This is an optimization exercise on Yosys and OpenROAD, whose aim is small area and a short achievable clock period, not a production implementation. Where RTL was checked, it was by simulation tests only, not by an equivalence proof against the original. Not every run is shown, and edits may drop behaviour that the tests do not exercise. Function not checked in runs 2 to 9: the RTL went through the layout flow alone. No activity file was given, so power comes from the tool's default toggle rates.

==> design/flow/constraint.sdc <==
create_clock -name core_clock -period 5.0 [get_ports {clk}]
set_input_delay 1.0000 -clock core_clock [delete_from_list [all_inputs] [get_ports {clk}]]
set_output_delay 1.0000 -clock core_clock [all_outputs]
set_load 0.01 [all_outputs]
==> design/flow/design.v <==
module decode #(parameter E_WIDTH=8, M_WIDTH=23) (clk, rst, A, B, sign_A, sign_B, exp_A, exp_B, mnt_A, mnt_B, exp_diff, gt_lt);
    input clk;
    input rst;
    input [E_WIDTH+M_WIDTH:0] A;
    input [E_WIDTH+M_WIDTH:0] B;
    output reg sign_A;
    output reg sign_B;
    output reg [E_WIDTH-1:0] exp_A;
    output reg [E_WIDTH-1:0] exp_B;
    output reg [M_WIDTH-1:0] mnt_A; 
    output reg [M_WIDTH-1:0] mnt_B; 
    output reg [E_WIDTH-1:0] exp_diff;
    output reg gt_lt;
    parameter BIAS = (1 << (E_WIDTH-1)) - 1;
    always @(posedge clk or negedge rst) begin
        if(rst == 1'b0) begin
            sign_A <= 0;
            sign_B <= 0;
            exp_A <= 0;
            exp_B <= 0;
            mnt_A <= 0;
            mnt_B <= 0;
            exp_diff <= 0;
            gt_lt <= 0;
        end
        else begin
            sign_A <= A[E_WIDTH+M_WIDTH];
            sign_B <= B[E_WIDTH+M_WIDTH];
          exp_A <= $signed(A[E_WIDTH+M_WIDTH-1:M_WIDTH]) - BIAS;
          exp_B <= $signed(B[E_WIDTH+M_WIDTH-1:M_WIDTH]) - BIAS;
            mnt_A <= A[M_WIDTH-1:0];
            mnt_B <= B[M_WIDTH-1:0];
            if (A[E_WIDTH+M_WIDTH-1:M_WIDTH] > B[E_WIDTH+M_WIDTH-1:M_WIDTH]) begin
                gt_lt <= 1'b1;        
              	exp_diff <= A[E_WIDTH+M_WIDTH-1:M_WIDTH] - B[E_WIDTH+M_WIDTH-1:M_WIDTH];
            end
            else begin
                gt_lt <= 1'b0;        
                exp_diff <= B[E_WIDTH+M_WIDTH-1:M_WIDTH] - A[E_WIDTH+M_WIDTH-1:M_WIDTH];
            end 
        end
    end
endmodule 
module spc_case #(parameter E_WIDTH=8, M_WIDTH=23) (clk, rst, sign_A, sign_B, exp_A, exp_B, exp_A_org, exp_B_org, mnt_A, mnt_B, res, s_case);
    input clk;
    input rst;
    input sign_A;
    input sign_B;
    input [E_WIDTH-1:0] exp_A;
    input [E_WIDTH-1:0] exp_B;
    input [E_WIDTH-1:0] exp_A_org;
    input [E_WIDTH-1:0] exp_B_org;
    input [M_WIDTH-1:0] mnt_A; 
    input [M_WIDTH-1:0] mnt_B; 
    output reg [E_WIDTH+M_WIDTH:0] res;
    output reg s_case;
    parameter BIAS = 1 << (E_WIDTH-1);
    parameter nBIAS = BIAS + 1'b1;
    always @(posedge clk or negedge rst) begin 
        if(rst == 1'b0) begin 
            res <= 0;
            s_case <= 0;
        end
        else begin
            if (((exp_A==BIAS) && (mnt_A!=0)) || ((exp_B==BIAS) && (mnt_B!=0))) begin
                res[E_WIDTH+M_WIDTH] <= 1'b0;
                res[E_WIDTH+M_WIDTH-1:M_WIDTH] <= (BIAS<<1) - 1;
                res[M_WIDTH-1:0] <= 1;
                s_case <= 1'b1;
            end
            else if (exp_A==BIAS) begin
                res <= {sign_A,exp_A_org,mnt_A};
                s_case <= 1'b1;
                if ((exp_B==BIAS) && (sign_A!=sign_B)) begin
                    res[E_WIDTH+M_WIDTH:M_WIDTH] <= {sign_A,exp_A_org};
                    res[M_WIDTH-1:0] <= 1;
                    s_case <= 1'b1;
                end
            end
            else if (exp_B==BIAS) begin
                res <= {sign_B,exp_B_org,mnt_B};
                s_case <= 1'b1;
            end
            else if (($signed(exp_A)==nBIAS) && (mnt_A==0)) begin
                res <= {sign_B,exp_B_org,mnt_B};
                s_case <= 1'b1;
            end
            else if (($signed(exp_B)==nBIAS) && (mnt_B==0)) begin
                res <= {sign_A,exp_A_org,mnt_A};
                s_case <= 1'b1;
            end
            else begin
                res <= 0;
                s_case <= 1'b0;
            end
        end
    end
endmodule
module align #(parameter E_WIDTH=8, M_WIDTH=23) (clk, rst, sign_A, sign_B, A, B, exp_A, exp_B, exp_diff, gt_lt, align_A, align_B, sign_res, exp_res, add_sub);
    input clk;
    input rst;
    input sign_A;
    input sign_B;
    input [M_WIDTH-1:0] A;
    input [M_WIDTH-1:0] B;
    input [E_WIDTH-1:0] exp_A;
    input [E_WIDTH-1:0] exp_B;
    input [E_WIDTH-1:0] exp_diff;
    input gt_lt;
    output reg [M_WIDTH-1:0] align_A;
    output reg [M_WIDTH-1:0] align_B;
    output reg sign_res;
    output reg [E_WIDTH-1:0] exp_res;
    output reg add_sub;
    wire [M_WIDTH-1:0] small_no;
    wire [M_WIDTH-1:0] align_A_wire;
    wire [M_WIDTH-1:0] align_B_wire;
    wire add_sub_wire;
    assign small_no = gt_lt?B:A;
    assign align_A_wire = gt_lt?A:B;
  	assign align_B_wire = small_no>>exp_diff;
    assign add_sub_wire = rst?(sign_A^sign_B):1'b0;
    always @(posedge clk or negedge rst) begin
        if (rst == 1'b0) begin
          	align_A <= 0;
          	align_B <= 0;
          	add_sub <= 0;
            sign_res <= 1'b0;
            exp_res <= 0;
        end
        else begin
          align_A <= align_A_wire;
          align_B <= align_B_wire;
          add_sub <= add_sub_wire;
          if (gt_lt == 1'b0) begin
            sign_res <= sign_B;
            exp_res <= $signed(exp_B)+127; 
          end
          else begin
            sign_res <= sign_A;
            exp_res <= $signed(exp_A)+127;
          end
        end
    end
endmodule    
module adder #(parameter E_WIDTH=8, M_WIDTH=23) (clk, rst, add_sub, A, B, sign_res, exp_res, sum_spc_case, s_case, sum);   
    input clk;
    input rst;
    input add_sub;
    input [M_WIDTH-1:0] A;
    input [M_WIDTH-1:0] B;
    input sign_res;
    input [E_WIDTH-1:0] exp_res;
    input [E_WIDTH+M_WIDTH:0] sum_spc_case;
    input s_case;
    output reg [E_WIDTH+M_WIDTH+1:0] sum;
    always @(posedge clk or negedge rst) begin
        if (rst == 1'b0) begin
            sum <= 0;
        end
        else if (s_case == 1'b1) begin
            sum <= {sum_spc_case[E_WIDTH+M_WIDTH:M_WIDTH],1'b0,sum_spc_case[M_WIDTH-1:0]};
        end
        else begin
          if (add_sub == 1'b0) begin
                sum[E_WIDTH+M_WIDTH+1:M_WIDTH+1] <= {sign_res,exp_res};
                sum[M_WIDTH:0] <= A + B;
            end
            else begin
                sum[E_WIDTH+M_WIDTH+1:M_WIDTH+1] <= {sign_res,exp_res};
                sum[M_WIDTH:0] <= A - B;
            end 
        end
    end
endmodule    
module normalize #(parameter E_WIDTH=8, M_WIDTH=23) (clk, rst, sum, res);
    input clk;
    input rst;
    input [E_WIDTH+M_WIDTH+1:0] sum;
    output reg [E_WIDTH+M_WIDTH:0] res;
    wire [E_WIDTH-1:0] exp;
    wire [M_WIDTH-1:0] val;
    parameter BIAS = 1 << (E_WIDTH-1);
    assign exp = sum[M_WIDTH]?sum[E_WIDTH+M_WIDTH:M_WIDTH+1]+1:sum[E_WIDTH+M_WIDTH:M_WIDTH+1];
    assign val = sum[M_WIDTH]?sum[M_WIDTH:1]:sum[M_WIDTH-1:0];
    always @(posedge clk or negedge rst) begin
        if (rst == 1'b0) begin
            res <= 0;
        end
        else begin
            if (exp == BIAS) begin
                res[E_WIDTH+M_WIDTH:M_WIDTH] <= {sum[E_WIDTH+M_WIDTH+1],exp};
                res[M_WIDTH-1:0] <= 0; 
            end
            else begin
                res[E_WIDTH+M_WIDTH:M_WIDTH] <= {sum[E_WIDTH+M_WIDTH+1],exp};
                res[M_WIDTH-1:0] <= val;
            end
        end
    end
endmodule
module fp_adder #(parameter E_WIDTH=8, M_WIDTH=23) (clk, rst, A, B, res);
  input clk;
  input rst;
  input [E_WIDTH+M_WIDTH:0] A;
  input [E_WIDTH+M_WIDTH:0] B;
  output [E_WIDTH+M_WIDTH:0] res;
  wire sign_A;
  wire sign_B;
  wire [E_WIDTH-1:0] exp_A;
  wire [E_WIDTH-1:0] exp_B;
  wire [M_WIDTH-1:0] mnt_A; 
  wire [M_WIDTH-1:0] mnt_B; 
  wire [E_WIDTH-1:0] exp_diff;
  wire gt_lt;
  wire [E_WIDTH+M_WIDTH:0] res_spc_case;
  wire s_case;
  wire [M_WIDTH-1:0] align_A; 
  wire [M_WIDTH-1:0] align_B; 
  wire sign_res;
  wire [E_WIDTH-1:0] exp_res;
  wire add_sub;
  wire [E_WIDTH+M_WIDTH+1:0] res_adder;
  wire [E_WIDTH-1:0] exp_A_org = exp_A + ((1 << (E_WIDTH-1)) - 1);
  wire [E_WIDTH-1:0] exp_B_org = exp_B + ((1 << (E_WIDTH-1)) - 1);
  decode #(E_WIDTH,M_WIDTH) unit1
                (
                .clk(clk),
                .rst(rst),
                .A(A),
                .B(B),
                .sign_A(sign_A),
                .sign_B(sign_B),
                .exp_A(exp_A),
                .exp_B(exp_B),
                .mnt_A(mnt_A),
                .mnt_B(mnt_B),
                .exp_diff(exp_diff),
                .gt_lt(gt_lt)
                );
  spc_case #(E_WIDTH,M_WIDTH) unit21
               (
                .clk(clk),
                .rst(rst),
                .sign_A(sign_A),
                .sign_B(sign_B),
                .exp_A(exp_A),
                .exp_B(exp_B),
                .exp_A_org(exp_A_org),
                .exp_B_org(exp_B_org),
                .mnt_A(mnt_A),
                .mnt_B(mnt_B),
                .res(res_spc_case),
                .s_case(s_case)
                );
  align #(E_WIDTH,M_WIDTH) unit22
                (
                .clk(clk), 
                .rst(rst),
                .sign_A(sign_A),
                .sign_B(sign_B),
                .A(mnt_A),
                .B(mnt_B),
                .exp_A(exp_A),
                .exp_B(exp_B),
                .exp_diff(exp_diff),
                .gt_lt(gt_lt),
                .align_A(align_A),
                .align_B(align_B),
                .sign_res(sign_res),
                .exp_res(exp_res),
                .add_sub(add_sub)
                );   
  adder #(E_WIDTH,M_WIDTH) unit3
                (
                .clk(clk), 
                .rst(rst),
                .add_sub(add_sub),
                .A(align_A),
                .B(align_B),
                .sign_res(sign_res),
                .exp_res(exp_res),
                .sum_spc_case(res_spc_case),
                .s_case(s_case),
                .sum(res_adder)
                );   
  normalize #(E_WIDTH,M_WIDTH) unit4
                (
                .clk(clk),
                .rst(rst),
                .sum(res_adder),
                .res(res)
                );
endmodule
==> design/flow/config.mk <==
export PLATFORM = sky130hd
export DESIGN_NAME = fp_adder
export DESIGN_NICKNAME = fp_adder
export VERILOG_FILES = /design/flow/design.v
export SDC_FILE = /design/flow/constraint.sdc
export NUM_CORES = 4
export LEC_CHECK = 0
export CAP_MARGIN = 20
export CORE_MARGIN = 2
export CORE_UTILIZATION = 40
export SLEW_MARGIN = 20
==> design/flow/run.sh <==
#!/bin/bash
# synth_recipe.tcl (not shown) runs the flow's synth.tcl, then flattens the netlist and writes it again
# the make line also repeats each setting of config.mk as NAME=value (left out here)
make -C /OpenROAD-flow-scripts/flow DESIGN_CONFIG=/design/flow/config.mk WORK_HOME=/design/flow/orfs CLKGATE_MAP_FILE= SYNTH_SCRIPT=/design/flow/synth_recipe.tcl finish
Run 1, cells by drive strength:
Drawn at 3 px/um.
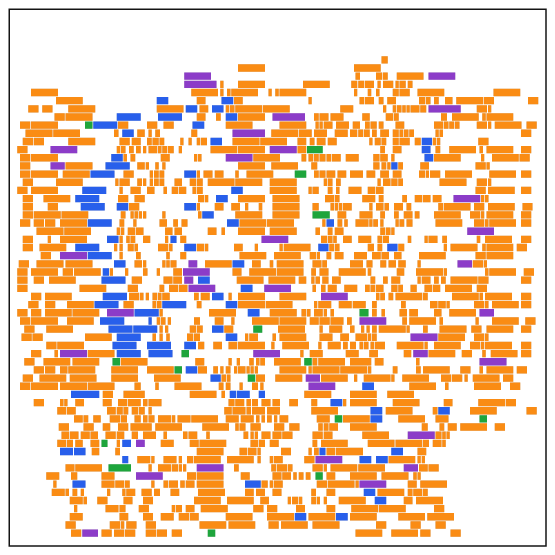
Key: orange = drive 1 or less [cells 1085, share 88%]; purple = drive 6 and up [cells 39, share 3.2%]; green = drive 3 to 4 [cells 17, share 1.4%]; blue = drive 2 [cells 87, share 7.1%]

Run 1, flops by top-level scope:
Drawn at 3 px/um. Other sequential cells in the stronger gray, the rest of the logic in the fainter gray.
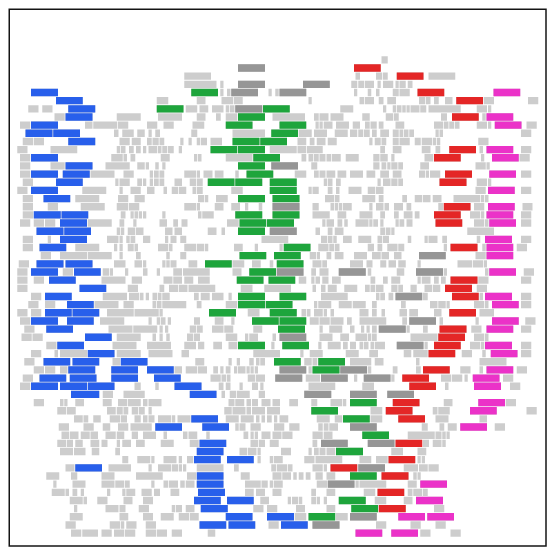
Key: blue = unit1 [sequential cells 73]; green = unit22 [sequential cells 56]; magenta = unit4 [sequential cells 32, where a vertical strip on the right]; red = unit3 [sequential cells 33, where a vertical strip on the right]

==> results.cfg, run 1 <==
[min_path]
worstHoldPathCells = 0
hold_class = register to register

[worst_setup_path]
path_cells = or4_1 > or3_1 > nor3_1 > a21oi_1 > xnor2_1 > ha_1 > and3_1 > a221oi_1 > o21ai_0 > a21boi_1 > xor2_1 > o21ai_0
cp_slowest_cell = or4_1
r2r-start = unit22.align_B[4]
crit_buf_inv = 0
cpMostUsedCell = o21ai_0
critical_path_class = register to register
worstRegToRegCells = 12
critPathRequiredTime_ns = 5.38
cp_top_family = simple AND/OR/NAND/NOR gates
r2r_slack_ns = 1.04
critPathMaxFanout = 7
crit_start = unit22.align_B[4]
arrival_ns = 4.34
path_depth = 12
r2r-end = unit3.sum[12]
critPathCapture = unit3.sum[12]
worstSetupStartpointType = register
cp-end-kind = register
cpPeakStageDelay_ns = 0.55

[logic_synthesis]
syn_area_um2 = 12200
ys_top_cells_by_area = dfrtp_1 (47%), ha_1 (5.0%), mux4_2 (4.4%)
synthCells = 1134
synthTopCellsByCount = dfrtp_1 (227), nor2_1 (100), nand2_1 (91)
ys_ff_latch = 227
ys.flop_type = dfrtp_1
async_flop_share_pct = 100
synth_top_area_share_pct = 46.7
yosysSeqAreaShare_pct = 46.7
yosysMostFrequentCell = dfrtp_1
postSynthAreaPerCell_um2 = 10.7
synth_nets = 1252
yosysWarnings = 5
synth_edf_count = 0
synth.distinct_cells = 81
yosys.area.top_type = dfrtp_1

[sta]
final_hold_viol_count = 0
worst_pin_slew_ns = 1.05
slew-limit-headroom_pct = 29.3
timing.hold.ws_ns = 0.370
skew_ns = 0.0142
setup_viol = 0
drv_slew = 0
fin_tns_setup_ns = 0
max_freq_mhz = 252
fin_crit_sh_pct = 79.2
fin_crit_ns = 3.96
rsz0062_at_grt = false

[clock_network]
ctsResizeCount = 0
clkLatencyLatePin_ns = 0.53
numCtsBuffers = 25
path_clk_slew_ns = 0.06
cts_max_path_buffers = 3
h-tree-depth = 1
postCtsSetupRepairBufs = 0
cts_hold_buf = 0
root_buffer = clkbuf_16
cts_tree = done
numClockSinks = 227

[routing]
wl_per_cell_um = 18.7
firstDrtPassIters = 5
ant_nets = 0
drtIter0Drc = 639
drcViolationCount = 0
vias_per_cell = 5.59
vias = 9045
routed_wirelength_um = 30200

[global_routing]
grt_max_degree = 110
grt_pass1_wl_um = 48800
grt_pass1_vias = 8772
overflow = 0
track_usage_pct = 19.4
antenna_found_initial = 0

[pwr]
p_leak_nw = 6.11
p_per_area_nw_per_um2 = 540
irDropWorstVdd_mv = 0.216
power_mw = 7.74

[cells_and_area]
n_antenna_cell = 0
fin_util_pct = 48.1
drive_above_1_share_pct = 11.6
nets = 1327
finalNonFillerCells = 1618
syn_to_final_growth_pct = 17.6

[die]
ioPinCount = 98
dieArea_um2 = 31800
rows = 63
start_util_pct = 40.9
core-area_um2 = 29800

[flow_run]
maxCapViolations = 0

[placed_design]
dp_hpwl_um = 22700
dp.cells = 1572
routabilityCongestion = 0.921

[outcome]
outcome = finished clean
Run 1, I/O pins on the die edge:
Drawn at 3 px/um. Pins as bars across the die edge, other pins in gray.
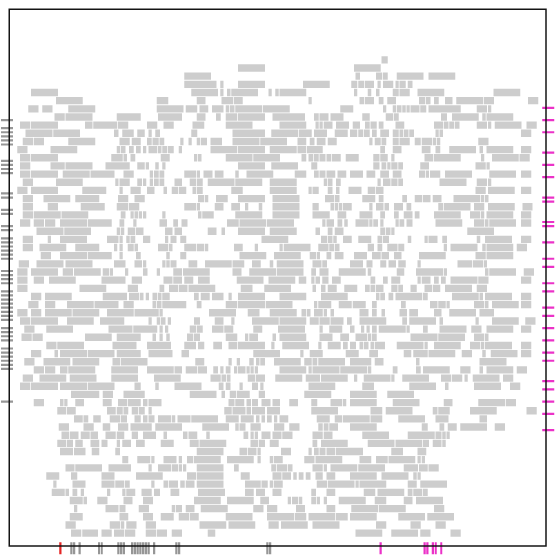
Key: red = clk [pins 1, direction input, edge bottom]; magenta = res [pins 32, direction output, edge 26 right, 6 bottom]
die height: 178 um
Die X: 178 um
PortBufs: 97

-- run 1: layout by cell type, fill, tap and decap left out, drive strengths merged, types with 8 or more instances in the layout --
master	n
nand4	12
nor3	39
buf	9
mux2i	51
a211oi	9
a21o	15
nand2	91
nor4	20
clkbuf	35
ha	49
o221ai	11
o21ai	41
xnor2	49
a21oi	46
clkdlybuf4s50	96
a31oi	9
and3	14
nand3	29
xor2	24
nor2	101
dfrtp	227
mux4	24
a221oi	24
o211ai	8
inv	45
mux2	42
-- run 1: sequential cells by signal, indices dropped and copies added, names as in the netlist, 23 cells and up --
signal / cells
unit1.mnt_A: 23
unit4.res: 32
unit22.align_B: 23
unit21.res: 32
unit3.sum: 33
unit22.align_A: 23
unit1.mnt_B: 23
-- run 1: cells by family after synthesis --
family / count (synthesis) / share of synthesized area [%]
simple gates: 347 / 13.7
flops: 227 / 46.7
compound gates: 219 / 12.7
mux: 117 / 12.5
buf+inv: 99 / 3.64
xor+xnor: 73 / 5.25
fa+ha+maj: 52 / 5.53
-- run 1: routing by layer --
layer | vias to the layer above | track usage (%) | routed length (um)
met5 | - | 0 | 0
met4 | 0 | 4.71 | 719
met3 | 45 | 2.28 | 1890
met2 | 352 | 29.0 | 12900
met1 | 4384 | 29.9 | 14700
li1 | 4264 | - | -
-- run 1: power breakdown --
part / switching (mW) / internal [mW]
clock: 0.745 / 1.22
combinational: 1.77 / 1.52
sequential: 0.285 / 2.20
total: 2.80 / 4.94
-- run 1: final cells by class --
cell class	count	area, um^2
tap	390	488
sequential	227	5680
clock buffer	35	723
multi-input combinational	808	6050
timing repair buffer	105	1040
fill	2801	15500
inverter	42	160
clock inverter	11	179
-- run 1: worst min path at each step --
stage,from,endpoint,slack (ns)
floorplan,unit3.sum[32],unit4.res[31],0.33
global placement,unit3.sum[32],unit4.res[31],0.33
detailed placement,unit3.sum[32],unit4.res[31],0.37
CTS,unit3.sum[32],unit4.res[31],0.38
global route,unit3.sum[32],unit4.res[31],0.38
finish,unit3.sum[32],unit4.res[31],0.37
-- run 1: worst register-to-register path: stages (launching register included) --
cell and delay, ns:
dfrtp_1 0.41, or4_1 0.55, or3_1 0.45, nor3_1 0.24, a21oi_1 0.12, xnor2_1 0.16
ha_1 0.35, and3_1 0.21, a221oi_1 0.25, o21ai_0 0.23, a21boi_1 0.54, xor2_1 0.20
o21ai_0 0.10
-- run 1: stage by stage --
stage / instance area [um^2] / setup WS [ns]
2_1_floorplan: 12200 / 1.62
3_5_place_dp: 13400 / 1.15
4_1_cts: 14300 / 1.14
3_3_place_gp: 13400 / 1.23
6_report: 14300 / 1.04
5_1_grt: 14300 / 0.837
--- run 2 (diff from run 1) ---
==> design/flow/design.v (replaced) <==
module fp_adder (clk, rst, A, B, res);
  input clk;
  input rst;
  input [31:0] A;
  input [31:0] B;
  output reg [31:0] res;
  wire [7:0]  eA = A[30:23];
  wire [7:0]  eB = B[30:23];
  wire        gt = eA > eB;
  wire [7:0]  d  = gt ? eA - eB : eB - eA;
  reg  [22:0] l1;      
  reg  [22:0] m1;      
  reg  [4:0]  d1;      
  reg         big1;    
  reg  [7:0]  e1;      
  reg         s1;      
  reg         sub1;    
  always @(posedge clk) begin
    l1   <= gt ? A[22:0] : B[22:0];
    m1   <= gt ? B[22:0] : A[22:0];
    d1   <= d[4:0];
    big1 <= |d[7:5];
    e1   <= gt ? eA : eB;
    s1   <= gt ? A[31] : B[31];
    sub1 <= A[31] ^ B[31];
  end
  wire [22:0] sh   = big1 ? 23'd0 : (m1 >> d1);
  wire        d0   = (d1 == 5'd0) & ~big1;
  wire        lnz  = |l1;
  wire        mnz  = |m1;
  wire        e255 = &e1;
  wire        nan  = e255 & (lnz | (d0 & mnz));
  wire        z    = (e1 == 8'd0) & ~lnz;
  reg  [22:0] l2;
  reg  [22:0] m2;
  reg  [7:0]  e2;
  reg         s2;
  reg         sub2;
  always @(posedge clk) begin
    l2   <= e255 ? 23'd0 : l1;
    m2   <= e255 ? {22'd0, nan | (d0 & sub1)} : sh;
    e2   <= e1;
    s2   <= nan ? 1'b0 : s1 ^ (d0 & sub1 & (e255 | (z & mnz)));
    sub2 <= sub1 & ~e255 & ~z;
  end
  wire [23:0] sum = sub2 ? {1'b0, l2} - {1'b0, m2} : {1'b0, l2} + {1'b0, m2};
  reg  [23:0] S3;
  reg  [7:0]  e3;
  reg         s3;
  always @(posedge clk) begin
    S3 <= sum;
    e3 <= e2;
    s3 <= s2;
  end
  wire [7:0]  eo = S3[23] ? e3 + 8'd1 : e3;
  wire [22:0] fo = S3[23] ? S3[23:1] : S3[22:0];
  always @(posedge clk or negedge rst) begin
    if (!rst)
      res <= 32'd0;
    else
      res <= {s3, eo, (eo == 8'd128) ? 23'd0 : fo};
  end
endmodule
--- a/design/flow/config.mk
+++ b/design/flow/config.mk
@@ -5,7 +5,9 @@
 export SDC_FILE = /design/flow/constraint.sdc
 export NUM_CORES = 4
 export LEC_CHECK = 0
+export ABC_CLOCK_PERIOD_IN_PS = 1800
 export CAP_MARGIN = 20
 export CORE_MARGIN = 2
-export CORE_UTILIZATION = 40
+export CORE_UTILIZATION = 60
+export SETUP_SLACK_MARGIN = 3.1
 export SLEW_MARGIN = 20
Run 2, IR drop map:
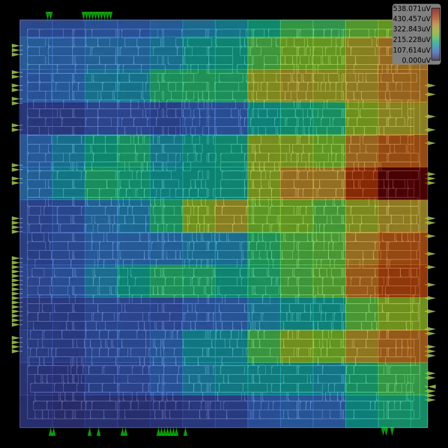
cell-internal power: 4.47 mW
switching power: 2.98 mW
Final Power: 7.45 mW

Run 2, M2 wires:
Drawn at 4 px/um.
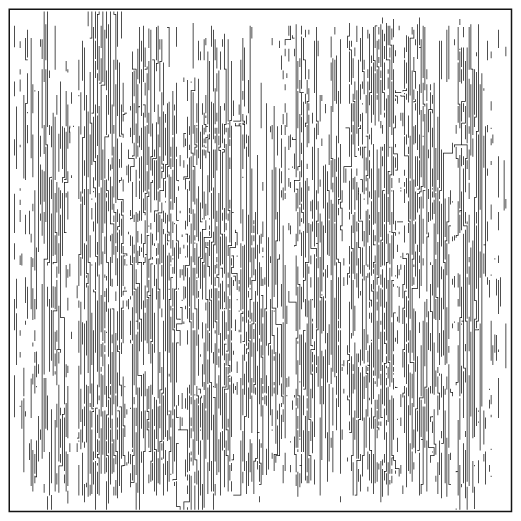
The wires run mostly vertical. The layer holds 52% of the routed length. 1080 nets have wire on it. The layer carries 15700 um of wire.
met2 GRT Util: 59.2%
total vias in the final route: 8026
total detailed-routing wirelength: 30100 um

==> run 2 against run 1 <==
  * Still clean on timing, DRC and antenna
  * Routed wire length is 0.44% lower
  * Synthesized cell count is 21% lower
  * Critical path depth is 1 higher
  * Combinational power is about 20% higher
  * Synthesized area is 28% lower
  * Final cell count is 21% lower
  * Critical path type unchanged
  * Critical endpoint is now S3[19]
==> results.cfg, run 2 <==
[outcome]
outcome = finished clean

[worst_setup_path]
crit_buf_inv = 2
cp-end-kind = register
worstSetupStartpointType = register
crit_start = m2[4]
critical_path_class = register to register
path_depth = 13
r2r_slack_ns = 1.68
cp_slowest_cell = a2111o_1
path_cells = or3_4 > buf_4 > buf_6 > nor3_4 > nor2_1 > xnor2_1 > ha_2 > a2111o_1 > o21ai_4 > o21ai_4 > or4_4 > o21ai_2 > xnor2_1
critPathMaxFanout = 5
critPathRequiredTime_ns = 5.36
r2r-end = S3[19]
worstRegToRegCells = 13
r2r-start = m2[4]
critPathCapture = S3[19]
cp_top_family = simple AND/OR/NAND/NOR gates

[clock_network]
numCtsBuffers = 17
path_clk_slew_ns = 0.08
h-tree-depth = 4
cts_tree = done
root_buffer = clkbuf_16
clkLatencyLatePin_ns = 0.45
cts_max_path_buffers = 2
numClockSinks = 183

[logic_synthesis]
synth.distinct_cells = 73
ys_top_cells_by_area = dfxtp_1 (34%), dfrtp_1 (9.1%), mux2i_1 (6.8%)
ys.flop_type = dfxtp_1
yosysSeqAreaShare_pct = 43.4
synth_nets = 1003
ys_ff_latch = 183
synthTopCellsByCount = dfxtp_1 (151), nor2_1 (83), mux2i_1 (60)
synth_top_area_share_pct = 34.3
syn_area_um2 = 8810
yosys.area.top_type = dfxtp_1
yosysMostFrequentCell = dfxtp_1
postSynthAreaPerCell_um2 = 9.87
yosysWarnings = 1
synth_edf_count = 0
async_flop_share_pct = 17.5

[sta]
final_hold_viol_count = 0
slew-limit-headroom_pct = 63.8
max_freq_mhz = 301
rsz0062_at_grt = true
setup_viol = 0
fin_crit_sh_pct = 66.5
worst_pin_slew_ns = 0.543
timing.hold.ws_ns = 0.330
fin_tns_setup_ns = 0
fin_crit_ns = 3.32

[global_routing]
overflow = 0
grt_pass1_wl_um = 40100
antenna_found_initial = 0
grt_pass1_vias = 7727
grt_max_degree = 36
track_usage_pct = 32.4

[placed_design]
place_ws_ns = 1.11
dp_hpwl_um = 15200
placed_area_um2 = 10200
routabilityCongestion = 0.897

[routing]
drcViolationCount = 0
drtIter0Drc = 748
vias_per_cell = 6.28
wl_per_cell_um = 23.5
firstDrtPassIters = 5

[die]
start_util_pct = 61.1
rows = 44

[cells_and_area]
multi_input_area_um2 = 5680
drive_above_1_share_pct = 38.6
top_regs = res: 32 flops, S3: 24 flops
seq_area_um2 = 3860
n_antenna_cell = 0
final_common_cell = dfxtp_1
final_cell_mix = dfxtp_1 (138), buf_4 (65), nor2_1 (60)
n_fill_cell = 666
max_flop_register = res

[min_path]
hold_class = register to register
worstHoldPathCells = 0

[flow_run]
maxCapViolations = 0

[pwr]
swShare_pct = 40.0
pwr-share-seq_pct = 28.4
irDropWorstVdd_mv = 0.297
clockPowerShare_pct = 18.6
combPwrFrac_pct = 53.1
p_leak_nw = 5.33
p_per_area_nw_per_um2 = 588
Run 2, close-up of the layout:
Region (48, 23) to (78, 53) um. Cells in gray, sequential cells in the stronger gray; small squares are vias.
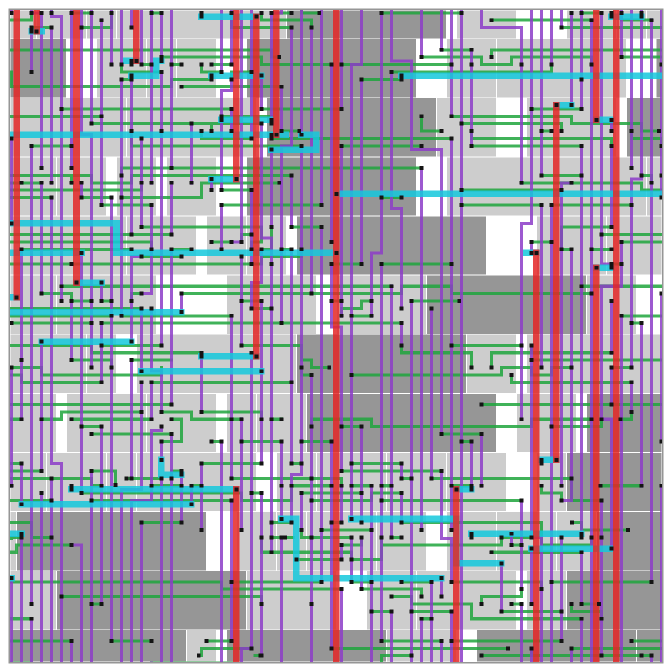
Key: purple = met2; cyan = met3; green = met1; red = met4
Sequential cells in the window: 14. Netlist names of flops here include m2 (5), d1 (3), l2 (3). Most frequent: nor2b_1 (6). 72 logic cells have their middle in the window.

Run 2, I/O pins on the die edge:
Drawn at 4 px/um. Pins as bars across the die edge, other pins in gray.
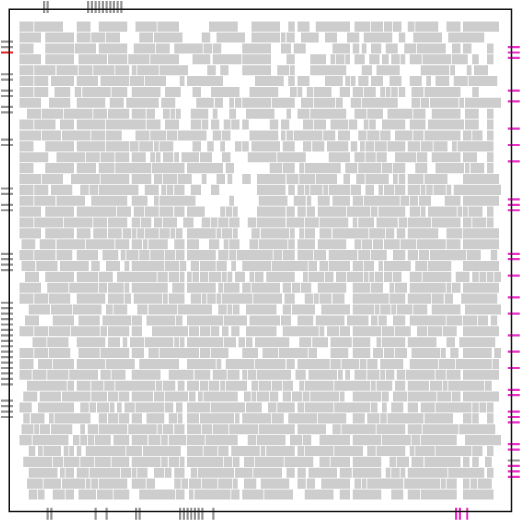
Key: red = clk [pins 1, direction input, edge left]; magenta = res [pins 32, direction output, edge 29 right, 3 bottom]
die height: 125 um
Die X: 125 um

-- run 2: layer usage --
metal	routed length (um)	vias to the layer above	part of all wire [%]	track usage (%)
met3	1760	142	5.9	7.06
met2	15700	472	52	59.2
met5	0	-	0	0
met1	11100	3879	37	35.7
li1	-	3533	-	-
met4	1560	0	5.2	15.1
-- run 2: power by group through the flow --
stage	clock network [mW]	registers, mW	logic (mW)
6_report	1.38	2.11	3.95
5_1_grt	1.44	2.14	4.13
4_1_cts	1.36	2.08	3.16
3_5_place_dp	0	2.10	2.66
3_3_place_gp	0	2.09	2.59
2_1_floorplan	0	2.06	2.02
-- run 2: area by class of cell --
class | count | area share, %
Inverter | 41 | 1.40
Multi-Input combinational cell | 628 | 44.9
Clock buffer | 18 | 3.56
Timing Repair Buffer | 211 | 16.5
Sequential cell | 183 | 30.5
Tap cell | 184 | 1.82
Clock inverter | 14 | 1.28
-- run 2: worst min-delay path by stage --
stage | from | to | slack [ns]
2_1_floorplan | e2[0] | e3[0] | 0.31
3_3_place_gp | e2[4] | e3[4] | 0.32
3_5_place_dp | e2[6] | e3[6] | 0.31
4_1_cts | e2[6] | e3[6] | 0.33
5_1_grt | e2[1] | e3[1] | 0.34
6_report | e2[1] | e3[1] | 0.33
-- run 2: timing repair --
item / 4_1_cts / 5_1_grt
resized for setup: 287 / 121
cloned: 12 / 1
hold buffers: 0 / 0
pin swaps: 56 / 100
buffers inserted: 64 / 34
setup endpoints to repair: 159 / 147
-- run 2: stage by stage --
stage               power [mW]  utilization [%]  instances
detailed placement        4.76             70.5       1136
global route              7.70             87.7       1279
CTS                       6.60             82.8       1244
floorplan                 4.08                -        893
global placement          4.69             70.5       1136
finish                    7.45             87.7       1279
-- run 2: cells by family (layout without fill, tap and decap cells) --
group,after synthesis,in the layout,synth area share [%]
buf+inv,85,284,4.14
xor+xnor,55,55,5.46
fa+ha+maj,44,44,6.50
compound gates,158,158,12.0
flops,183,183,43.4
simple gates,252,255,14.2
mux,116,116,14.4
--- run 3 (diff from run 2) ---
==> design/flow/config.mk (replaced) <==
export PLATFORM = sky130hd
export DESIGN_NAME = fp_adder
export DESIGN_NICKNAME = fp_adder
export VERILOG_FILES = /design/flow/design.v
export SDC_FILE = /design/flow/constraint.sdc
export NUM_CORES = 4
export LEC_CHECK = 0
export CAP_MARGIN = 20
export CORE_MARGIN = 2
export CORE_UTILIZATION = 40
export SLEW_MARGIN = 20
Run 3, I/O pins on the die edge:
Drawn at 3 px/um. Pins as bars across the die edge, other pins in gray.
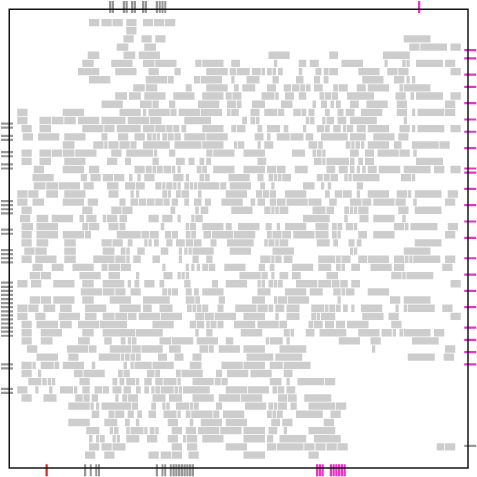
Key: red = clk [pins 1, direction input, edge bottom]; magenta = res [pins 32, direction output, edge 22 right, 9 bottom, 1 top]
All pins by edge: 36 left, 26 bottom, 23 right, 13 top.
Die X: 152 um
die height: 152 um

Run 3, routing congestion map:
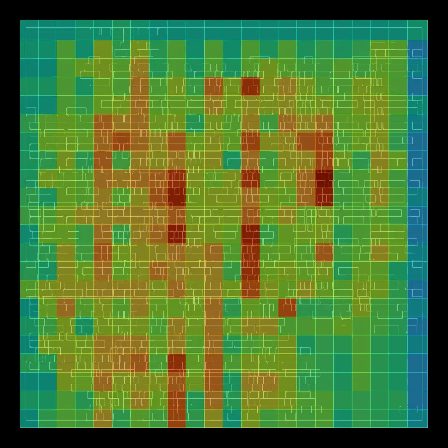
final core utilization: 48.7%
met1 Use GR: 22.5%
GR peak layer: met2

==> run 3 against run 2 <==
  * Hold slack worse by 0.0024 ns
  * Register-to-register slack worse by 0.24 ns
  * Global-route usage is 16 points lower
  * Fmax is 9.2% lower
  * Utilization is 39 points lower
==> results.cfg, run 3 <==
[sta]
fin_crit_sh_pct = 73.2
worst_pin_slew_ns = 1.07
setup_viol = 0
max_freq_mhz = 273
rsz0062_at_grt = false
skew_ns = 0.0109
slew-limit-headroom_pct = 28.4
final_hold_viol_count = 0

[logic_synthesis]
synthCells = 893
synthTopCellsByCount = dfxtp_1 (151), nor2_1 (83), mux2i_1 (60)
syn_area_um2 = 8810
ys_top_cells_by_area = dfxtp_1 (34%), dfrtp_1 (9.1%), mux2i_1 (6.8%)
yosysSeqAreaShare_pct = 43.4
yosysWarnings = 1
synth.distinct_cells = 73
ys_ff_latch = 183
synth_top_area_share_pct = 34.3
async_flop_share_pct = 17.5
ys.flop_type = dfxtp_1
synth_edf_count = 0
yosys.area.top_type = dfxtp_1

[clock_network]
numClockSinks = 183
ctsResizeCount = 0
path_clk_slew_ns = 0.07
cts_tree = done
root_buffer = clkbuf_16
cts_max_path_buffers = 2
postCtsSetupRepairBufs = 0
h-tree-depth = 4

[outcome]
outcome = finished clean

[worst_setup_path]
critPathRequiredTime_ns = 5.31
cpPeakStageDelay_ns = 0.69
path_cells = clkdlybuf4s50_1 > inv_1 > ha_1 > fa_1 > and2b_1 > o2111ai_1 > a41oi_4 > buf_12 > mux2_2
cp-end-kind = register
arrival_ns = 3.97
cp_slowest_cell = a41oi_4
critical_path_class = input pin to register

[die]
start_util_pct = 40.5
rows = 54
dieArea_um2 = 23200

[routing]
drtIter0Drc = 371
routed_wirelength_um = 18400
drcViolationCount = 0
wl_per_cell_um = 14.5
ant_nets = 0
vias = 6426

[global_routing]
antenna_found_initial = 0
grt_max_degree = 43
grtUsageMet3_pct = 3.13
grt_pass1_vias = 6231

[cells_and_area]
final_common_cell = dfxtp_1
top_regs = res: 32 flops, S3: 24 flops
final_cell_mix = dfxtp_1 (151), clkdlybuf4s50_1 (97), nor2_1 (82)
max_flop_register = res

[placed_design]
place_ws_ns = 0.920
routabilityCongestion = 0.889
io_buffers = 97
dp_hpwl_um = 14300

[pwr]
p_leak_nw = 4.32

[min_path]
hold_class = register to register
Run 3, IR drop map:
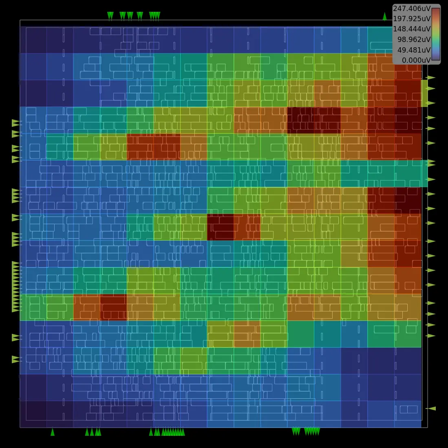
cell-internal power: 3.79 mW
Final Power: 5.92 mW
switching power: 2.12 mW
PwrDens: 558 nW/um^2

Run 3, cells by drive strength:
Drawn at 3 px/um.
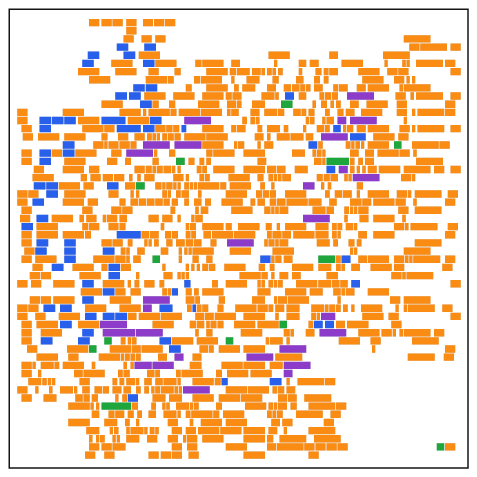
Key: blue = drive 2 [cells 72, share 7.3%]; orange = drive 1 or less [cells 872, share 89%]; purple = drive 6 and up [cells 28, share 2.8%]; green = drive 3 to 4 [cells 13, share 1.3%]
non-clock buffer count: 104
final worst slack: 1.34 ns
synth-to-layout area growth: 20.3%

## run 3: layout make-up
class	instances	area (um^2)	area share (%)
clock inverter	12	131	1.24
timing repair buffer	104	1040	9.77
clock buffer	20	468	4.41
sequential	183	3820	36.1
multi-input combinational	625	4640	43.8
tap	280	350	3.30
inverter	41	154	1.45
## run 3: layer usage
layer	part of all wire [%]	up-vias
li1	-	3299
met1	49	2958
met2	45	147
met3	3.8	22
met4	1.4	0
met5	0	-
## run 3: cells by family after synthesis
logic type / after synthesis / synth area share, %
AO/OA/AOI/OAI: 158 / 12.0
XOR/XNOR: 55 / 5.46
adder cells (fa/ha/maj): 44 / 6.50
buffers and inverters: 85 / 4.14
flip-flops: 183 / 43.4
multiplexers: 116 / 14.4
AND/OR/NAND/NOR: 252 / 14.2
## run 3: per-stage QoR
stage | cell area, um^2 | cells | util, %
after floorplan | 8810 | 893 | -
after global placement | 10000 | 1233 | 46.0
after detailed placement | 10000 | 1233 | 46.0
after CTS | 10600 | 1265 | 48.7
after global routing | 10600 | 1265 | 48.7
final | 10600 | 1265 | 48.7
## run 3: worst paths after layout
check	cells past startpoint	slack, ns	startpoint	end
min	0	0.33	e2[2]	e3[2]
max in group asynchronous	2	3.75	rst	res[15]
min in group asynchronous	2	0.97	rst	res[21]
max	9	1.34	A[23]	l1[13]
max reg2reg	14	1.44	m2[4]	S3[22]
min reg2reg	0	0.33	e2[2]	e3[2]
## run 3: power by group
part | internal, mW | switching (mW)
clock network | 0.746 | 0.592
logic | 1.21 | 1.29
registers | 1.83 | 0.244
## run 3: worst max-delay path: cells and delay by family
family | cells | cell delay [ns]
AO/OA/AOI/OAI | 2 | 0.87
adder cells (fa/ha/maj) | 2 | 0.60
buffers and inverters | 3 | 0.85
multiplexers | 1 | 0.37
AND/OR/NAND/NOR | 1 | 0.24
--- run 4 (diff from run 3) ---
--- a/design/flow/design.v
+++ b/design/flow/design.v
@@ -1,13 +1,65 @@
+module pfx_add #(parameter N = 23) (a, b, cin, s, cout);
+  input  [N-1:0] a;
+  input  [N-1:0] b;
+  input          cin;
+  output [N-1:0] s;
+  output         cout;
+  localparam L = $clog2(N);
+  wire [N-1:0] p = a ^ b;
+  wire [N-1:0] g [0:L];
+  wire [N-1:0] t [0:L];
+  assign g[0] = (a & b) | {{(N-1){1'b0}}, p[0] & cin};
+  assign t[0] = p;
+  genvar l, i;
+  generate
+    for (l = 0; l < L; l = l + 1) begin : lev
+      for (i = 0; i < N; i = i + 1) begin : bt
+        if ((i >> l) & 1) begin : cmb
+          localparam integer J = ((i >> l) << l) - 1;
+          assign g[l+1][i] = g[l][i] | (t[l][i] & g[l][J]);
+          assign t[l+1][i] = t[l][i] & t[l][J];
+        end else begin : pas
+          assign g[l+1][i] = g[l][i];
+          assign t[l+1][i] = t[l][i];
+        end
+      end
+    end
+  endgenerate
+  assign s    = p ^ {g[L][N-2:0], cin};
+  assign cout = g[L][N-1];
+endmodule
 module fp_adder (clk, rst, A, B, res);
   input clk;
   input rst;
   input [31:0] A;
   input [31:0] B;
   output reg [31:0] res;
-  wire [7:0]  eA = A[30:23];
-  wire [7:0]  eB = B[30:23];
-  wire        gt = eA > eB;
-  wire [7:0]  d  = gt ? eA - eB : eB - eA;
+  wire [7:0] eA = A[30:23];
+  wire [7:0] eB = B[30:23];
+  wire [7:0] ep = eA ^ ~eB;
+  wire [7:0] eg [0:3];
+  wire [7:0] et [0:3];
+  assign eg[0] = eA & ~eB;
+  assign et[0] = ep;
+  genvar l, i;
+  generate
+    for (l = 0; l < 3; l = l + 1) begin : elev
+      for (i = 0; i < 8; i = i + 1) begin : ebit
+        if ((i >> l) & 1) begin : cmb
+          localparam integer J = ((i >> l) << l) - 1;
+          assign eg[l+1][i] = eg[l][i] | (et[l][i] & eg[l][J]);
+          assign et[l+1][i] = et[l][i] & et[l][J];
+        end else begin : pas
+          assign eg[l+1][i] = eg[l][i];
+          assign et[l+1][i] = et[l][i];
+        end
+      end
+    end
+  endgenerate
+  wire       gt   = eg[3][7];
+  wire [7:0] d_ab = ep ^ {eg[3][6:0] | et[3][6:0], 1'b1};
+  wire [7:0] d_ba = ~(ep ^ {eg[3][6:0], 1'b0});
+  wire [7:0] d    = gt ? d_ab : d_ba;
   reg  [22:0] l1;      
   reg  [22:0] m1;      
   reg  [4:0]  d1;      
@@ -43,21 +95,35 @@
     s2   <= nan ? 1'b0 : s1 ^ (d0 & sub1 & (e255 | (z & mnz)));
     sub2 <= sub1 & ~e255 & ~z;
   end
-  wire [23:0] sum = sub2 ? {1'b0, l2} - {1'b0, m2} : {1'b0, l2} + {1'b0, m2};
+  wire [22:0] sum;
+  wire        cout;
+  pfx_add #(23) add (.a(l2), .b(m2 ^ {23{sub2}}), .cin(sub2), .s(sum), .cout(cout));
   reg  [23:0] S3;
   reg  [7:0]  e3;
   reg         s3;
   always @(posedge clk) begin
-    S3 <= sum;
+    S3 <= {cout ^ sub2, sum};
     e3 <= e2;
     s3 <= s2;
   end
-  wire [7:0]  eo = S3[23] ? e3 + 8'd1 : e3;
-  wire [22:0] fo = S3[23] ? S3[23:1] : S3[22:0];
+  wire [7:0]  einc;
+  genvar k;
+  generate
+    for (k = 0; k < 8; k = k + 1) begin : inc
+      if (k == 0) begin : b0
+        assign einc[0] = ~e3[0];
+      end else begin : bk
+        assign einc[k] = e3[k] ^ (&e3[k-1:0]);
+      end
+    end
+  endgenerate
+  wire [7:0]  eo  = S3[23] ? einc : e3;
+  wire [22:0] fo  = S3[23] ? S3[23:1] : S3[22:0];
+  wire        clr = S3[23] ? (e3 == 8'd127) : (e3 == 8'd128);
   always @(posedge clk or negedge rst) begin
     if (!rst)
       res <= 32'd0;
     else
-      res <= {s3, eo, (eo == 8'd128) ? 23'd0 : fo};
+      res <= {s3, eo, clr ? 23'd0 : fo};
   end
 endmodule
==> design/flow/flow/run.sh (new file) <==
#!/bin/bash
# Standard layout, but adders left to ABC instead of the full/half adder cells.
export ADDER_MAP_FILE=
bash standard.sh > standard.log 2>&1
==> design/flow/standard.sh (new file) <==
#!/bin/bash
# synth_recipe.tcl (not shown) runs the flow's synth.tcl, then flattens the netlist and writes it again
# the make line also repeats each setting of config.mk as NAME=value (left out here)
make -C /OpenROAD-flow-scripts/flow DESIGN_CONFIG=/design/flow/config.mk WORK_HOME=/design/flow/orfs CLKGATE_MAP_FILE= SYNTH_SCRIPT=/design/flow/synth_recipe.tcl "${@:-finish}"
--- a/design/flow/config.mk
+++ b/design/flow/config.mk
@@ -5,6 +5,7 @@
 export SDC_FILE = /design/flow/constraint.sdc
 export NUM_CORES = 4
 export LEC_CHECK = 0
+export ABC_AREA = 1
 export CAP_MARGIN = 20
 export CORE_MARGIN = 2
 export CORE_UTILIZATION = 40
removed: design/flow/run.sh
Run 4, M2 wires:
Drawn at 3 px/um.
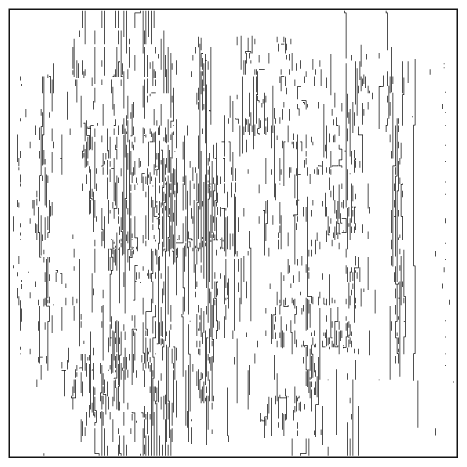
The layer carries 7750 um of wire. The wires run mostly vertical.

Run 4, close-up of the layout:
Region (59, 30) to (89, 60) um. Cells in gray, sequential cells in the stronger gray; small squares are vias.
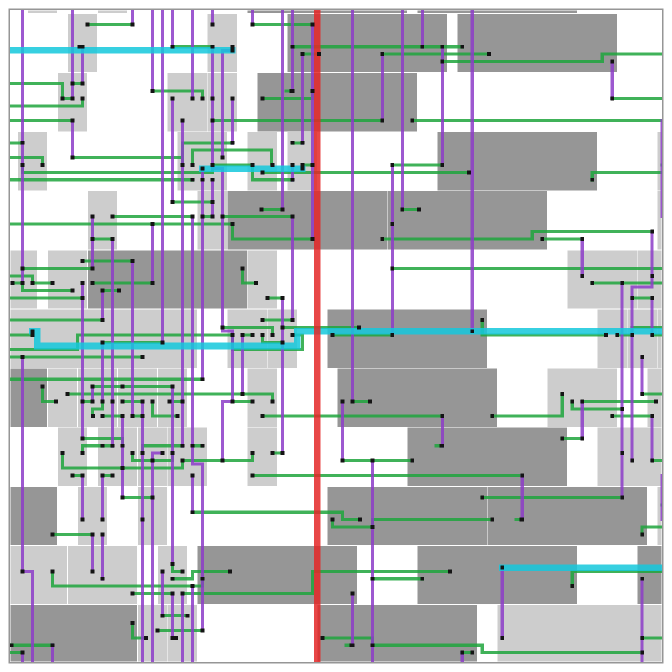
Key: purple = met2; cyan = met3; red = met4; green = met1
56 logic cells have their middle in the window. Sequential cells in the window: 16. Netlist names of flops here include l2 (6), m2 (4). Most frequent: dfxtp_1 (16), nor2_1 (13), inv_1 (7).

==> run 4 against run 3 <==
  * Final area shrank 4.6%
  * Utilization is 0.80 points higher
  * Die area fell by 4.6%
  * Register-to-register slack gained 0.80 ns
  * Highest routed layer unchanged
  * Largest power group is now sequential cells
  * Sequential power down 6%
  * Clock skew rose by 0.00066 ns
  * Total power fell by 23%
==> results.cfg, run 4 <==
[cells_and_area]
largest_reg_flops = 32
drive_above_1_share_pct = 5.59
final_common_cell = nand2_1
final_cell_mix = nand2_1 (364), inv_1 (165), dfxtp_1 (151)
finalNonFillerCells = 1557
n_antenna_cell = 0
nets = 1340
fin_util_pct = 49.5
top_regs = res: 32 flops, S3: 24 flops
syn_to_final_growth_pct = 20.5
max_flop_register = res

[worst_setup_path]
r2r-end = m2[13]
worstSetupStartpointType = input pin
crit_start = B[24]
r2r-start = e1[0]
critPathRequiredTime_ns = 5.31
cp-end-kind = register
critPathCapture = big1
critPathMaxFanout = 68
r2r_slack_ns = 2.24

[clock_network]
postCtsSetupRepairBufs = 0
cts_hold_buf = 0
h-tree-depth = 4
root_buffer = clkbuf_16
cts_max_path_buffers = 2
numClockSinks = 183
clkLatencyLatePin_ns = 0.42
ctsResizeCount = 0

[logic_synthesis]
yosysMostFrequentCell = nand2_1
yosysSeqAreaShare_pct = 45.5
synth_edf_count = 0
synthTopCellsByCount = nand2_1 (365), inv_1 (165), dfxtp_1 (151)
synth_compound_area_share_pct = 12.4
ys_top_cells_by_area = dfxtp_1 (36%), nand2_1 (16%), dfrtp_1 (9.5%)
ys.flop_type = dfxtp_1
synth_top_family_by_area = simple AND/OR/NAND/NOR gates
synth-simple-area-share_pct = 27.7
synth_nets = 1258
yosysWarnings = 2
synth_fa_ha_area_share_pct = 0
ys_ff_latch = 183
synth-xor-area-share_pct = 3.95
synthMuxAreaShare_pct = 0.477
synth_top_area_share_pct = 36.0
postSynthAreaPerCell_um2 = 7.04
yosys.area.top_type = dfxtp_1

[min_path]
worstHoldPathCells = 0
hold_class = register to register

[sta]
fin_tns_setup_ns = 0
final_hold_viol_count = 0
drv_slew = 0
rsz0062_at_grt = false
slew-limit-headroom_pct = 35.9
fin_crit_sh_pct = 59.5
fin_crit_ns = 2.97
skew_ns = 0.0116
setup_viol = 0
worst_pin_slew_ns = 0.961

[global_routing]
grt_pass1_wl_um = 29700
overflow = 0
grt_max_degree = 69

[placed_design]
io_buffers = 97
routabilityCongestion = 0.901
dp.cells = 1525

[pwr]
p_leak_nw = 4.84
irDropWorstVdd_mv = 0.225

[flow_run]
maxCapViolations = 0

[routing]
wl_per_cell_um = 11.1
ant_nets = 0
vias_per_cell = 4.48
drtIter0Drc = 529
drcViolationCount = 0
routed_wirelength_um = 17300
vias = 6973
firstDrtPassIters = 6

[outcome]
outcome = finished clean

[die]
rows = 52
start_util_pct = 41.1
dieArea_um2 = 22200
Run 4, IR drop map:
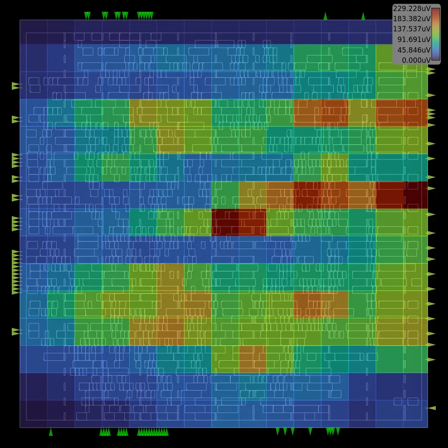
cell-internal power: 3.06 mW
Final Power: 4.54 mW
PwrDens: 449 nW/um^2

Run 4, I/O pins on the die edge:
Drawn at 3 px/um. Pins as bars across the die edge, other pins in gray.
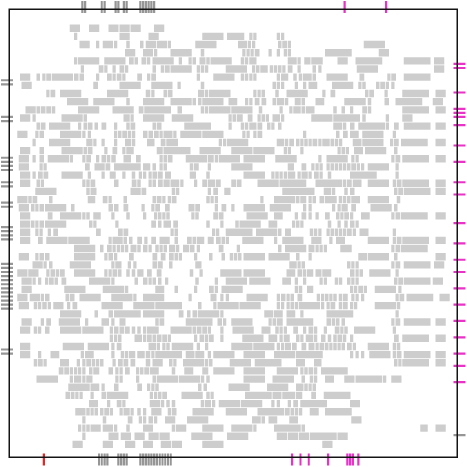
Key: magenta = res [pins 32, direction output, edge 22 right, 8 bottom, 2 top]; red = clk [pins 1, direction input, edge bottom]
All pins by edge: 30 left, 29 bottom, 23 right, 16 top.
die height: 149 um
Die X: 149 um

run 4: cell count changes after synthesis, sizes merged, moves of 35 or more:
cell | before | now
mux2i | 60 | 4
ha | 41 | 0
nand3 | 10 | 45
o21ai | 34 | 117
mux2 | 53 | 0
nand2 | 46 | 372
inv | 39 | 169
run 4: how the worst min path moves through the flow:
| stage | startpoint | to | slack [ns] |
|---|---|---|---|
| 2_1_floorplan | e2[0] | e3[0] | 0.31 |
| 3_3_place_gp | e2[7] | e3[7] | 0.31 |
| 3_5_place_dp | e2[5] | e3[5] | 0.31 |
| 4_1_cts | e2[5] | e3[5] | 0.33 |
| 5_1_grt | e2[5] | e3[5] | 0.33 |
| 6_report | e2[5] | e3[5] | 0.33 |
run 4: final cells by class:
| cell class | instances | area, um^2 |
|---|---|---|
| tap | 270 | 338 |
| multi-input combinational | 799 | 3740 |
| clock buffer | 17 | 425 |
| fill | 2040 | 10300 |
| clock inverter | 15 | 140 |
| sequential | 183 | 3820 |
| inverter | 170 | 638 |
| timing repair buffer | 103 | 1020 |
run 4: metrics by stage:
stage          hold WS (ns)  worst slack [ns]  area (um^2)  total power [mW]
5_1_grt               0.331              1.71        10100              4.88
6_report              0.328              2.03        10100              4.54
4_1_cts               0.326              2.04        10100              4.59
3_5_place_dp          0.312              1.59         9550              3.29
3_3_place_gp          0.310              1.65         9550              3.28
2_1_floorplan         0.310              2.64         8400              2.83
run 4: worst max-delay path: stages:
cell and delay [ns]:
clkdlybuf4s50_1 0.48, inv_1 0.05, nand2_1 0.08, nand2_1 0.13, o21ai_1 0.25, nand2_1 0.10, nand2_2 0.11, nand3_1 0.11
nand2_2 0.09, buf_4 0.46, nand2_1 0.16, nand2_1 0.08, nand2_1 0.04, nand2_1 0.05, nand3_1 0.07
run 4: cells by family (layout without fill, tap and decap cells):
kind of cell / after synthesis / after routing
AO/OA/AOI/OAI: 193 / 193
XOR/XNOR: 37 / 37
buffers and inverters: 210 / 305
flip-flops: 183 / 183
multiplexers: 4 / 4
AND/OR/NAND/NOR: 565 / 565
run 4: power breakdown:
part / internal [mW] / total [mW] / switching, mW
combinational: 0.569 / 1.29 / 0.725
sequential: 1.79 / 1.96 / 0.172
clock: 0.700 / 1.29 / 0.587
run 4: metal layers:
metal,up-vias,GRT usage (%),share of wire (%)
li1,3871,-,-
met2,149,26.4,45
met4,0,4.10,0.75
met3,14,3.24,4.0
met1,2939,23.2,51
met5,-,0,0
--- run 5 (diff from run 4) ---
--- a/design/flow/config.mk
+++ b/design/flow/config.mk
@@ -8,5 +8,6 @@
 export ABC_AREA = 1
 export CAP_MARGIN = 20
 export CORE_MARGIN = 2
-export CORE_UTILIZATION = 40
+export CORE_UTILIZATION = 55
+export SETUP_SLACK_MARGIN = 2.8
 export SLEW_MARGIN = 20
Run 5, routing congestion map:
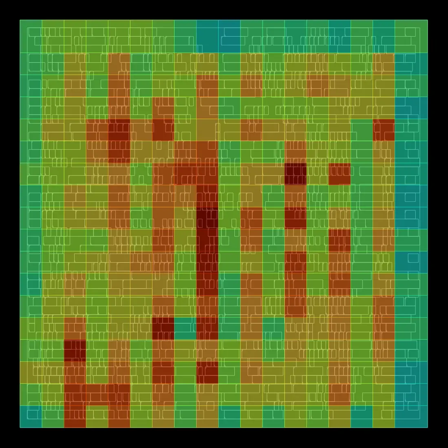
met2 GRT Util: 37.4%
WL/cell: 12.2 um
final core utilization: 70.3%
global-route usage over all layers: 23.0%

Run 5, close-up of the layout:
Region (49, 23) to (79, 53) um. Cells in gray, sequential cells in the stronger gray; small squares are vias.
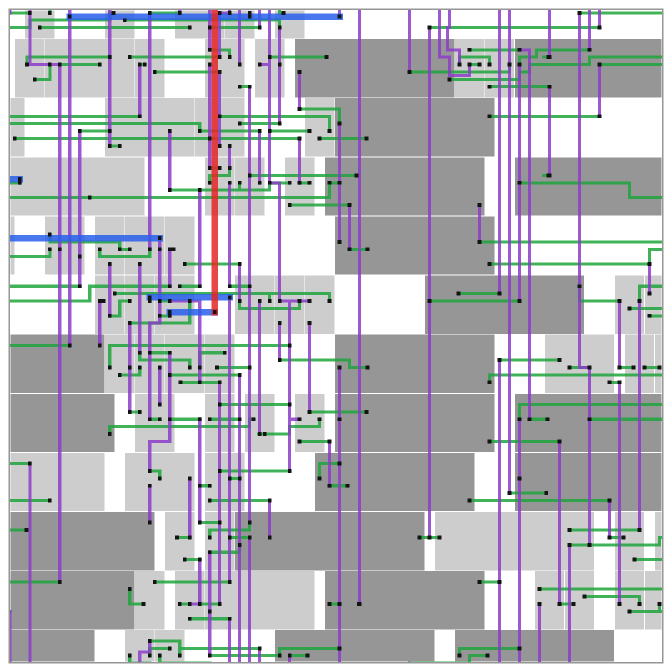
Key: red = met4; green = met1; purple = met2; blue = met3
Most frequent: dfxtp_1 (20), nor2_1 (16), inv_1 (11). Sequential cells in the window: 21. 70 logic cells have their middle in the window. Netlist names of flops here include l2 (7), m2 (6), e2 (2).

==> run 5 against run 4 <==
  * Sequential share of layout area fell by 1.5 points
  * Fmax increased by 34%
  * Clock skew is 0.0028 ns lower
  * Non-clock buffer count rose by 25
  * Clock power hardly changed
  * Synthesized cell count unchanged
  * Still clean
  * Global-route usage is 6.4 points higher
  * Hold slack got worse by 0.0028 ns
  * Clock-buffer cell count up 5
  * Critical path type unchanged
  * Final cell count fell by 3.7%
  * Worst setup slack improved by 0.75 ns
  * Combinational power is 4% higher
==> results.cfg, run 5 <==
[outcome]
outcome = finished clean

[die]
die_w_um = 128
rows = 45
die_height_um = 128
core-area_um2 = 15000
ioPinCount = 98
dieArea_um2 = 16300
start_util_pct = 55.8

[global_routing]
overflow = 0
grt_max_degree = 44
grt_pass1_vias = 6613
antenna_found_initial = 1
grt_pass1_wl_um = 30400

[logic_synthesis]
synth_edf_count = 0
ys_top_cells_by_area = dfxtp_1 (36%), nand2_1 (16%), dfrtp_1 (9.5%)
yosysMostFrequentCell = nand2_1
synth_top_family_by_area = simple AND/OR/NAND/NOR gates
synthTopCellsByCount = nand2_1 (365), inv_1 (165), dfxtp_1 (151)
synth.distinct_cells = 43
postSynthAreaPerCell_um2 = 7.04
synth-simple-area-share_pct = 27.7
ys_ff_latch = 183
synth-xor-area-share_pct = 3.95
yosys.area.top_type = dfxtp_1
ys.flop_type = dfxtp_1
yosysSeqAreaShare_pct = 45.5
synthMuxAreaShare_pct = 0.477
async_flop_share_pct = 17.5
yosysWarnings = 2
synth_compound_area_share_pct = 12.4
syn_area_um2 = 8400

[cells_and_area]
final_cell_mix = nand2_1 (348), inv_1 (155), dfxtp_1 (148)
multi_input_area_um2 = 3980
finalNonFillerCells = 1500
drive_above_1_share_pct = 11.9
n_fill_cell = 1260
n_antenna_cell = 0
nets = 1365
seq_area_um2 = 3830
largest_reg_flops = 32
final_common_cell = nand2_1
top_regs = res: 32 flops, S3: 24 flops
max_flop_register = res

[routing]
routed_wirelength_um = 18300
vias_per_cell = 4.85
drtIter0Drc = 496
ant_nets = 0
vias = 7272
drcViolationCount = 0

[clock_network]
cts_tree = done
numCtsBuffers = 17
cts_max_path_buffers = 2
numClockSinks = 183
clkLatencyLatePin_ns = 0.43
path_clk_slew_ns = 0.07
h-tree-depth = 4
root_buffer = clkbuf_16

[placed_design]
dp_hpwl_um = 12900
io_buffers = 97
place_ws_ns = 1.65
dp.cells = 1443
routabilityCongestion = 0.953

[pwr]
internal-power_mw = 3.07
p_leak_nw = 5.14
irDropWorstVdd_mv = 0.256
pwr-share-seq_pct = 42.9
p_switching_mw = 1.51
clockPowerShare_pct = 27.9
combPwrFrac_pct = 29.2

[sta]
drv_slew = 0
setup_viol = 0
slew-limit-headroom_pct = 55.6
rsz0062_at_grt = true
fin_crit_sh_pct = 44.5
max_freq_mhz = 450
fin_tns_setup_ns = 0
fin_crit_ns = 2.22
final_hold_viol_count = 0
skew_ns = 0.00880
worst_pin_slew_ns = 0.666

[min_path]
hold_class = register to register

[worst_setup_path]
critical_path_class = input pin to register
critPathRequiredTime_ns = 5.32
worstSetupStartpointType = input pin
arrival_ns = 2.54
critPathMaxFanout = 4
r2r_slack_ns = 2.93
cp-end-kind = register

[flow_run]
maxCapViolations = 0
Run 5, cells by drive strength:
Drawn at 4 px/um.
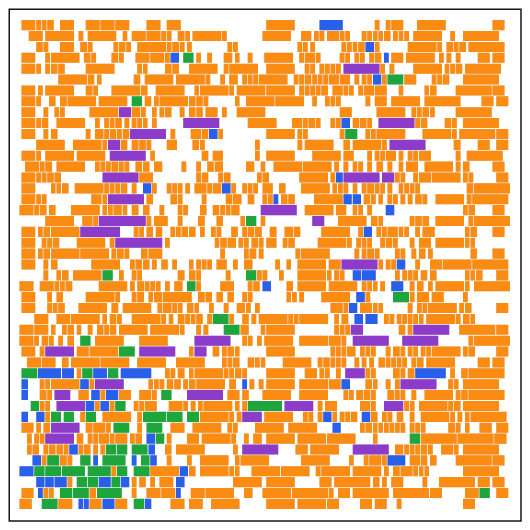
Key: blue = drive 2 [cells 65, share 5.0%]; purple = drive 6 and up [cells 39, share 3.0%]; green = drive 3 to 4 [cells 52, share 4.0%]; orange = drive 1 or less [cells 1156, share 88%]
final worst slack: 2.78 ns
synth-to-layout area growth: 25.9%
non-clock buffer count: 128

Run 5, IR drop map:
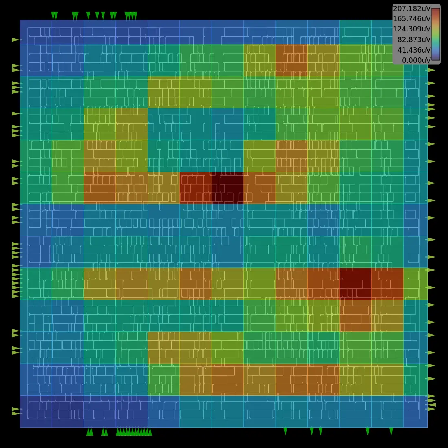
PwrDens: 433 nW/um^2
Final Power: 4.58 mW

-- run 5: cell counts after synthesis --
No cell type changed its count.
-- run 5: final cells by class --
| cell class | instances | share of cell area [%] |
|---|---|---|
| Clock inverter | 10 | 0.770 |
| Inverter | 170 | 6.20 |
| Sequential cell | 183 | 36.2 |
| Clock buffer | 22 | 4.69 |
| Timing Repair Buffer | 128 | 12.3 |
| Multi-Input combinational cell | 799 | 37.6 |
| Tap cell | 188 | 2.23 |
-- run 5: power groups by stage --
stage	Sequential, mW	Clock, mW	Combinational, mW
after global routing	2.01	1.35	1.52
after floorplan	1.99	0	0.851
final	1.96	1.28	1.34
after global placement	1.99	0	1.28
after CTS	1.96	1.30	1.29
after detailed placement	2.00	0	1.29
-- run 5: per-stage QoR --
step	util (%)	hold WS [ns]	instance area, um^2
6_report	70.3	0.325	10600
5_1_grt	70.3	0.335	10600
4_1_cts	69.1	0.324	10400
3_5_place_dp	63.4	0.312	9530
3_3_place_gp	63.4	0.312	9530
2_1_floorplan	-	0.310	8490
-- run 5: cells by family (layout without fill, tap and decap cells) --
family / after synthesis / after routing
simple gates: 565 / 565
buf+inv: 210 / 330
compound gates: 193 / 193
flops: 183 / 183
xor+xnor: 37 / 37
mux: 4 / 4
-- run 5: path summary, 6_finish.rpt --
kind	startpoint	endpoint	cells after the start
max in group asynchronous	rst	res[9]	2
hold reg to reg	s3	res[31]	0
hold / removal	s3	res[31]	0
setup reg to reg	d1[3]	s2	10
setup / recovery	B[23]	big1	15
min in group asynchronous	rst	res[31]	2
-- run 5: per-layer routing --
metal / share of wire (%) / wire (um) / track usage (%)
met2: 46 / 8460 / 37.4
met1: 47 / 8660 / 30.8
met4: 1.7 / 319 / 7.11
met3: 4.6 / 848 / 4.94
met5: 0.071 / 13 / 0
-- run 5: worst max-delay path, cell delays in order --
cell,delay [ns]
dlygate4sd2_1,0.25
inv_2,0.08
nor2_1,0.06
inv_1,0.05
nand2_1,0.06
nor2_1,0.14
nand2_1,0.14
nor2_4,0.17
nand2_1,0.09
nand2_1,0.11
nand2_2,0.07
nand2_1,0.06
nand2_1,0.05
nand2_1,0.11
nand3_2,0.09
-- run 5: what timing repair did --
action,CTS,global route
setup endpoints to repair,144,87
pin swaps,16,19
setup buffers,15,5
gates cloned,3,2
hold buffers,0,0
resized for setup,89,58
--- run 6 (diff from run 5) ---
--- a/design/flow/config.mk
+++ b/design/flow/config.mk
@@ -9,5 +9,5 @@
 export CAP_MARGIN = 20
 export CORE_MARGIN = 2
 export CORE_UTILIZATION = 55
-export SETUP_SLACK_MARGIN = 2.8
+export SETUP_SLACK_MARGIN = 3.0
 export SLEW_MARGIN = 20
Run 6, IR drop map:
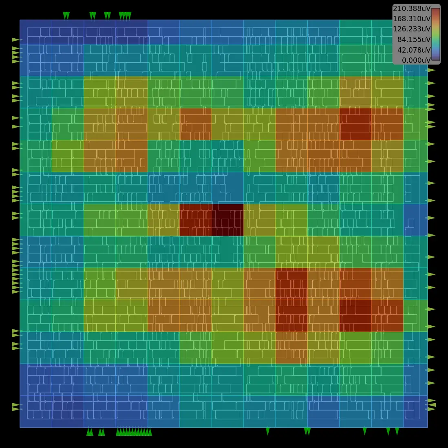
Final Power: 4.89 mW
cell-internal power: 3.23 mW
switching power: 1.67 mW
PwrDens: 427 nW/um^2

Run 6, close-up of the layout:
Region (49, 23) to (79, 53) um. Cells in gray, sequential cells in the stronger gray; small squares are vias.
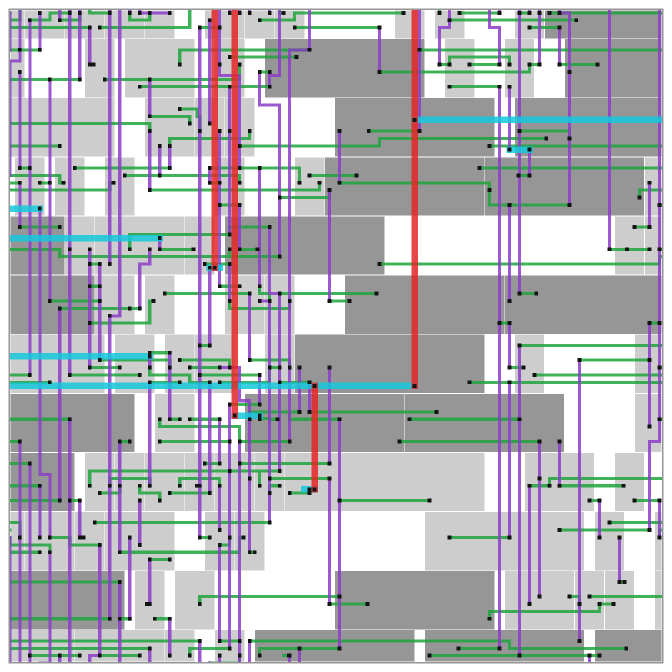
Key: green = met1; purple = met2; red = met4; cyan = met3
Netlist names of flops here include l2 (8), m2 (5). Most frequent: dfxtp_1 (17), nor2_1 (15), inv_1 (13). Sequential cells in the window: 18. 73 logic cells have their middle in the window.

==> run 6 against run 5 <==
  * First-iteration DRC count up 19%
  * Utilization up 5.9 points
  * Clock skew up 0.0048 ns
  * Clock power up 7%
  * Global-route usage up 2.0 points
  * Die area unchanged
  * Largest cell class unchanged
  * Largest power group unchanged
==> results.cfg, run 6 <==
[die]
dieArea_um2 = 16300
start_util_pct = 55.8
core-area_um2 = 15000
die_w_um = 128
die_height_um = 128
rows = 45
ioPinCount = 98

[routing]
firstDrtPassIters = 5
drcViolationCount = 0
ant_nets = 0
wl_per_cell_um = 14.9
drtIter0Drc = 588
vias_per_cell = 5.18

[sta]
fin_tns_setup_ns = 0
drv_slew = 0
worst_pin_slew_ns = 0.484
rsz0062_at_grt = true
setup_viol = 0
skew_ns = 0.0136
slew-limit-headroom_pct = 67.4
fin_ws_ns = 2.82
fin_crit_ns = 2.18
fin_crit_sh_pct = 43.5
max_freq_mhz = 460

[logic_synthesis]
yosysSeqAreaShare_pct = 45.5
syn_area_um2 = 8400
synth_nets = 1258
synth_edf_count = 0
yosysMostFrequentCell = nand2_1
synthTopCellsByCount = nand2_1 (365), inv_1 (165), dfxtp_1 (151)
synth_top_area_share_pct = 36.0
synthCells = 1192
yosys.area.top_type = dfxtp_1
yosysWarnings = 2
postSynthAreaPerCell_um2 = 7.04
synth.distinct_cells = 43
ys_ff_latch = 183
async_flop_share_pct = 17.5
ys_top_cells_by_area = dfxtp_1 (36%), nand2_1 (16%), dfrtp_1 (9.5%)

[placed_design]
placed_area_um2 = 9550
io_buffers = 97
routabilityCongestion = 0.903
dp.cells = 1442
dp_hpwl_um = 13000
place_ws_ns = 1.45

[global_routing]
grt_pass1_wl_um = 32800
antenna_found_initial = 0
grt_pass1_vias = 6975
track_usage_pct = 25.0

[worst_setup_path]
cpPeakStageDelay_ns = 0.22
arrival_ns = 2.50
cp_slowest_cell = xor2_4
critical_path_class = input pin to register
crit_buf_inv = 2
critPathRequiredTime_ns = 5.32
critPathMaxFanout = 4
cp_top_family = simple AND/OR/NAND/NOR gates
worstSetupStartpointType = input pin
path_cells = buf_6 > xor2_4 > nor2_2 > nor2_2 > nand2_4 > buf_6 > a21oi_4 > nand2_2 > nand2_4 > nand3b_1 > nand2_2 > nand3_2

[cells_and_area]
final_common_cell = nand2_1
drive_above_1_share_pct = 24.5
final_cell_mix = nand2_1 (303), dfxtp_1 (146), inv_1 (143)
max_flop_register = res
fin_util_pct = 76.2
top_regs = res: 32 flops, S3: 24 flops
n_antenna_cell = 0
design_area_um2 = 11400
nets = 1413
n_fill_cell = 1060
finalNonFillerCells = 1548

[clock_network]
cts_tree = done
path_clk_slew_ns = 0.08
cts_max_path_buffers = 2
clkLatencyLatePin_ns = 0.43
h-tree-depth = 4
numClockSinks = 183
numCtsBuffers = 17
cts_hold_buf = 0

[min_path]
hold_class = register to register

[pwr]
p_leak_nw = 5.51
irDropWorstVdd_mv = 0.265

[outcome]
outcome = finished clean
Run 6, cells by drive strength:
Drawn at 4 px/um.
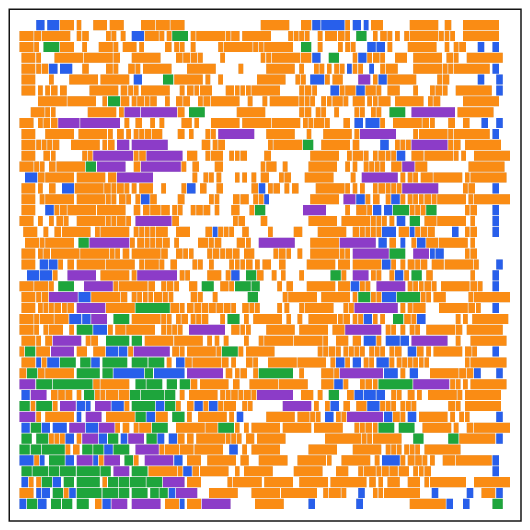
Key: purple = drive 6 and up [cells 68, share 5.0%]; blue = drive 2 [cells 156, share 11%]; green = drive 3 to 4 [cells 109, share 8.0%]; orange = drive 1 or less [cells 1027, share 76%]

Run 6, M2 wires:
Drawn at 4 px/um.
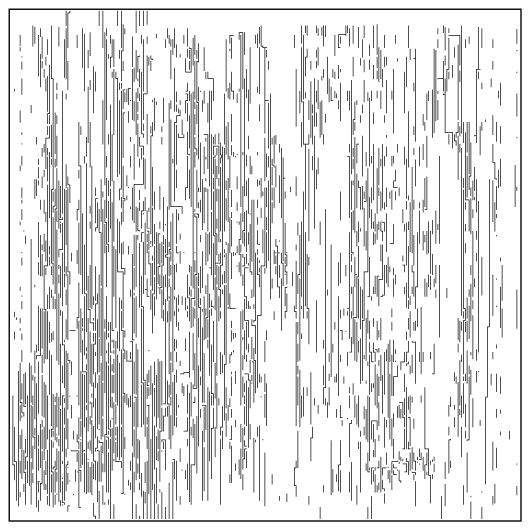
The wires run mostly vertical. The longest straight run is 51.3 um. The layer holds 49% of the routed length.
total vias in the final route: 8021
met2 GRT Util: 41.7%
total detailed-routing wirelength: 23000 um

-- run 6: cell counts after synthesis --
No cell type changed its count.
-- run 6: cells by family after synthesis --
group	Yosys count	share of synthesized area, %
buffers and inverters	210	10.0
multiplexers	4	0.477
XOR/XNOR	37	3.95
AO/OA/AOI/OAI	193	12.4
AND/OR/NAND/NOR	565	27.7
flip-flops	183	45.5
-- run 6: final timing paths --
| kind | startpoint | slack (ns) | depth (start not counted) | to |
|---|---|---|---|---|
| max | B[26] | 2.82 | 12 | big1 |
| min reg2reg | s3 | 0.33 | 0 | res[31] |
| min in group asynchronous | rst | 0.96 | 2 | res[25] |
| max reg2reg | sub2 | 3.04 | 14 | S3[19] |
| max in group asynchronous | rst | 3.75 | 2 | res[9] |
| min | s3 | 0.33 | 0 | res[31] |
-- run 6: final cells by class --
cell class	instances	area, um^2	share of cell area [%]
timing repair inverter	2	10.0	0.0874
clock inverter	13	170	1.49
multi-input combinational	799	4360	38.1
inverter	170	709	6.20
sequential	183	3840	33.5
tap	188	235	2.05
timing repair buffer	174	1690	14.8
clock buffer	19	433	3.78
-- run 6: what timing repair did --
item,4_1_cts,5_1_grt
setup buffers,40,21
pin swaps,32,42
gates resized for setup,278,172
cloned,6,7
setup endpoints to repair,158,121
-- run 6: report_power, final --
part	internal (mW)	switching, mW
logic	0.640	0.900
registers	1.79	0.194
clock network	0.794	0.573
-- run 6: metal layers --
layer	share of wire [%]	track usage, %	vias up
met5	0	0	-
met2	49	41.7	302
met4	3.6	9.05	0
met3	4.7	4.73	71
li1	-	-	4035
met1	43	32.5	3613
-- run 6: per-stage QoR --
step           hold slack [ns]  total power, mW
5_1_grt                  0.336             5.16
2_1_floorplan            0.310             2.84
3_3_place_gp             0.311             3.27
6_report                 0.326             4.89
4_1_cts                  0.327             4.68
3_5_place_dp             0.313             3.30
--- run 7 (diff from run 6) ---
==> design/flow/run.sh (new file) <==
#!/bin/bash
# synth_recipe.tcl (not shown) runs the flow's synth.tcl, then flattens the netlist and writes it again
# the make line also repeats each setting of config.mk as NAME=value (left out here)
make -C /OpenROAD-flow-scripts/flow DESIGN_CONFIG=/design/flow/config.mk WORK_HOME=/design/flow/orfs CLKGATE_MAP_FILE= SYNTH_SCRIPT=/design/flow/synth_recipe.tcl finish
--- a/design/flow/config.mk
+++ b/design/flow/config.mk
@@ -8,6 +8,5 @@
 export ABC_AREA = 1
 export CAP_MARGIN = 20
 export CORE_MARGIN = 2
-export CORE_UTILIZATION = 55
-export SETUP_SLACK_MARGIN = 3.0
+export CORE_UTILIZATION = 40
 export SLEW_MARGIN = 20
removed: design/flow/flow/run.sh
removed: design/flow/standard.sh
Run 7, IR drop map:
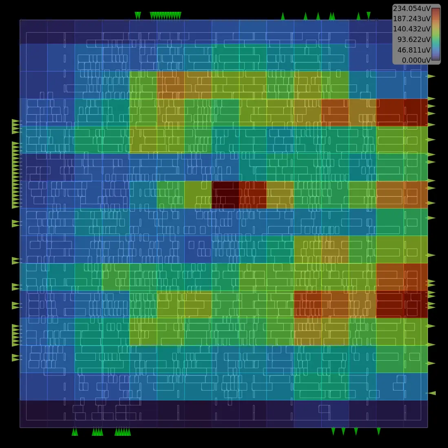
cell-internal power: 3.31 mW
Final Power: 4.81 mW
switching power: 1.50 mW
PwrDens: 473 nW/um^2

Run 7, I/O pins on the die edge:
Drawn at 3 px/um. Pins as bars across the die edge, other pins in gray.
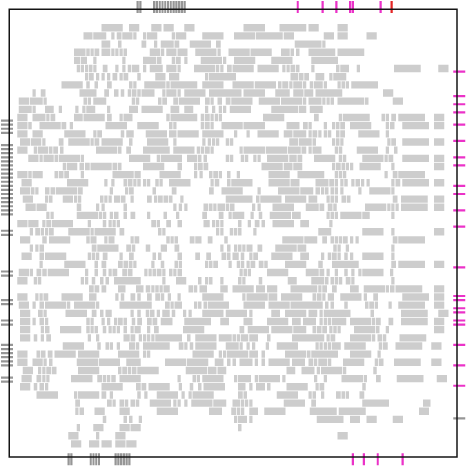
die height: 149 um
Die X: 149 um

==> run 7 against run 6 <==
  * Critical path depth shrank 1
  * Fmax shrank 34%
  * Final cell count down 5.0%
  * Non-clock buffer count shrank 72
  * Die area up 36%
  * Combinational power decreased by about 10%
  * Synthesized area fell by 0.22%
  * Clock skew down 0.0065 ns
  * Clock power increased by 4%
  * Sequential cell count is the same
  * Total power decreased by 1.7%
  * Register-to-register slack got worse by 0.98 ns
  * Critical path type unchanged
==> results.cfg, run 7 <==
[outcome]
outcome = finished clean

[clock_network]
path_clk_slew_ns = 0.06
cts_tree = done
root_buffer = clkbuf_16
h-tree-depth = 4
cts_max_path_buffers = 2
cts_hold_buf = 0
postCtsSetupRepairBufs = 0
numCtsBuffers = 17

[worst_setup_path]
critPathMaxFanout = 73
path_cells = clkdlybuf4s50_1 > inv_1 > ha_1 > fa_1 > inv_1 > o21ai_4 > nand2_2 > nand2_4 > inv_2 > buf_4 > o21ai_0
worstSetupStartpointType = input pin
arrival_ns = 3.59
worstRegToRegCells = 10
critical_path_class = input pin to register
cpPeakStageDelay_ns = 0.48
path_depth = 11
cp_top_family = buffers and inverters
cpMostUsedCell = inv_1

[logic_synthesis]
yosysSeqAreaShare_pct = 45.6
postSynthAreaPerCell_um2 = 7.59
yosys.area.top_type = dfxtp_1
ys.flop_type = dfxtp_1
synth.distinct_cells = 46
synthTopCellsByCount = nand2_1 (336), dfxtp_1 (151), inv_1 (130)
yosysMostFrequentCell = nand2_1
synth_nets = 1210
syn_area_um2 = 8380

[sta]
drv_slew = 0
worst_pin_slew_ns = 0.886
setup_viol = 0
final_hold_viol_count = 0
skew_ns = 0.00702
slew-limit-headroom_pct = 40.8
fin_crit_ns = 3.29
fin_tns_setup_ns = 0

[die]
core-area_um2 = 20400
rows = 52

[cells_and_area]
final_common_cell = nand2_1
nets = 1294
largest_reg_flops = 32
max_flop_register = res
final_cell_mix = nand2_1 (336), dfxtp_1 (151), inv_1 (130)
top_regs = res: 32 flops, S3: 24 flops

[flow_run]
maxCapViolations = 0

[pwr]
irDropWorstVdd_mv = 0.240

[global_routing]
grt_pass1_vias = 5966
grt_max_degree = 74
antenna_found_initial = 0

[routing]
firstDrtPassIters = 4
wl_per_cell_um = 11.5
drtIter0Drc = 355

[placed_design]
dp_hpwl_um = 13300

[min_path]
worstHoldPathCells = 0
Run 7, cells by drive strength:
Drawn at 3 px/um.
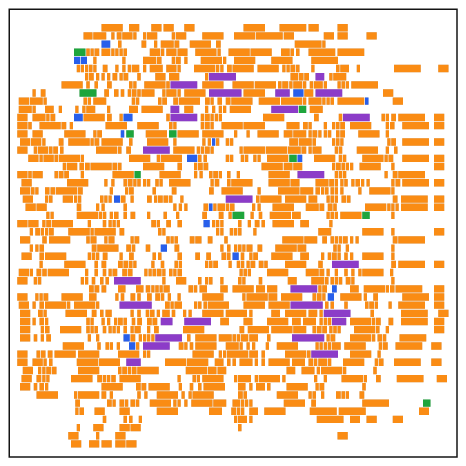
Key: green = drive 3 to 4 [cells 10, share 0.83%]; purple = drive 6 and up [cells 27, share 2.3%]; orange = drive 1 or less [cells 1143, share 95%]; blue = drive 2 [cells 20, share 1.7%]

Run 7, M2 wires:
Drawn at 3 px/um.
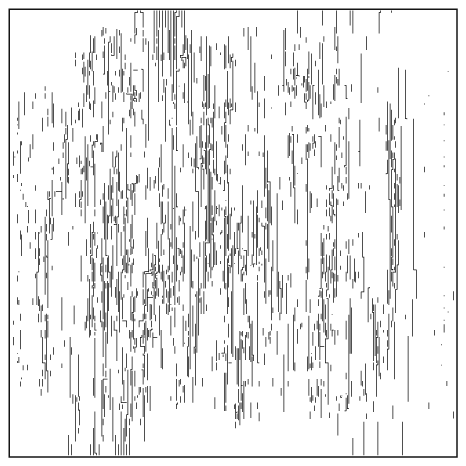
total vias in the final route: 6578
total detailed-routing wirelength: 17000 um
met2 GRT Util: 24.7%

[run 7: layer usage]
| metal | global-route usage, % | part of all wire [%] | routed length [um] | vias up |
|---|---|---|---|---|
| li1 | - | - | - | 3610 |
| met1 | 23.1 | 52 | 8750 | 2821 |
| met2 | 24.7 | 43 | 7290 | 129 |
| met3 | 2.88 | 3.9 | 657 | 18 |
| met4 | 5.38 | 1.6 | 278 | 0 |
| met5 | 0 | 0 | 0 | - |
[run 7: through the flow]
stage	setup WS (ns)	area, um^2	utilization (%)	instances	power (mW)
floorplan	2.16	8380	-	1103	2.91
global placement	1.34	9520	46.7	1438	3.40
detailed placement	1.24	9520	46.7	1438	3.42
CTS	1.71	10200	49.9	1470	4.86
global route	1.46	10200	49.9	1470	5.15
finish	1.71	10200	49.9	1470	4.81
[run 7: final timing paths]
path | start | endpoint | slack, ns
max | B[23] | m1[10] | 1.71
min | e2[6] | e3[6] | 0.33
max reg2reg | sub2 | S3[16] | 2.06
min reg2reg | e2[6] | e3[6] | 0.33
max in group asynchronous | rst | res[29] | 3.76
min in group asynchronous | rst | res[7] | 0.96
[run 7: power by group]
| part | internal, mW | switching (mW) |
|---|---|---|
| logic | 0.617 | 0.767 |
| clock network | 0.882 | 0.548 |
| registers | 1.81 | 0.187 |
[run 7: logic make-up (layout without fill, tap and decap cells)]
kind of cell	count (synthesis)	in the layout	synth area share [%]
buf+inv	172	269	8.51
xor+xnor	41	41	4.29
simple gates	501	501	24.0
flops	183	183	45.6
fa+ha+maj	41	41	6.84
compound gates	163	163	10.5
mux	2	2	0.239
[run 7: worst reg2reg max path, cell delays in order, from the launching register on]
cell      delay [ns]
dfxtp_1         0.89
xnor2_1         0.22
fa_1            0.45
inv_1           0.10
nand3_1         0.07
o211ai_1        0.16
nand2_1         0.08
nand2_1         0.17
nand2_1         0.09
nand2_2         0.15
fa_1            0.45
[run 7: final cells by class]
type / instances / area (um^2)
clock buffers: 22 / 474
clock inverters: 10 / 166
fillers: 1991 / 10200
inverters: 135 / 509
multi-input cells: 748 / 3840
flip-flops and latches: 183 / 3820
well taps: 270 / 338
repair buffers: 102 / 1010
--- run 8 (diff from run 7) ---
==> design/flow/flow/run.sh (new file) <==
#!/bin/bash
# Standard layout with two changes: adders are left to ABC instead of the
# full/half adder cells, and the port buffers are buf_2 instead of delay cells.
export ADDER_MAP_FILE=
export BUFFER_PORTS_ARGS="-buffer_cell sky130_fd_sc_hd__buf_2"
bash standard.sh > standard.log 2>&1
==> design/flow/standard.sh (new file) <==
#!/bin/bash
# synth_recipe.tcl (not shown) runs the flow's synth.tcl, then flattens the netlist and writes it again
# the make line also repeats each setting of config.mk as NAME=value (left out here)
make -C /OpenROAD-flow-scripts/flow DESIGN_CONFIG=/design/flow/config.mk WORK_HOME=/design/flow/orfs CLKGATE_MAP_FILE= SYNTH_SCRIPT=/design/flow/synth_recipe.tcl "${@:-finish}"
--- a/design/flow/config.mk
+++ b/design/flow/config.mk
@@ -8,5 +8,6 @@
 export ABC_AREA = 1
 export CAP_MARGIN = 20
 export CORE_MARGIN = 2
-export CORE_UTILIZATION = 40
+export CORE_UTILIZATION = 55
+export SETUP_SLACK_MARGIN = 3.3
 export SLEW_MARGIN = 20
removed: design/flow/run.sh
Run 8, cells by drive strength:
Drawn at 4 px/um.
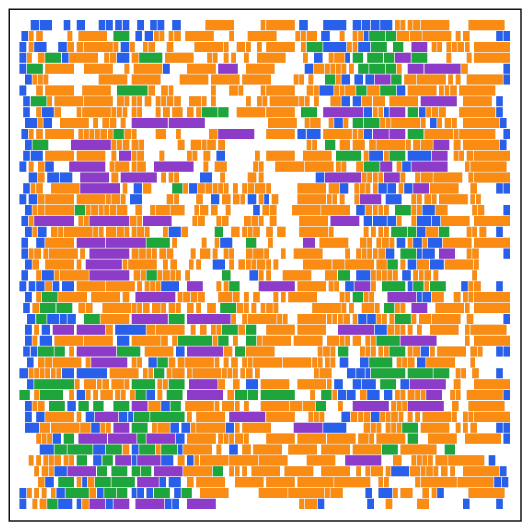
Key: green = drive 3 to 4 [cells 129, share 9.4%]; purple = drive 6 and up [cells 79, share 5.8%]; blue = drive 2 [cells 254, share 19%]; orange = drive 1 or less [cells 907, share 66%]
synth-to-layout area growth: 40.1%
non-clock buffer count: 184
final worst slack: 2.85 ns

Run 8, close-up of the layout:
Region (49, 23) to (79, 53) um. Cells in gray, sequential cells in the stronger gray; small squares are vias.
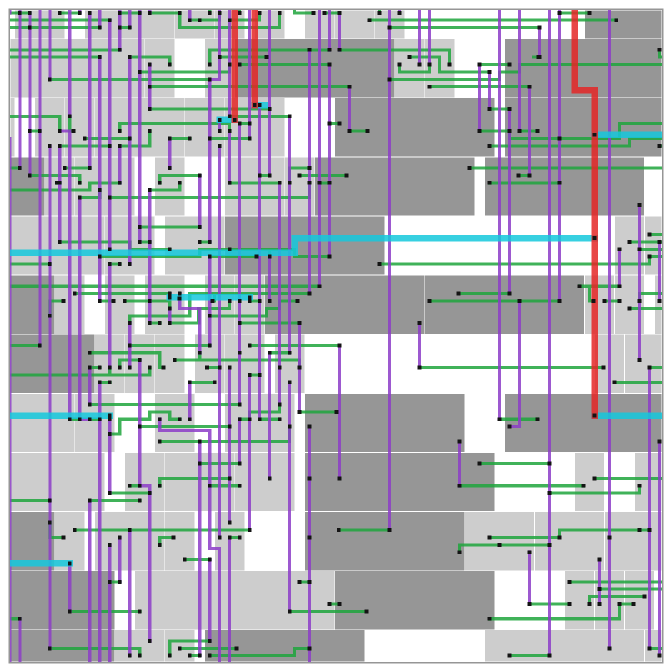
Key: purple = met2; cyan = met3; green = met1; red = met4
72 logic cells have their middle in the window. Sequential cells in the window: 18. Netlist names of flops here include l2 (7), m2 (6). Most frequent: dfxtp_1 (17), nor2_1 (14), inv_1 (12).

==> run 8 against run 7 <==
  * Via count is 23% higher
  * Clock-buffer cell count is 1 lower
  * Hold slack hardly changed
  * Critical path depth is 1 higher
  * First-iteration DRC count is 44% higher
  * Clock skew is 0.0056 ns higher
  * Register-to-register slack better by 0.94 ns
==> results.cfg, run 8 <==
[min_path]
hold_start = e2[7]
hold_class = register to register
worstHoldPathCells = 0

[logic_synthesis]
yosysSeqAreaShare_pct = 45.5
yosysMostFrequentCell = nand2_1
postSynthAreaPerCell_um2 = 7.04
synth_top_area_share_pct = 36.0
synth_edf_count = 0
ys_ff_latch = 183
yosysWarnings = 2
synth.distinct_cells = 43
ys.flop_type = dfxtp_1
async_flop_share_pct = 17.5
syn_area_um2 = 8400
yosys.area.top_type = dfxtp_1
synthCells = 1192
synthTopCellsByCount = nand2_1 (365), inv_1 (165), dfxtp_1 (151)
ys_top_cells_by_area = dfxtp_1 (36%), nand2_1 (16%), dfrtp_1 (9.5%)
synth_nets = 1258

[clock_network]
cts_tree = done
numClockSinks = 183
numCtsBuffers = 17
clkLatencyLatePin_ns = 0.43
h-tree-depth = 4
path_clk_slew_ns = 0.06
root_buffer = clkbuf_16
cts_max_path_buffers = 2
cts_hold_buf = 0

[global_routing]
antenna_found_initial = 0
track_usage_pct = 25.8
grt_max_degree = 33
grt_pass1_wl_um = 33400
overflow = 0
grt_pass1_vias = 6960

[cells_and_area]
n_fill_cell = 996
fin_util_pct = 78.3
max_flop_register = res
final_common_cell = nand2_1
top_regs = res: 32 flops, S3: 24 flops
finalNonFillerCells = 1557
largest_reg_flops = 32
final_cell_mix = nand2_1 (265), dfxtp_1 (145), inv_1 (143)
nets = 1423
drive_above_1_share_pct = 33.7
n_antenna_cell = 0

[die]
dieArea_um2 = 16300
ioPinCount = 98
start_util_pct = 55.8
core-area_um2 = 15000
rows = 45

[worst_setup_path]
critPathMaxFanout = 5
worstRegToRegCells = 13
cp-end-kind = register
critPathRequiredTime_ns = 5.32
crit_start = B[28]
critical_path_class = input pin to register
worstSetupStartpointType = input pin
r2r-start = sub2
arrival_ns = 2.46

[outcome]
outcome = finished clean

[placed_design]
dp_hpwl_um = 12700
routabilityCongestion = 0.904
dp.cells = 1441
io_buffers = 97

[flow_run]
maxCapViolations = 0

[sta]
fin_crit_sh_pct = 42.9
fin_tns_setup_ns = 0
worst_pin_slew_ns = 0.659
skew_ns = 0.0126
rsz0062_at_grt = true
slew-limit-headroom_pct = 56.1
drv_slew = 0
timing.hold.ws_ns = 0.326
max_freq_mhz = 466
setup_viol = 0
final_hold_viol_count = 0
fin_crit_ns = 2.15

[routing]
drcViolationCount = 0
drtIter0Drc = 511
ant_nets = 0
routed_wirelength_um = 23700
vias = 8104
wl_per_cell_um = 15.2
vias_per_cell = 5.20
firstDrtPassIters = 8

[pwr]
p_leak_nw = 5.74
combPwrFrac_pct = 35.1
internal-power_mw = 3.31
irDropWorstVdd_mv = 0.272
swShare_pct = 34.9
clockPowerShare_pct = 25.9
pwr-share-seq_pct = 39.0
Run 8, I/O pins on the die edge:
Drawn at 4 px/um. Pins as bars across the die edge, other pins in gray.
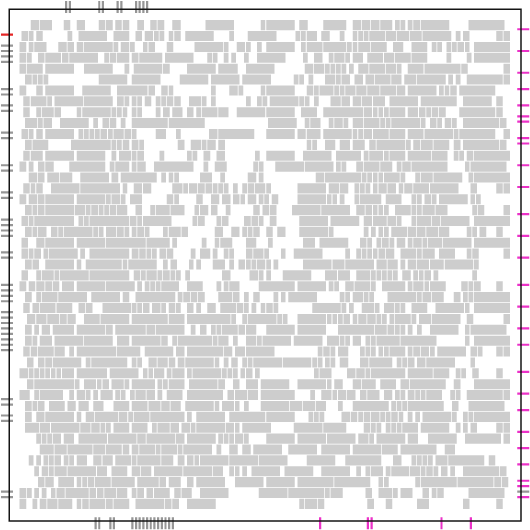
Die X: 128 um
die height: 128 um

Run 8, IR drop map:
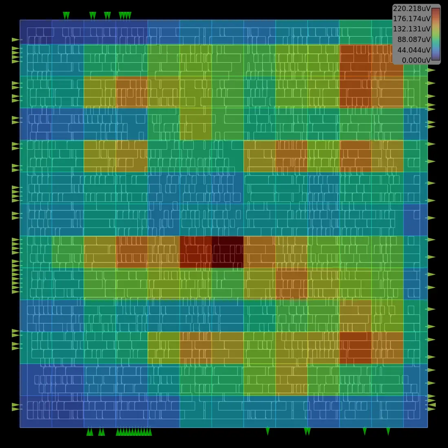
PwrDens: 432 nW/um^2
switching power: 1.77 mW

-- run 8: changes by cell type after synthesis, sizes merged, moves of 7 or more --
cell and change:
buf -9, clkbuf +12, fa -8, ha -33, inv +34, nand2 +32
nand3b +7, nand4 +10, nor2 +13, o21ai +20, or2 +7
-- run 8: repair_timing --
action	CTS	global route
hold endpoints to repair	0	0
cloned	12	4
setup buffers	40	29
pin swaps	53	61
gates resized for setup	186	208
endpoints found under the setup margin	165	159
-- run 8: cells by family (layout without fill, tap and decap cells) --
| kind of cell | after synthesis | in the layout | synth area share (%) |
|---|---|---|---|
| flip-flops | 183 | 183 | 45.5 |
| multiplexers | 4 | 4 | 0.477 |
| AND/OR/NAND/NOR | 565 | 565 | 27.7 |
| AO/OA/AOI/OAI | 193 | 193 | 12.4 |
| buffers and inverters | 210 | 387 | 10.0 |
| XOR/XNOR | 37 | 37 | 3.95 |
-- run 8: cell type report --
| cell class | instances | area, um^2 | share of cell area, % |
|---|---|---|---|
| multi-input cells | 799 | 4710 | 40.1 |
| flip-flops and latches | 183 | 3840 | 32.6 |
| well taps | 188 | 235 | 2.00 |
| clock inverters | 10 | 92.6 | 0.787 |
| repair inverters | 2 | 10.0 | 0.0851 |
| inverters | 170 | 708 | 6.02 |
| repair buffers | 184 | 1670 | 14.2 |
| clock buffers | 21 | 493 | 4.19 |
-- run 8: worst paths after layout --
| check | to | slack [ns] |
|---|---|---|
| setup / recovery | d1[4] | 2.85 |
| hold / removal | e3[7] | 0.33 |
| setup reg to reg | S3[19] | 3.00 |
| hold reg to reg | e3[7] | 0.33 |
| max in group asynchronous | res[3] | 3.97 |
| min in group asynchronous | res[26] | 0.60 |
-- run 8: per-layer routing --
| metal | routed length (um) | track usage, % | up-vias | part of all wire (%) |
|---|---|---|---|---|
| li1 | - | - | 4062 | - |
| met2 | 11500 | 42.8 | 320 | 48 |
| met5 | 0 | 0 | - | 0 |
| met4 | 1200 | 12.0 | 0 | 5.0 |
| met1 | 9900 | 32.8 | 3633 | 42 |
| met3 | 1150 | 4.52 | 89 | 4.8 |
-- run 8: per-stage QoR --
stage               instance area (um^2)  setup slack, ns  total power, mW
floorplan                           8520             2.82             2.84
finish                             11800             2.85             5.08
global route                       11800             2.83             5.35
global placement                    9050             2.15             3.14
detailed placement                  9050             2.12             3.15
CTS                                10800             3.02             4.75
-- run 8: critical path: stages --
cell and delay, ns:
buf_8 0.08, inv_2 0.06, nor2_4 0.13, nor2_4 0.07, a21oi_4 0.14, inv_2 0.07
a21oi_4 0.24, nand2_8 0.13, buf_12 0.16, o21ai_1 0.11, o21ai_1 0.11, xor2_1 0.15
-- run 8: power by group through the flow --
stage | registers, mW | clock network (mW) | logic, mW
final | 1.98 | 1.32 | 1.79
after global routing | 2.02 | 1.38 | 1.95
after CTS | 1.98 | 1.32 | 1.45
after detailed placement | 2.00 | 0 | 1.16
after global placement | 1.99 | 0 | 1.15
after floorplan | 1.99 | 0 | 0.856
--- run 9 (diff from run 8) ---
--- a/design/flow/config.mk
+++ b/design/flow/config.mk
@@ -9,5 +9,5 @@
 export CAP_MARGIN = 20
 export CORE_MARGIN = 2
 export CORE_UTILIZATION = 55
-export SETUP_SLACK_MARGIN = 3.3
+export SETUP_SLACK_MARGIN = 3.0
 export SLEW_MARGIN = 20
Run 9, M2 wires:
Drawn at 4 px/um.
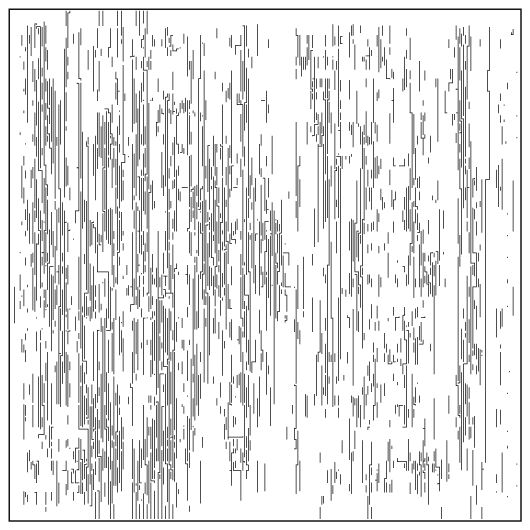
The longest straight run is 70.7 um. 1053 nets have wire on it.

Run 9, I/O pins on the die edge:
Drawn at 4 px/um. Pins as bars across the die edge, other pins in gray.
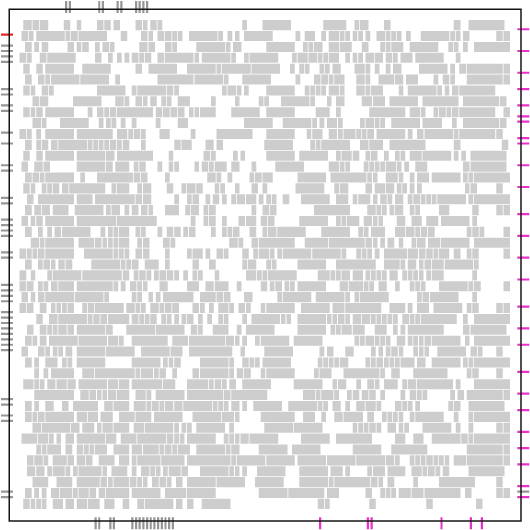
Key: red = clk [pins 1, direction input, edge left]; magenta = res [pins 32, direction output, edge 26 right, 6 bottom]
All pins by edge: 39 left, 27 right, 22 bottom, 10 top.

==> run 9 against run 8 <==
  * Synthesized area stayed put
  * Still clean
  * Register-to-register slack better by 0.09 ns
  * Critical path depth is 1 higher
  * Largest power group unchanged
==> results.cfg, run 9 <==
[outcome]
outcome = finished clean

[worst_setup_path]
critPathMaxFanout = 7
cpPeakStageDelay_ns = 0.16
r2r-start = sub2
crit_start = B[27]
r2r_slack_ns = 3.09
cp_slowest_cell = buf_12
crit_buf_inv = 6
cp-end-kind = register
cp_top_family = buffers and inverters
worstRegToRegCells = 14
cpMostUsedCell = inv_2
r2r-end = S3[23]
path_cells = buf_2 > inv_2 > nand2_1 > inv_2 > nor2_4 > nand2_2 > inv_4 > nand3_4 > nand2_8 > clkinv_8 > buf_12 > o21ai_2 > xor2_1
arrival_ns = 2.44
critical_path_class = input pin to register
critPathRequiredTime_ns = 5.35

[sta]
final_hold_viol_count = 0
fin_crit_ns = 2.09
setup_viol = 0
rsz0062_at_grt = true
skew_ns = 0.0107
slew-limit-headroom_pct = 56.0
max_freq_mhz = 478
worst_pin_slew_ns = 0.660
drv_slew = 0

[cells_and_area]
drive_above_1_share_pct = 24.6
nets = 1389
n_antenna_cell = 0
largest_reg_flops = 32
final_cell_mix = nand2_1 (311), dfxtp_1 (147), inv_1 (147)
top_regs = res: 32 flops, S3: 24 flops

[pwr]
pwr-share-seq_pct = 41.5
p_leak_nw = 5.33
combPwrFrac_pct = 30.5
irDropWorstVdd_mv = 0.259
swShare_pct = 33.1
clockPowerShare_pct = 28.0

[logic_synthesis]
synth_edf_count = 0
ys_top_cells_by_area = dfxtp_1 (36%), nand2_1 (16%), dfrtp_1 (9.5%)
syn_area_um2 = 8400
synthCells = 1192
synthTopCellsByCount = nand2_1 (365), inv_1 (165), dfxtp_1 (151)
synth_nets = 1258
synth.distinct_cells = 43
yosysWarnings = 2
yosys.area.top_type = dfxtp_1
yosysMostFrequentCell = nand2_1
async_flop_share_pct = 17.5
synth_top_area_share_pct = 36.0
ys.flop_type = dfxtp_1
ys_ff_latch = 183
yosysSeqAreaShare_pct = 45.5

[global_routing]
overflow = 0
track_usage_pct = 22.8
grt_pass1_wl_um = 29800
grt_pass1_vias = 6381
antenna_found_initial = 0
grt_max_degree = 44

[routing]
vias = 7603
routed_wirelength_um = 20400
drcViolationCount = 0
ant_nets = 0
vias_per_cell = 4.99
firstDrtPassIters = 5
wl_per_cell_um = 13.4

[clock_network]
cts_tree = done
numCtsBuffers = 17
h-tree-depth = 4
root_buffer = clkbuf_16
cts_max_path_buffers = 2
clkLatencyLatePin_ns = 0.42
path_clk_slew_ns = 0.07
numClockSinks = 183

[placed_design]
dp_hpwl_um = 12800
routabilityCongestion = 0.909
io_buffers = 97

[min_path]
hold_class = register to register
hold_start = e2[4]

[die]
rows = 45
core-area_um2 = 15000
dieArea_um2 = 16300
ioPinCount = 98
start_util_pct = 55.8
die_w_um = 128

[flow_run]
maxCapViolations = 0
Run 9, IR drop map:
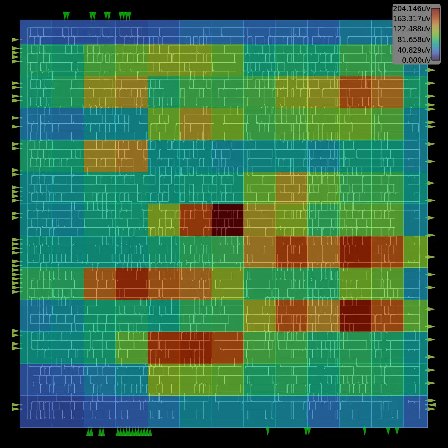
Final Power: 4.76 mW
cell-internal power: 3.19 mW
switching power: 1.57 mW
PwrDens: 439 nW/um^2

Run 9, cells by drive strength:
Drawn at 4 px/um.
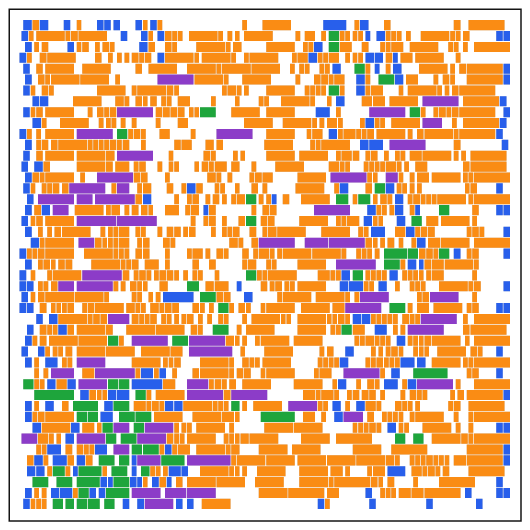
non-clock buffer count: 151
final instance area: 10900 um^2
final worst slack: 2.91 ns
synth-to-layout area growth: 29.2%

[run 9: cell counts after synthesis]
No cell type changed its count.
[run 9: logic make-up (layout without fill, tap and decap cells)]
family | count (synthesis) | count (layout) | share of synthesized area [%]
AND/OR/NAND/NOR | 565 | 565 | 27.7
flip-flops | 183 | 183 | 45.5
buffers and inverters | 210 | 353 | 10.0
AO/OA/AOI/OAI | 193 | 193 | 12.4
XOR/XNOR | 37 | 37 | 3.95
multiplexers | 4 | 4 | 0.477
[run 9: metal layers]
layer  part of all wire, %  GRT usage, %
met5                     0             0
met2                    47          36.6
met1                    45          30.8
met3                   5.0          5.15
met4                   2.6          7.30
[run 9: repair_timing]
item | 4_1_cts | 5_1_grt
resized for setup | 44 | 153
pin swaps | 9 | 33
setup buffers | 9 | 25
cloned | 7 | 9
endpoints found under the setup margin | 126 | 105
hold buffers | 0 | 0
[run 9: power by group through the flow]
stage / Clock, mW / Sequential, mW / Combinational, mW
after floorplan: 0 / 1.99 / 0.856
after global placement: 0 / 1.98 / 1.16
after detailed placement: 0 / 1.99 / 1.17
after CTS: 1.35 / 1.97 / 1.26
after global routing: 1.41 / 2.01 / 1.62
final: 1.33 / 1.98 / 1.45
[run 9: worst min-delay path by stage]
stage	end	slack [ns]	cells past startpoint
2_1_floorplan	e3[0]	0.31	0
3_3_place_gp	e3[7]	0.31	0
3_5_place_dp	e3[4]	0.31	0
4_1_cts	e3[4]	0.33	0
5_1_grt	e3[0]	0.34	0
6_report	e3[4]	0.33	0
[run 9: metrics by stage]
| step | hold WS, ns | util [%] | area [um^2] | std cells | setup WS, ns |
|---|---|---|---|---|---|
| floorplan | 0.310 | - | 8520 | 1192 | 2.82 |
| global placement | 0.312 | 60.3 | 9060 | 1442 | 2.16 |
| detailed placement | 0.313 | 60.3 | 9060 | 1442 | 2.09 |
| CTS | 0.326 | 66.8 | 10000 | 1489 | 2.98 |
| global route | 0.335 | 72.2 | 10900 | 1523 | 2.84 |
| finish | 0.326 | 72.2 | 10900 | 1523 | 2.91 |
[run 9: area by class of cell]
type / count / area (um^2)
multi-input cells: 799 / 4200
fillers: 1218 / 4180
flip-flops and latches: 183 / 3830
repair buffers: 151 / 1280
inverters: 170 / 699
clock buffers: 22 / 485
well taps: 188 / 235
clock inverters: 9 / 114
repair inverters: 1 / 5.00
--- run 10 (diff from run 9) ---
--- a/design/flow/design.v
+++ b/design/flow/design.v
@@ -4,7 +4,7 @@
   input          cin;
   output [N-1:0] s;
   output         cout;
-  localparam L = $clog2(N);
+  localparam L = (N > 16) ? 5 : (N > 8) ? 4 : (N > 4) ? 3 : (N > 2) ? 2 : 1;
   wire [N-1:0] p = a ^ b;
   wire [N-1:0] g [0:L];
   wire [N-1:0] t [0:L];
--- a/design/flow/config.mk
+++ b/design/flow/config.mk
@@ -9,5 +9,7 @@
 export CAP_MARGIN = 20
 export CORE_MARGIN = 2
 export CORE_UTILIZATION = 55
+export CTS_BUF_LIST = sky130_fd_sc_hd__clkbuf_8
+export CTS_CLUSTER_SIZE = 40
 export SETUP_SLACK_MARGIN = 3.0
 export SLEW_MARGIN = 20
Run 10, close-up of the layout:
Region (49, 23) to (79, 53) um. Cells in gray, sequential cells in the stronger gray; small squares are vias.
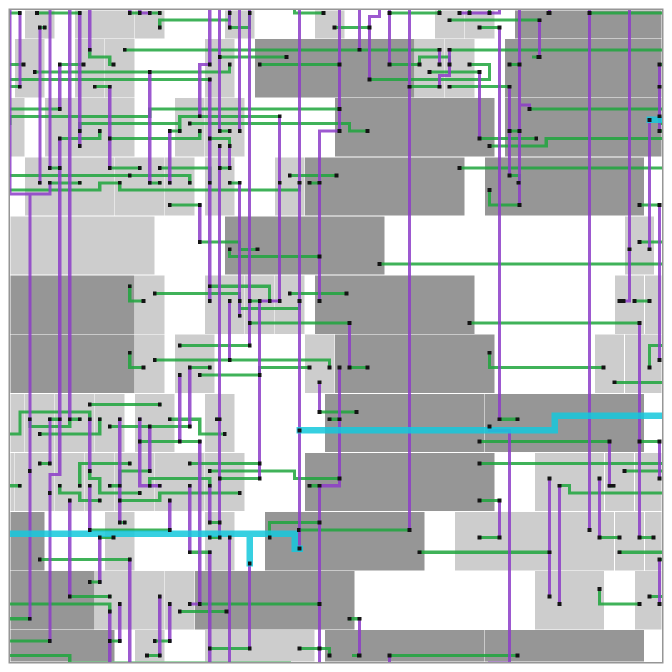

Run 10, IR drop map:
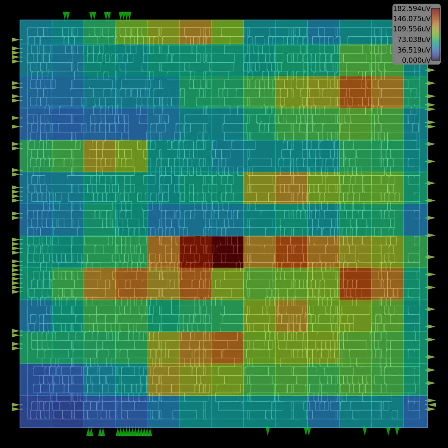
switching power: 1.53 mW
PwrDens: 420 nW/um^2

==> run 10 against run 9 <==
  * Die area is the same
  * Combinational power barely moved
  * Routed wire length is 6.6% lower
  * Sequential share of layout area is 1.0 points higher
  * Clock-buffer cell count decreased by 3
  * First-iteration DRC count decreased by 19%
  * Sequential cell count did not move
  * Utilization decreased by 2.0 points
  * Non-clock buffer count fell by 7
  * Worst setup slack got worse by 0.0060 ns
  * Synthesized area stayed put
==> results.cfg, run 10 <==
[sta]
worst_pin_slew_ns = 0.661
rsz0062_at_grt = true
timing.hold.ws_ns = 0.330
drv_slew = 0
slew-limit-headroom_pct = 55.9
fin_tns_setup_ns = 0
skew_ns = 0.0134
fin_crit_sh_pct = 42.0
setup_viol = 0
fin_crit_ns = 2.10
final_hold_viol_count = 0
max_freq_mhz = 476

[die]
die_w_um = 128
dieArea_um2 = 16300
ioPinCount = 98
core-area_um2 = 15000
start_util_pct = 55.8
rows = 45
die_height_um = 128

[cells_and_area]
n_fill_cell = 1241
final_common_cell = nand2_1
design_area_um2 = 10500
finalNonFillerCells = 1516
largest_reg_flops = 32
final_cell_mix = nand2_1 (315), dfxtp_1 (147), inv_1 (147)
syn_to_final_growth_pct = 25.6
top_regs = res: 32 flops, S3: 24 flops
multi_input_area_um2 = 4250
drive_above_1_share_pct = 24.8
seq_area_um2 = 3830
max_flop_register = res
n_antenna_cell = 0
nets = 1382

[routing]
vias = 7440
firstDrtPassIters = 6
routed_wirelength_um = 19100
drcViolationCount = 0
ant_nets = 0
vias_per_cell = 4.91
drtIter0Drc = 378

[flow_run]
maxCapViolations = 0

[global_routing]
grt_max_degree = 44
overflow = 0
grt_pass1_vias = 6180
grt_pass1_wl_um = 29000
antenna_found_initial = 0

[worst_setup_path]
r2r-start = sub2
crit_start = B[28]
critPathRequiredTime_ns = 5.33
critPathMaxFanout = 5
arrival_ns = 2.43
worstRegToRegCells = 12
r2r_slack_ns = 3.04
critical_path_class = input pin to register
worstSetupStartpointType = input pin
cp-end-kind = register

[logic_synthesis]
yosys.area.top_type = dfxtp_1
synth_top_area_share_pct = 36.0
synth_edf_count = 0
yosysMostFrequentCell = nand2_1
ys.flop_type = dfxtp_1
synth.distinct_cells = 43
yosysWarnings = 2
async_flop_share_pct = 17.5
synth_nets = 1258
synthTopCellsByCount = nand2_1 (365), inv_1 (165), dfxtp_1 (151)
ys_ff_latch = 183
synthCells = 1192
yosysSeqAreaShare_pct = 45.5
ys_top_cells_by_area = dfxtp_1 (36%), nand2_1 (16%), dfrtp_1 (9.5%)
syn_area_um2 = 8400
postSynthAreaPerCell_um2 = 7.04

[clock_network]
cts_max_path_buffers = 2
numClockSinks = 183
root_buffer = clkbuf_8
h-tree-depth = 4
path_clk_slew_ns = 0.08
cts_tree = done
numCtsBuffers = 17
clkLatencyLatePin_ns = 0.46

[placed_design]
routabilityCongestion = 0.909
placed_area_um2 = 9060
dp.cells = 1442
io_buffers = 97
dp_hpwl_um = 12800

[min_path]
worstHoldPathCells = 0
hold_start = e2[4]
hold_class = register to register

[pwr]
p_leak_nw = 5.19
irDropWorstVdd_mv = 0.182
power_mw = 4.43

[outcome]
outcome = finished clean
Run 10, M2 wires:
Drawn at 4 px/um.
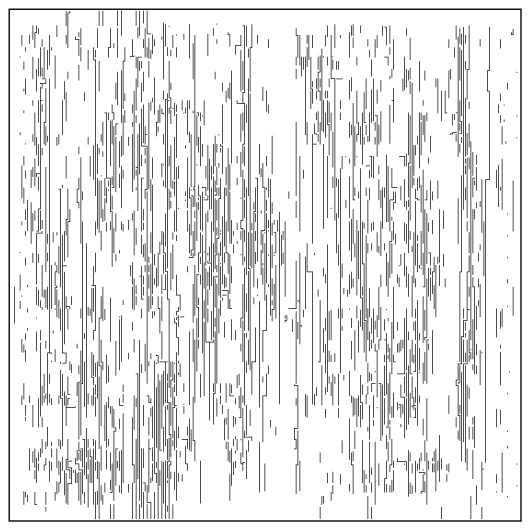
The layer holds 48% of the routed length. The longest straight run is 70.7 um. The wires run mostly vertical. The layer carries 9080 um of wire.

Run 10, routing congestion map:
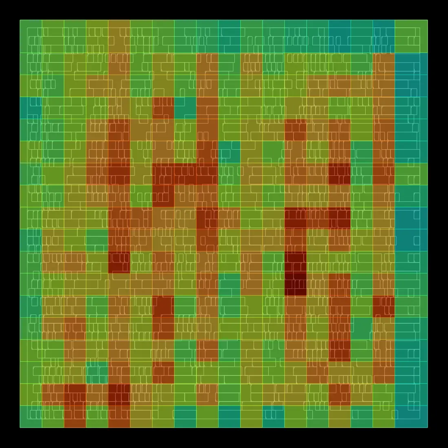
final core utilization: 70.2%
WL/cell: 12.6 um
met2 GRT Util: 35.8%
met1 Use GR: 30.5%
global-route usage over all layers: 22.2%

run 10: changes by cell type in the layout (fill, tap and decap cells not counted), sizes merged:
cell,change
clkbuf,-8
buf,-3
inv,+2
bufbuf,+1
bufinv,+1
clkinv,-1
clkinvlp,+1
run 10: what timing repair did:
| action | in CTS | in global routing |
|---|---|---|
| buffers inserted | 7 | 28 |
| pin swaps | 5 | 39 |
| hold buffers | 0 | 0 |
| setup endpoints to repair | 127 | 102 |
| hold endpoints to repair | 0 | 0 |
| gates cloned | 6 | 2 |
| resized for setup | 36 | 148 |
run 10: stage by stage:
stage          utilization (%)  setup WS, ns
3_5_place_dp              60.3          2.09
3_3_place_gp              60.3          2.16
2_1_floorplan                -          2.82
4_1_cts                   65.3          3.00
6_report                  70.2          2.90
5_1_grt                   70.2          2.87
run 10: cell type report:
class / count / share of cell area [%]
multi-input cells: 799 / 40.3
flip-flops and latches: 183 / 36.3
repair buffers: 144 / 10.5
inverters: 170 / 6.60
clock buffers: 19 / 2.48
well taps: 188 / 2.23
clock inverters: 12 / 1.44
repair inverters: 1 / 0.0474
run 10: where the power goes:
part | switching (mW) | total [mW] | internal, mW
Combinational | 0.846 | 1.43 | 0.588
Sequential | 0.184 | 1.97 | 1.79
Clock | 0.502 | 1.02 | 0.517
run 10: worst paths after layout:
check	end
worst min-delay path	e3[4]
worst min register to register	e3[4]
max in group asynchronous	res[12]
min in group asynchronous	res[25]
worst max-delay path	e1[1]
worst max register to register	S3[23]
run 10: worst max-delay path: stages:
cell	delay [ns]
buf_6	0.09
inv_4	0.04
nor2_4	0.11
nor2_4	0.06
a21oi_2	0.18
inv_2	0.07
a21oi_4	0.19
nand2_4	0.12
buf_6	0.15
buf_16	0.13
buf_4	0.14
nand2_1	0.06
o21ai_0	0.10
run 10: cells by family (layout without fill, tap and decap cells):
kind of cell | Yosys count | after routing | synth area share, %
AND/OR/NAND/NOR | 565 | 565 | 27.7
multiplexers | 4 | 4 | 0.477
XOR/XNOR | 37 | 37 | 3.95
AO/OA/AOI/OAI | 193 | 193 | 12.4
buffers and inverters | 210 | 346 | 10.0
flip-flops | 183 | 183 | 45.5
run 10: layer usage:
layer | global-route usage (%) | wire length (um) | vias to the layer above
li1 | - | - | 3958
met3 | 3.56 | 858 | 24
met5 | 0 | 0 | -
met4 | 7.50 | 308 | 0
met1 | 30.5 | 8820 | 3244
met2 | 35.8 | 9080 | 214
--- run 11 (diff from run 10) ---
--- a/design/flow/config.mk
+++ b/design/flow/config.mk
@@ -11,5 +11,5 @@
 export CORE_UTILIZATION = 55
 export CTS_BUF_LIST = sky130_fd_sc_hd__clkbuf_8
 export CTS_CLUSTER_SIZE = 40
-export SETUP_SLACK_MARGIN = 3.0
+export SETUP_SLACK_MARGIN = 2.9
 export SLEW_MARGIN = 20
Run 11, M2 wires:
Drawn at 4 px/um.
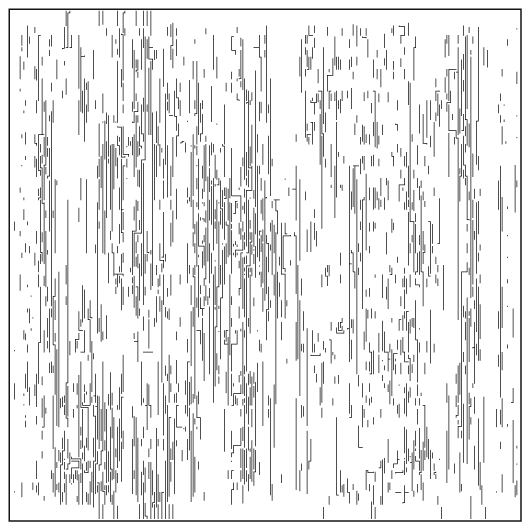
The layer carries 7940 um of wire. 983 nets have wire on it. The longest straight run is 60.2 um. The layer holds 44% of the routed length. The wires run mostly vertical.
total detailed-routing wirelength: 17900 um
total vias in the final route: 7228
met2 GRT Util: 33.2%

Run 11, close-up of the layout:
Region (49, 23) to (79, 53) um. Cells in gray, sequential cells in the stronger gray; small squares are vias.
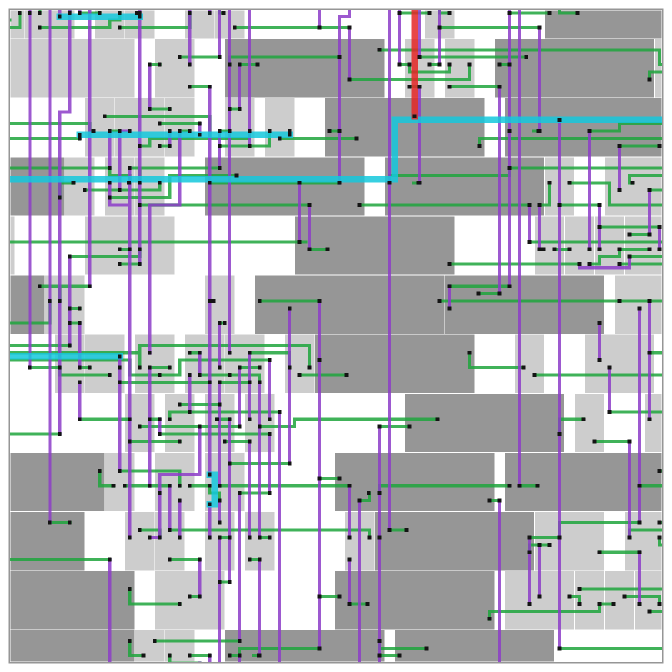
Key: red = met4; cyan = met3; purple = met2; green = met1
Sequential cells in the window: 20. Netlist names of flops here include l2 (7), m2 (6). 72 logic cells have their middle in the window. Most frequent: dfxtp_1 (19), nor2_1 (15), inv_1 (10).

==> run 11 against run 10 <==
  * Still clean on timing, DRC and antenna
  * Sequential power about the same
  * Critical path depth decreased by 3
  * Synthesized area unchanged
  * Final cell count fell by 1.2%
  * Synthesized cell count unchanged
  * Utilization fell by 3.9 points
  * First-iteration DRC count grew 8.7%
  * Fmax is 0.29% higher
  * Combinational power down about 10%
  * Clock skew down 0.00078 ns
  * Hold slack worse by 0.0086 ns
  * Largest cell class unchanged
==> results.cfg, run 11 <==
[outcome]
outcome = finished clean

[min_path]
worstHoldPathCells = 0
min_delay_worst_endpoint = s3
hold_class = register to register
hold_start = s2

[cells_and_area]
n_fill_cell = 1324
drive_above_1_share_pct = 18.2
final_cell_mix = nand2_1 (353), inv_1 (154), dfxtp_1 (147)
fin_util_pct = 66.3
largest_reg_flops = 32
seq_area_um2 = 3830
syn_to_final_growth_pct = 18.6
max_flop_register = res
multi_input_area_um2 = 3940
final_common_cell = nand2_1
nets = 1364
top_regs = res: 32 flops, S3: 24 flops
design_area_um2 = 9960
n_antenna_cell = 0

[routing]
vias_per_cell = 4.83
drcViolationCount = 0
firstDrtPassIters = 5
drtIter0Drc = 411
wl_per_cell_um = 11.9
ant_nets = 0

[sta]
fin_tns_setup_ns = 0
final_hold_viol_count = 0
max_freq_mhz = 478
skew_ns = 0.0127
fin_crit_ns = 2.09
fin_crit_sh_pct = 41.9
setup_viol = 0
slew-limit-headroom_pct = 55.8
worst_pin_slew_ns = 0.663
drv_slew = 0
timing.hold.ws_ns = 0.321
rsz0062_at_grt = true

[clock_network]
numClockSinks = 183
cts_tree = done
root_buffer = clkbuf_8
cts_max_path_buffers = 2
h-tree-depth = 4
path_clk_slew_ns = 0.09
clkLatencyLatePin_ns = 0.47
cts_hold_buf = 0
numCtsBuffers = 17

[worst_setup_path]
worstSetupStartpointType = input pin
r2r_slack_ns = 3.04
arrival_ns = 2.46
critPathRequiredTime_ns = 5.36
crit_start = B[28]
cp-end-kind = register
worstRegToRegCells = 14
r2r-start = sub2
critPathMaxFanout = 6
r2r-end = S3[23]

[placed_design]
placed_area_um2 = 9060
io_buffers = 97
dp_hpwl_um = 12800
routabilityCongestion = 0.939

[die]
ioPinCount = 98
start_util_pct = 55.8
rows = 45
core-area_um2 = 15000
die_height_um = 128
dieArea_um2 = 16300
die_w_um = 128

[logic_synthesis]
yosysWarnings = 2
synthTopCellsByCount = nand2_1 (365), inv_1 (165), dfxtp_1 (151)
ys_ff_latch = 183
ys.flop_type = dfxtp_1
ys_top_cells_by_area = dfxtp_1 (36%), nand2_1 (16%), dfrtp_1 (9.5%)
syn_area_um2 = 8400
yosysSeqAreaShare_pct = 45.5
async_flop_share_pct = 17.5
synth_top_area_share_pct = 36.0
postSynthAreaPerCell_um2 = 7.04
synth_edf_count = 0
synth_nets = 1258
synthCells = 1192
yosys.area.top_type = dfxtp_1

[flow_run]
maxCapViolations = 0

[global_routing]
grt_max_degree = 53
antenna_found_initial = 0
grt_pass1_wl_um = 28700
overflow = 0

[pwr]
irDropWorstVdd_mv = 0.186
power_mw = 4.32
p_per_area_nw_per_um2 = 434
p_leak_nw = 4.98
Run 11, routing congestion map:
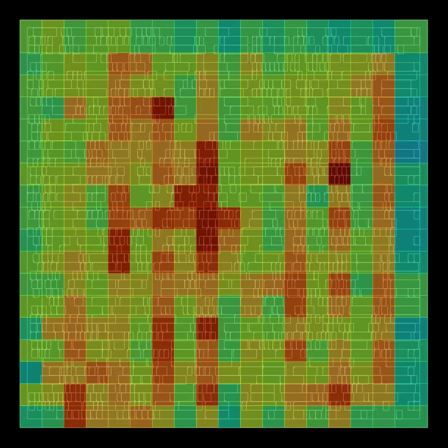
global-route usage over all layers: 21.9%
met1 Use GR: 30.5%

Run 11, I/O pins on the die edge:
Drawn at 4 px/um. Pins as bars across the die edge, other pins in gray.
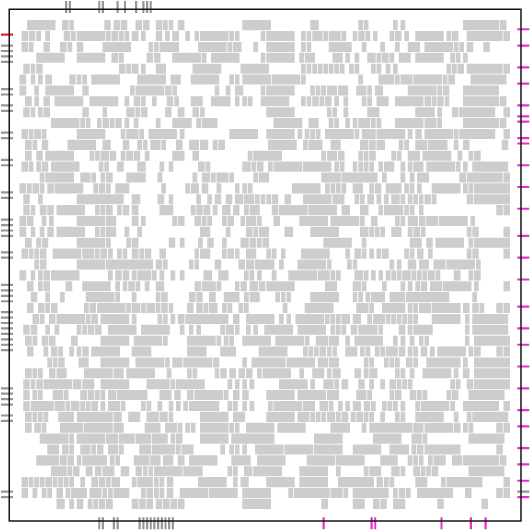

-- run 11: final cells by class --
| class | instances | share of cell area [%] |
|---|---|---|
| inverter | 170 | 6.93 |
| sequential | 183 | 38.5 |
| timing repair inverter | 2 | 0.138 |
| timing repair buffer | 125 | 8.20 |
| clock buffer | 17 | 2.35 |
| multi-input combinational | 799 | 39.5 |
| clock inverter | 14 | 2.00 |
| tap | 188 | 2.36 |
-- run 11: through the flow --
stage / worst slack [ns] / cells
2_1_floorplan: 2.82 / 1192
3_3_place_gp: 1.81 / 1441
3_5_place_dp: 2.00 / 1441
4_1_cts: 2.88 / 1475
5_1_grt: 2.84 / 1498
6_report: 2.91 / 1498
-- run 11: logic make-up after synthesis --
logic type	count (synthesis)	synth area share [%]
AND/OR/NAND/NOR	565	27.7
buffers and inverters	210	10.0
AO/OA/AOI/OAI	193	12.4
flip-flops	183	45.5
XOR/XNOR	37	3.95
multiplexers	4	0.477
-- run 11: worst max path at each step --
stage / endpoint / slack [ns] / cells past startpoint
after detailed placement: d1[4] / 2.00 / 13
after floorplan: d1[4] / 2.82 / 11
after global routing: S3[23] / 2.84 / 14
after global placement: d1[2] / 1.81 / 12
final: l1[19] / 2.91 / 10
after CTS: big1 / 2.88 / 12
-- run 11: what timing repair did --
item / CTS / global route
gates resized for setup: 25 / 32
setup buffers: 1 / 19
gates cloned: 2 / 4
setup endpoints to repair: 124 / 78
pin swaps: 1 / 12
-- run 11: where the power goes --
part / total, mW / switching (mW) / internal (mW)
Clock: 1.07 / 0.523 / 0.548
Combinational: 1.28 / 0.775 / 0.509
Sequential: 1.97 / 0.178 / 1.79
-- run 11: routing by layer --
layer	global-route usage, %	share of wire (%)	vias to the layer above
li1	-	-	3922
met2	33.2	44	170
met4	8.66	2.1	0
met1	30.5	50	3111
met5	0	0	-
met3	4.82	3.7	25
-- run 11: critical path, cell delays in order --
cell	delay, ns
buf_2	0.13
nor2_4	0.13
nor2_2	0.07
a21oi_2	0.15
inv_2	0.07
a21oi_4	0.22
nand2_8	0.12
buf_12	0.15
buf_4	0.16
o21ai_0	0.25

==> re-timing with driven ports <==
No port has a modelled driver above. Below, the same layouts with a new extraction and two added sets of constraints.
Step 1 (the two cells are an assumption about what drives the block):
set clk [get_ports {clk}]
set_driving_cell -lib_cell sky130_fd_sc_hd__clkbuf_16 $clk
set_driving_cell -lib_cell sky130_fd_sc_hd__buf_2 [delete_from_list [all_inputs] $clk]
Step 2 moves the port delays by t, midway between the first and last clock arrival at a register: inputs arrive t later, outputs are due t later. That takes back most of the time a late clock gives input paths.
Three values: no drivers, after step 1, after step 2; two values: the first two.
| run | t, ns | slack for setup (ns) | worst hold slack (ns) | slew at the worst register clock pin (ns) | pins driven straight from the clock port |
|---|---|---|---|---|---|
| run 1 | 0.571 | 1.039 / 1.039 / 1.039 | 0.370 / 0.370 / 0.370 | 0.07 / 0.07 | 1 |
| run 2 | 0.485 | 1.676 / 1.676 / 1.676 | 0.330 / 0.330 / 0.330 | 0.08 / 0.08 | 1 |
| run 3 | 0.466 | 1.341 / 1.360 / 0.894 | 0.328 / 0.328 / 0.328 | 0.07 / 0.07 | 1 |
| run 4 | 0.460 | 2.027 / 2.040 / 1.580 | 0.328 / 0.328 / 0.328 | 0.07 / 0.07 | 1 |
| run 5 | 0.469 | 2.776 / 2.801 / 2.332 | 0.325 / 0.325 / 0.325 | 0.07 / 0.07 | 1 |
| run 6 | 0.467 | 2.824 / 2.834 / 2.368 | 0.326 / 0.326 / 0.326 | 0.08 / 0.08 | 1 |
| run 7 | 0.470 | 1.711 / 1.732 / 1.263 | 0.326 / 0.326 / 0.326 | 0.07 / 0.07 | 1 |
| run 8 | 0.473 | 2.854 / 2.847 / 2.375 | 0.326 / 0.326 / 0.326 | 0.07 / 0.07 | 1 |
| run 9 | 0.465 | 2.907 / 2.885 / 2.421 | 0.326 / 0.326 / 0.326 | 0.07 / 0.07 | 1 |
| run 10 | 0.500 | 2.901 / 2.882 / 2.382 | 0.330 / 0.330 / 0.330 | 0.09 / 0.09 | 1 |
| run 11 | 0.502 | 2.907 / 2.926 / 2.424 | 0.321 / 0.321 / 0.321 | 0.10 / 0.10 | 1 |
After both steps every run listed still meets setup and hold. For run 10, which loses most, drivers alone change the setup slack by -0.019 ns; drivers and shift together by -0.519 ns.
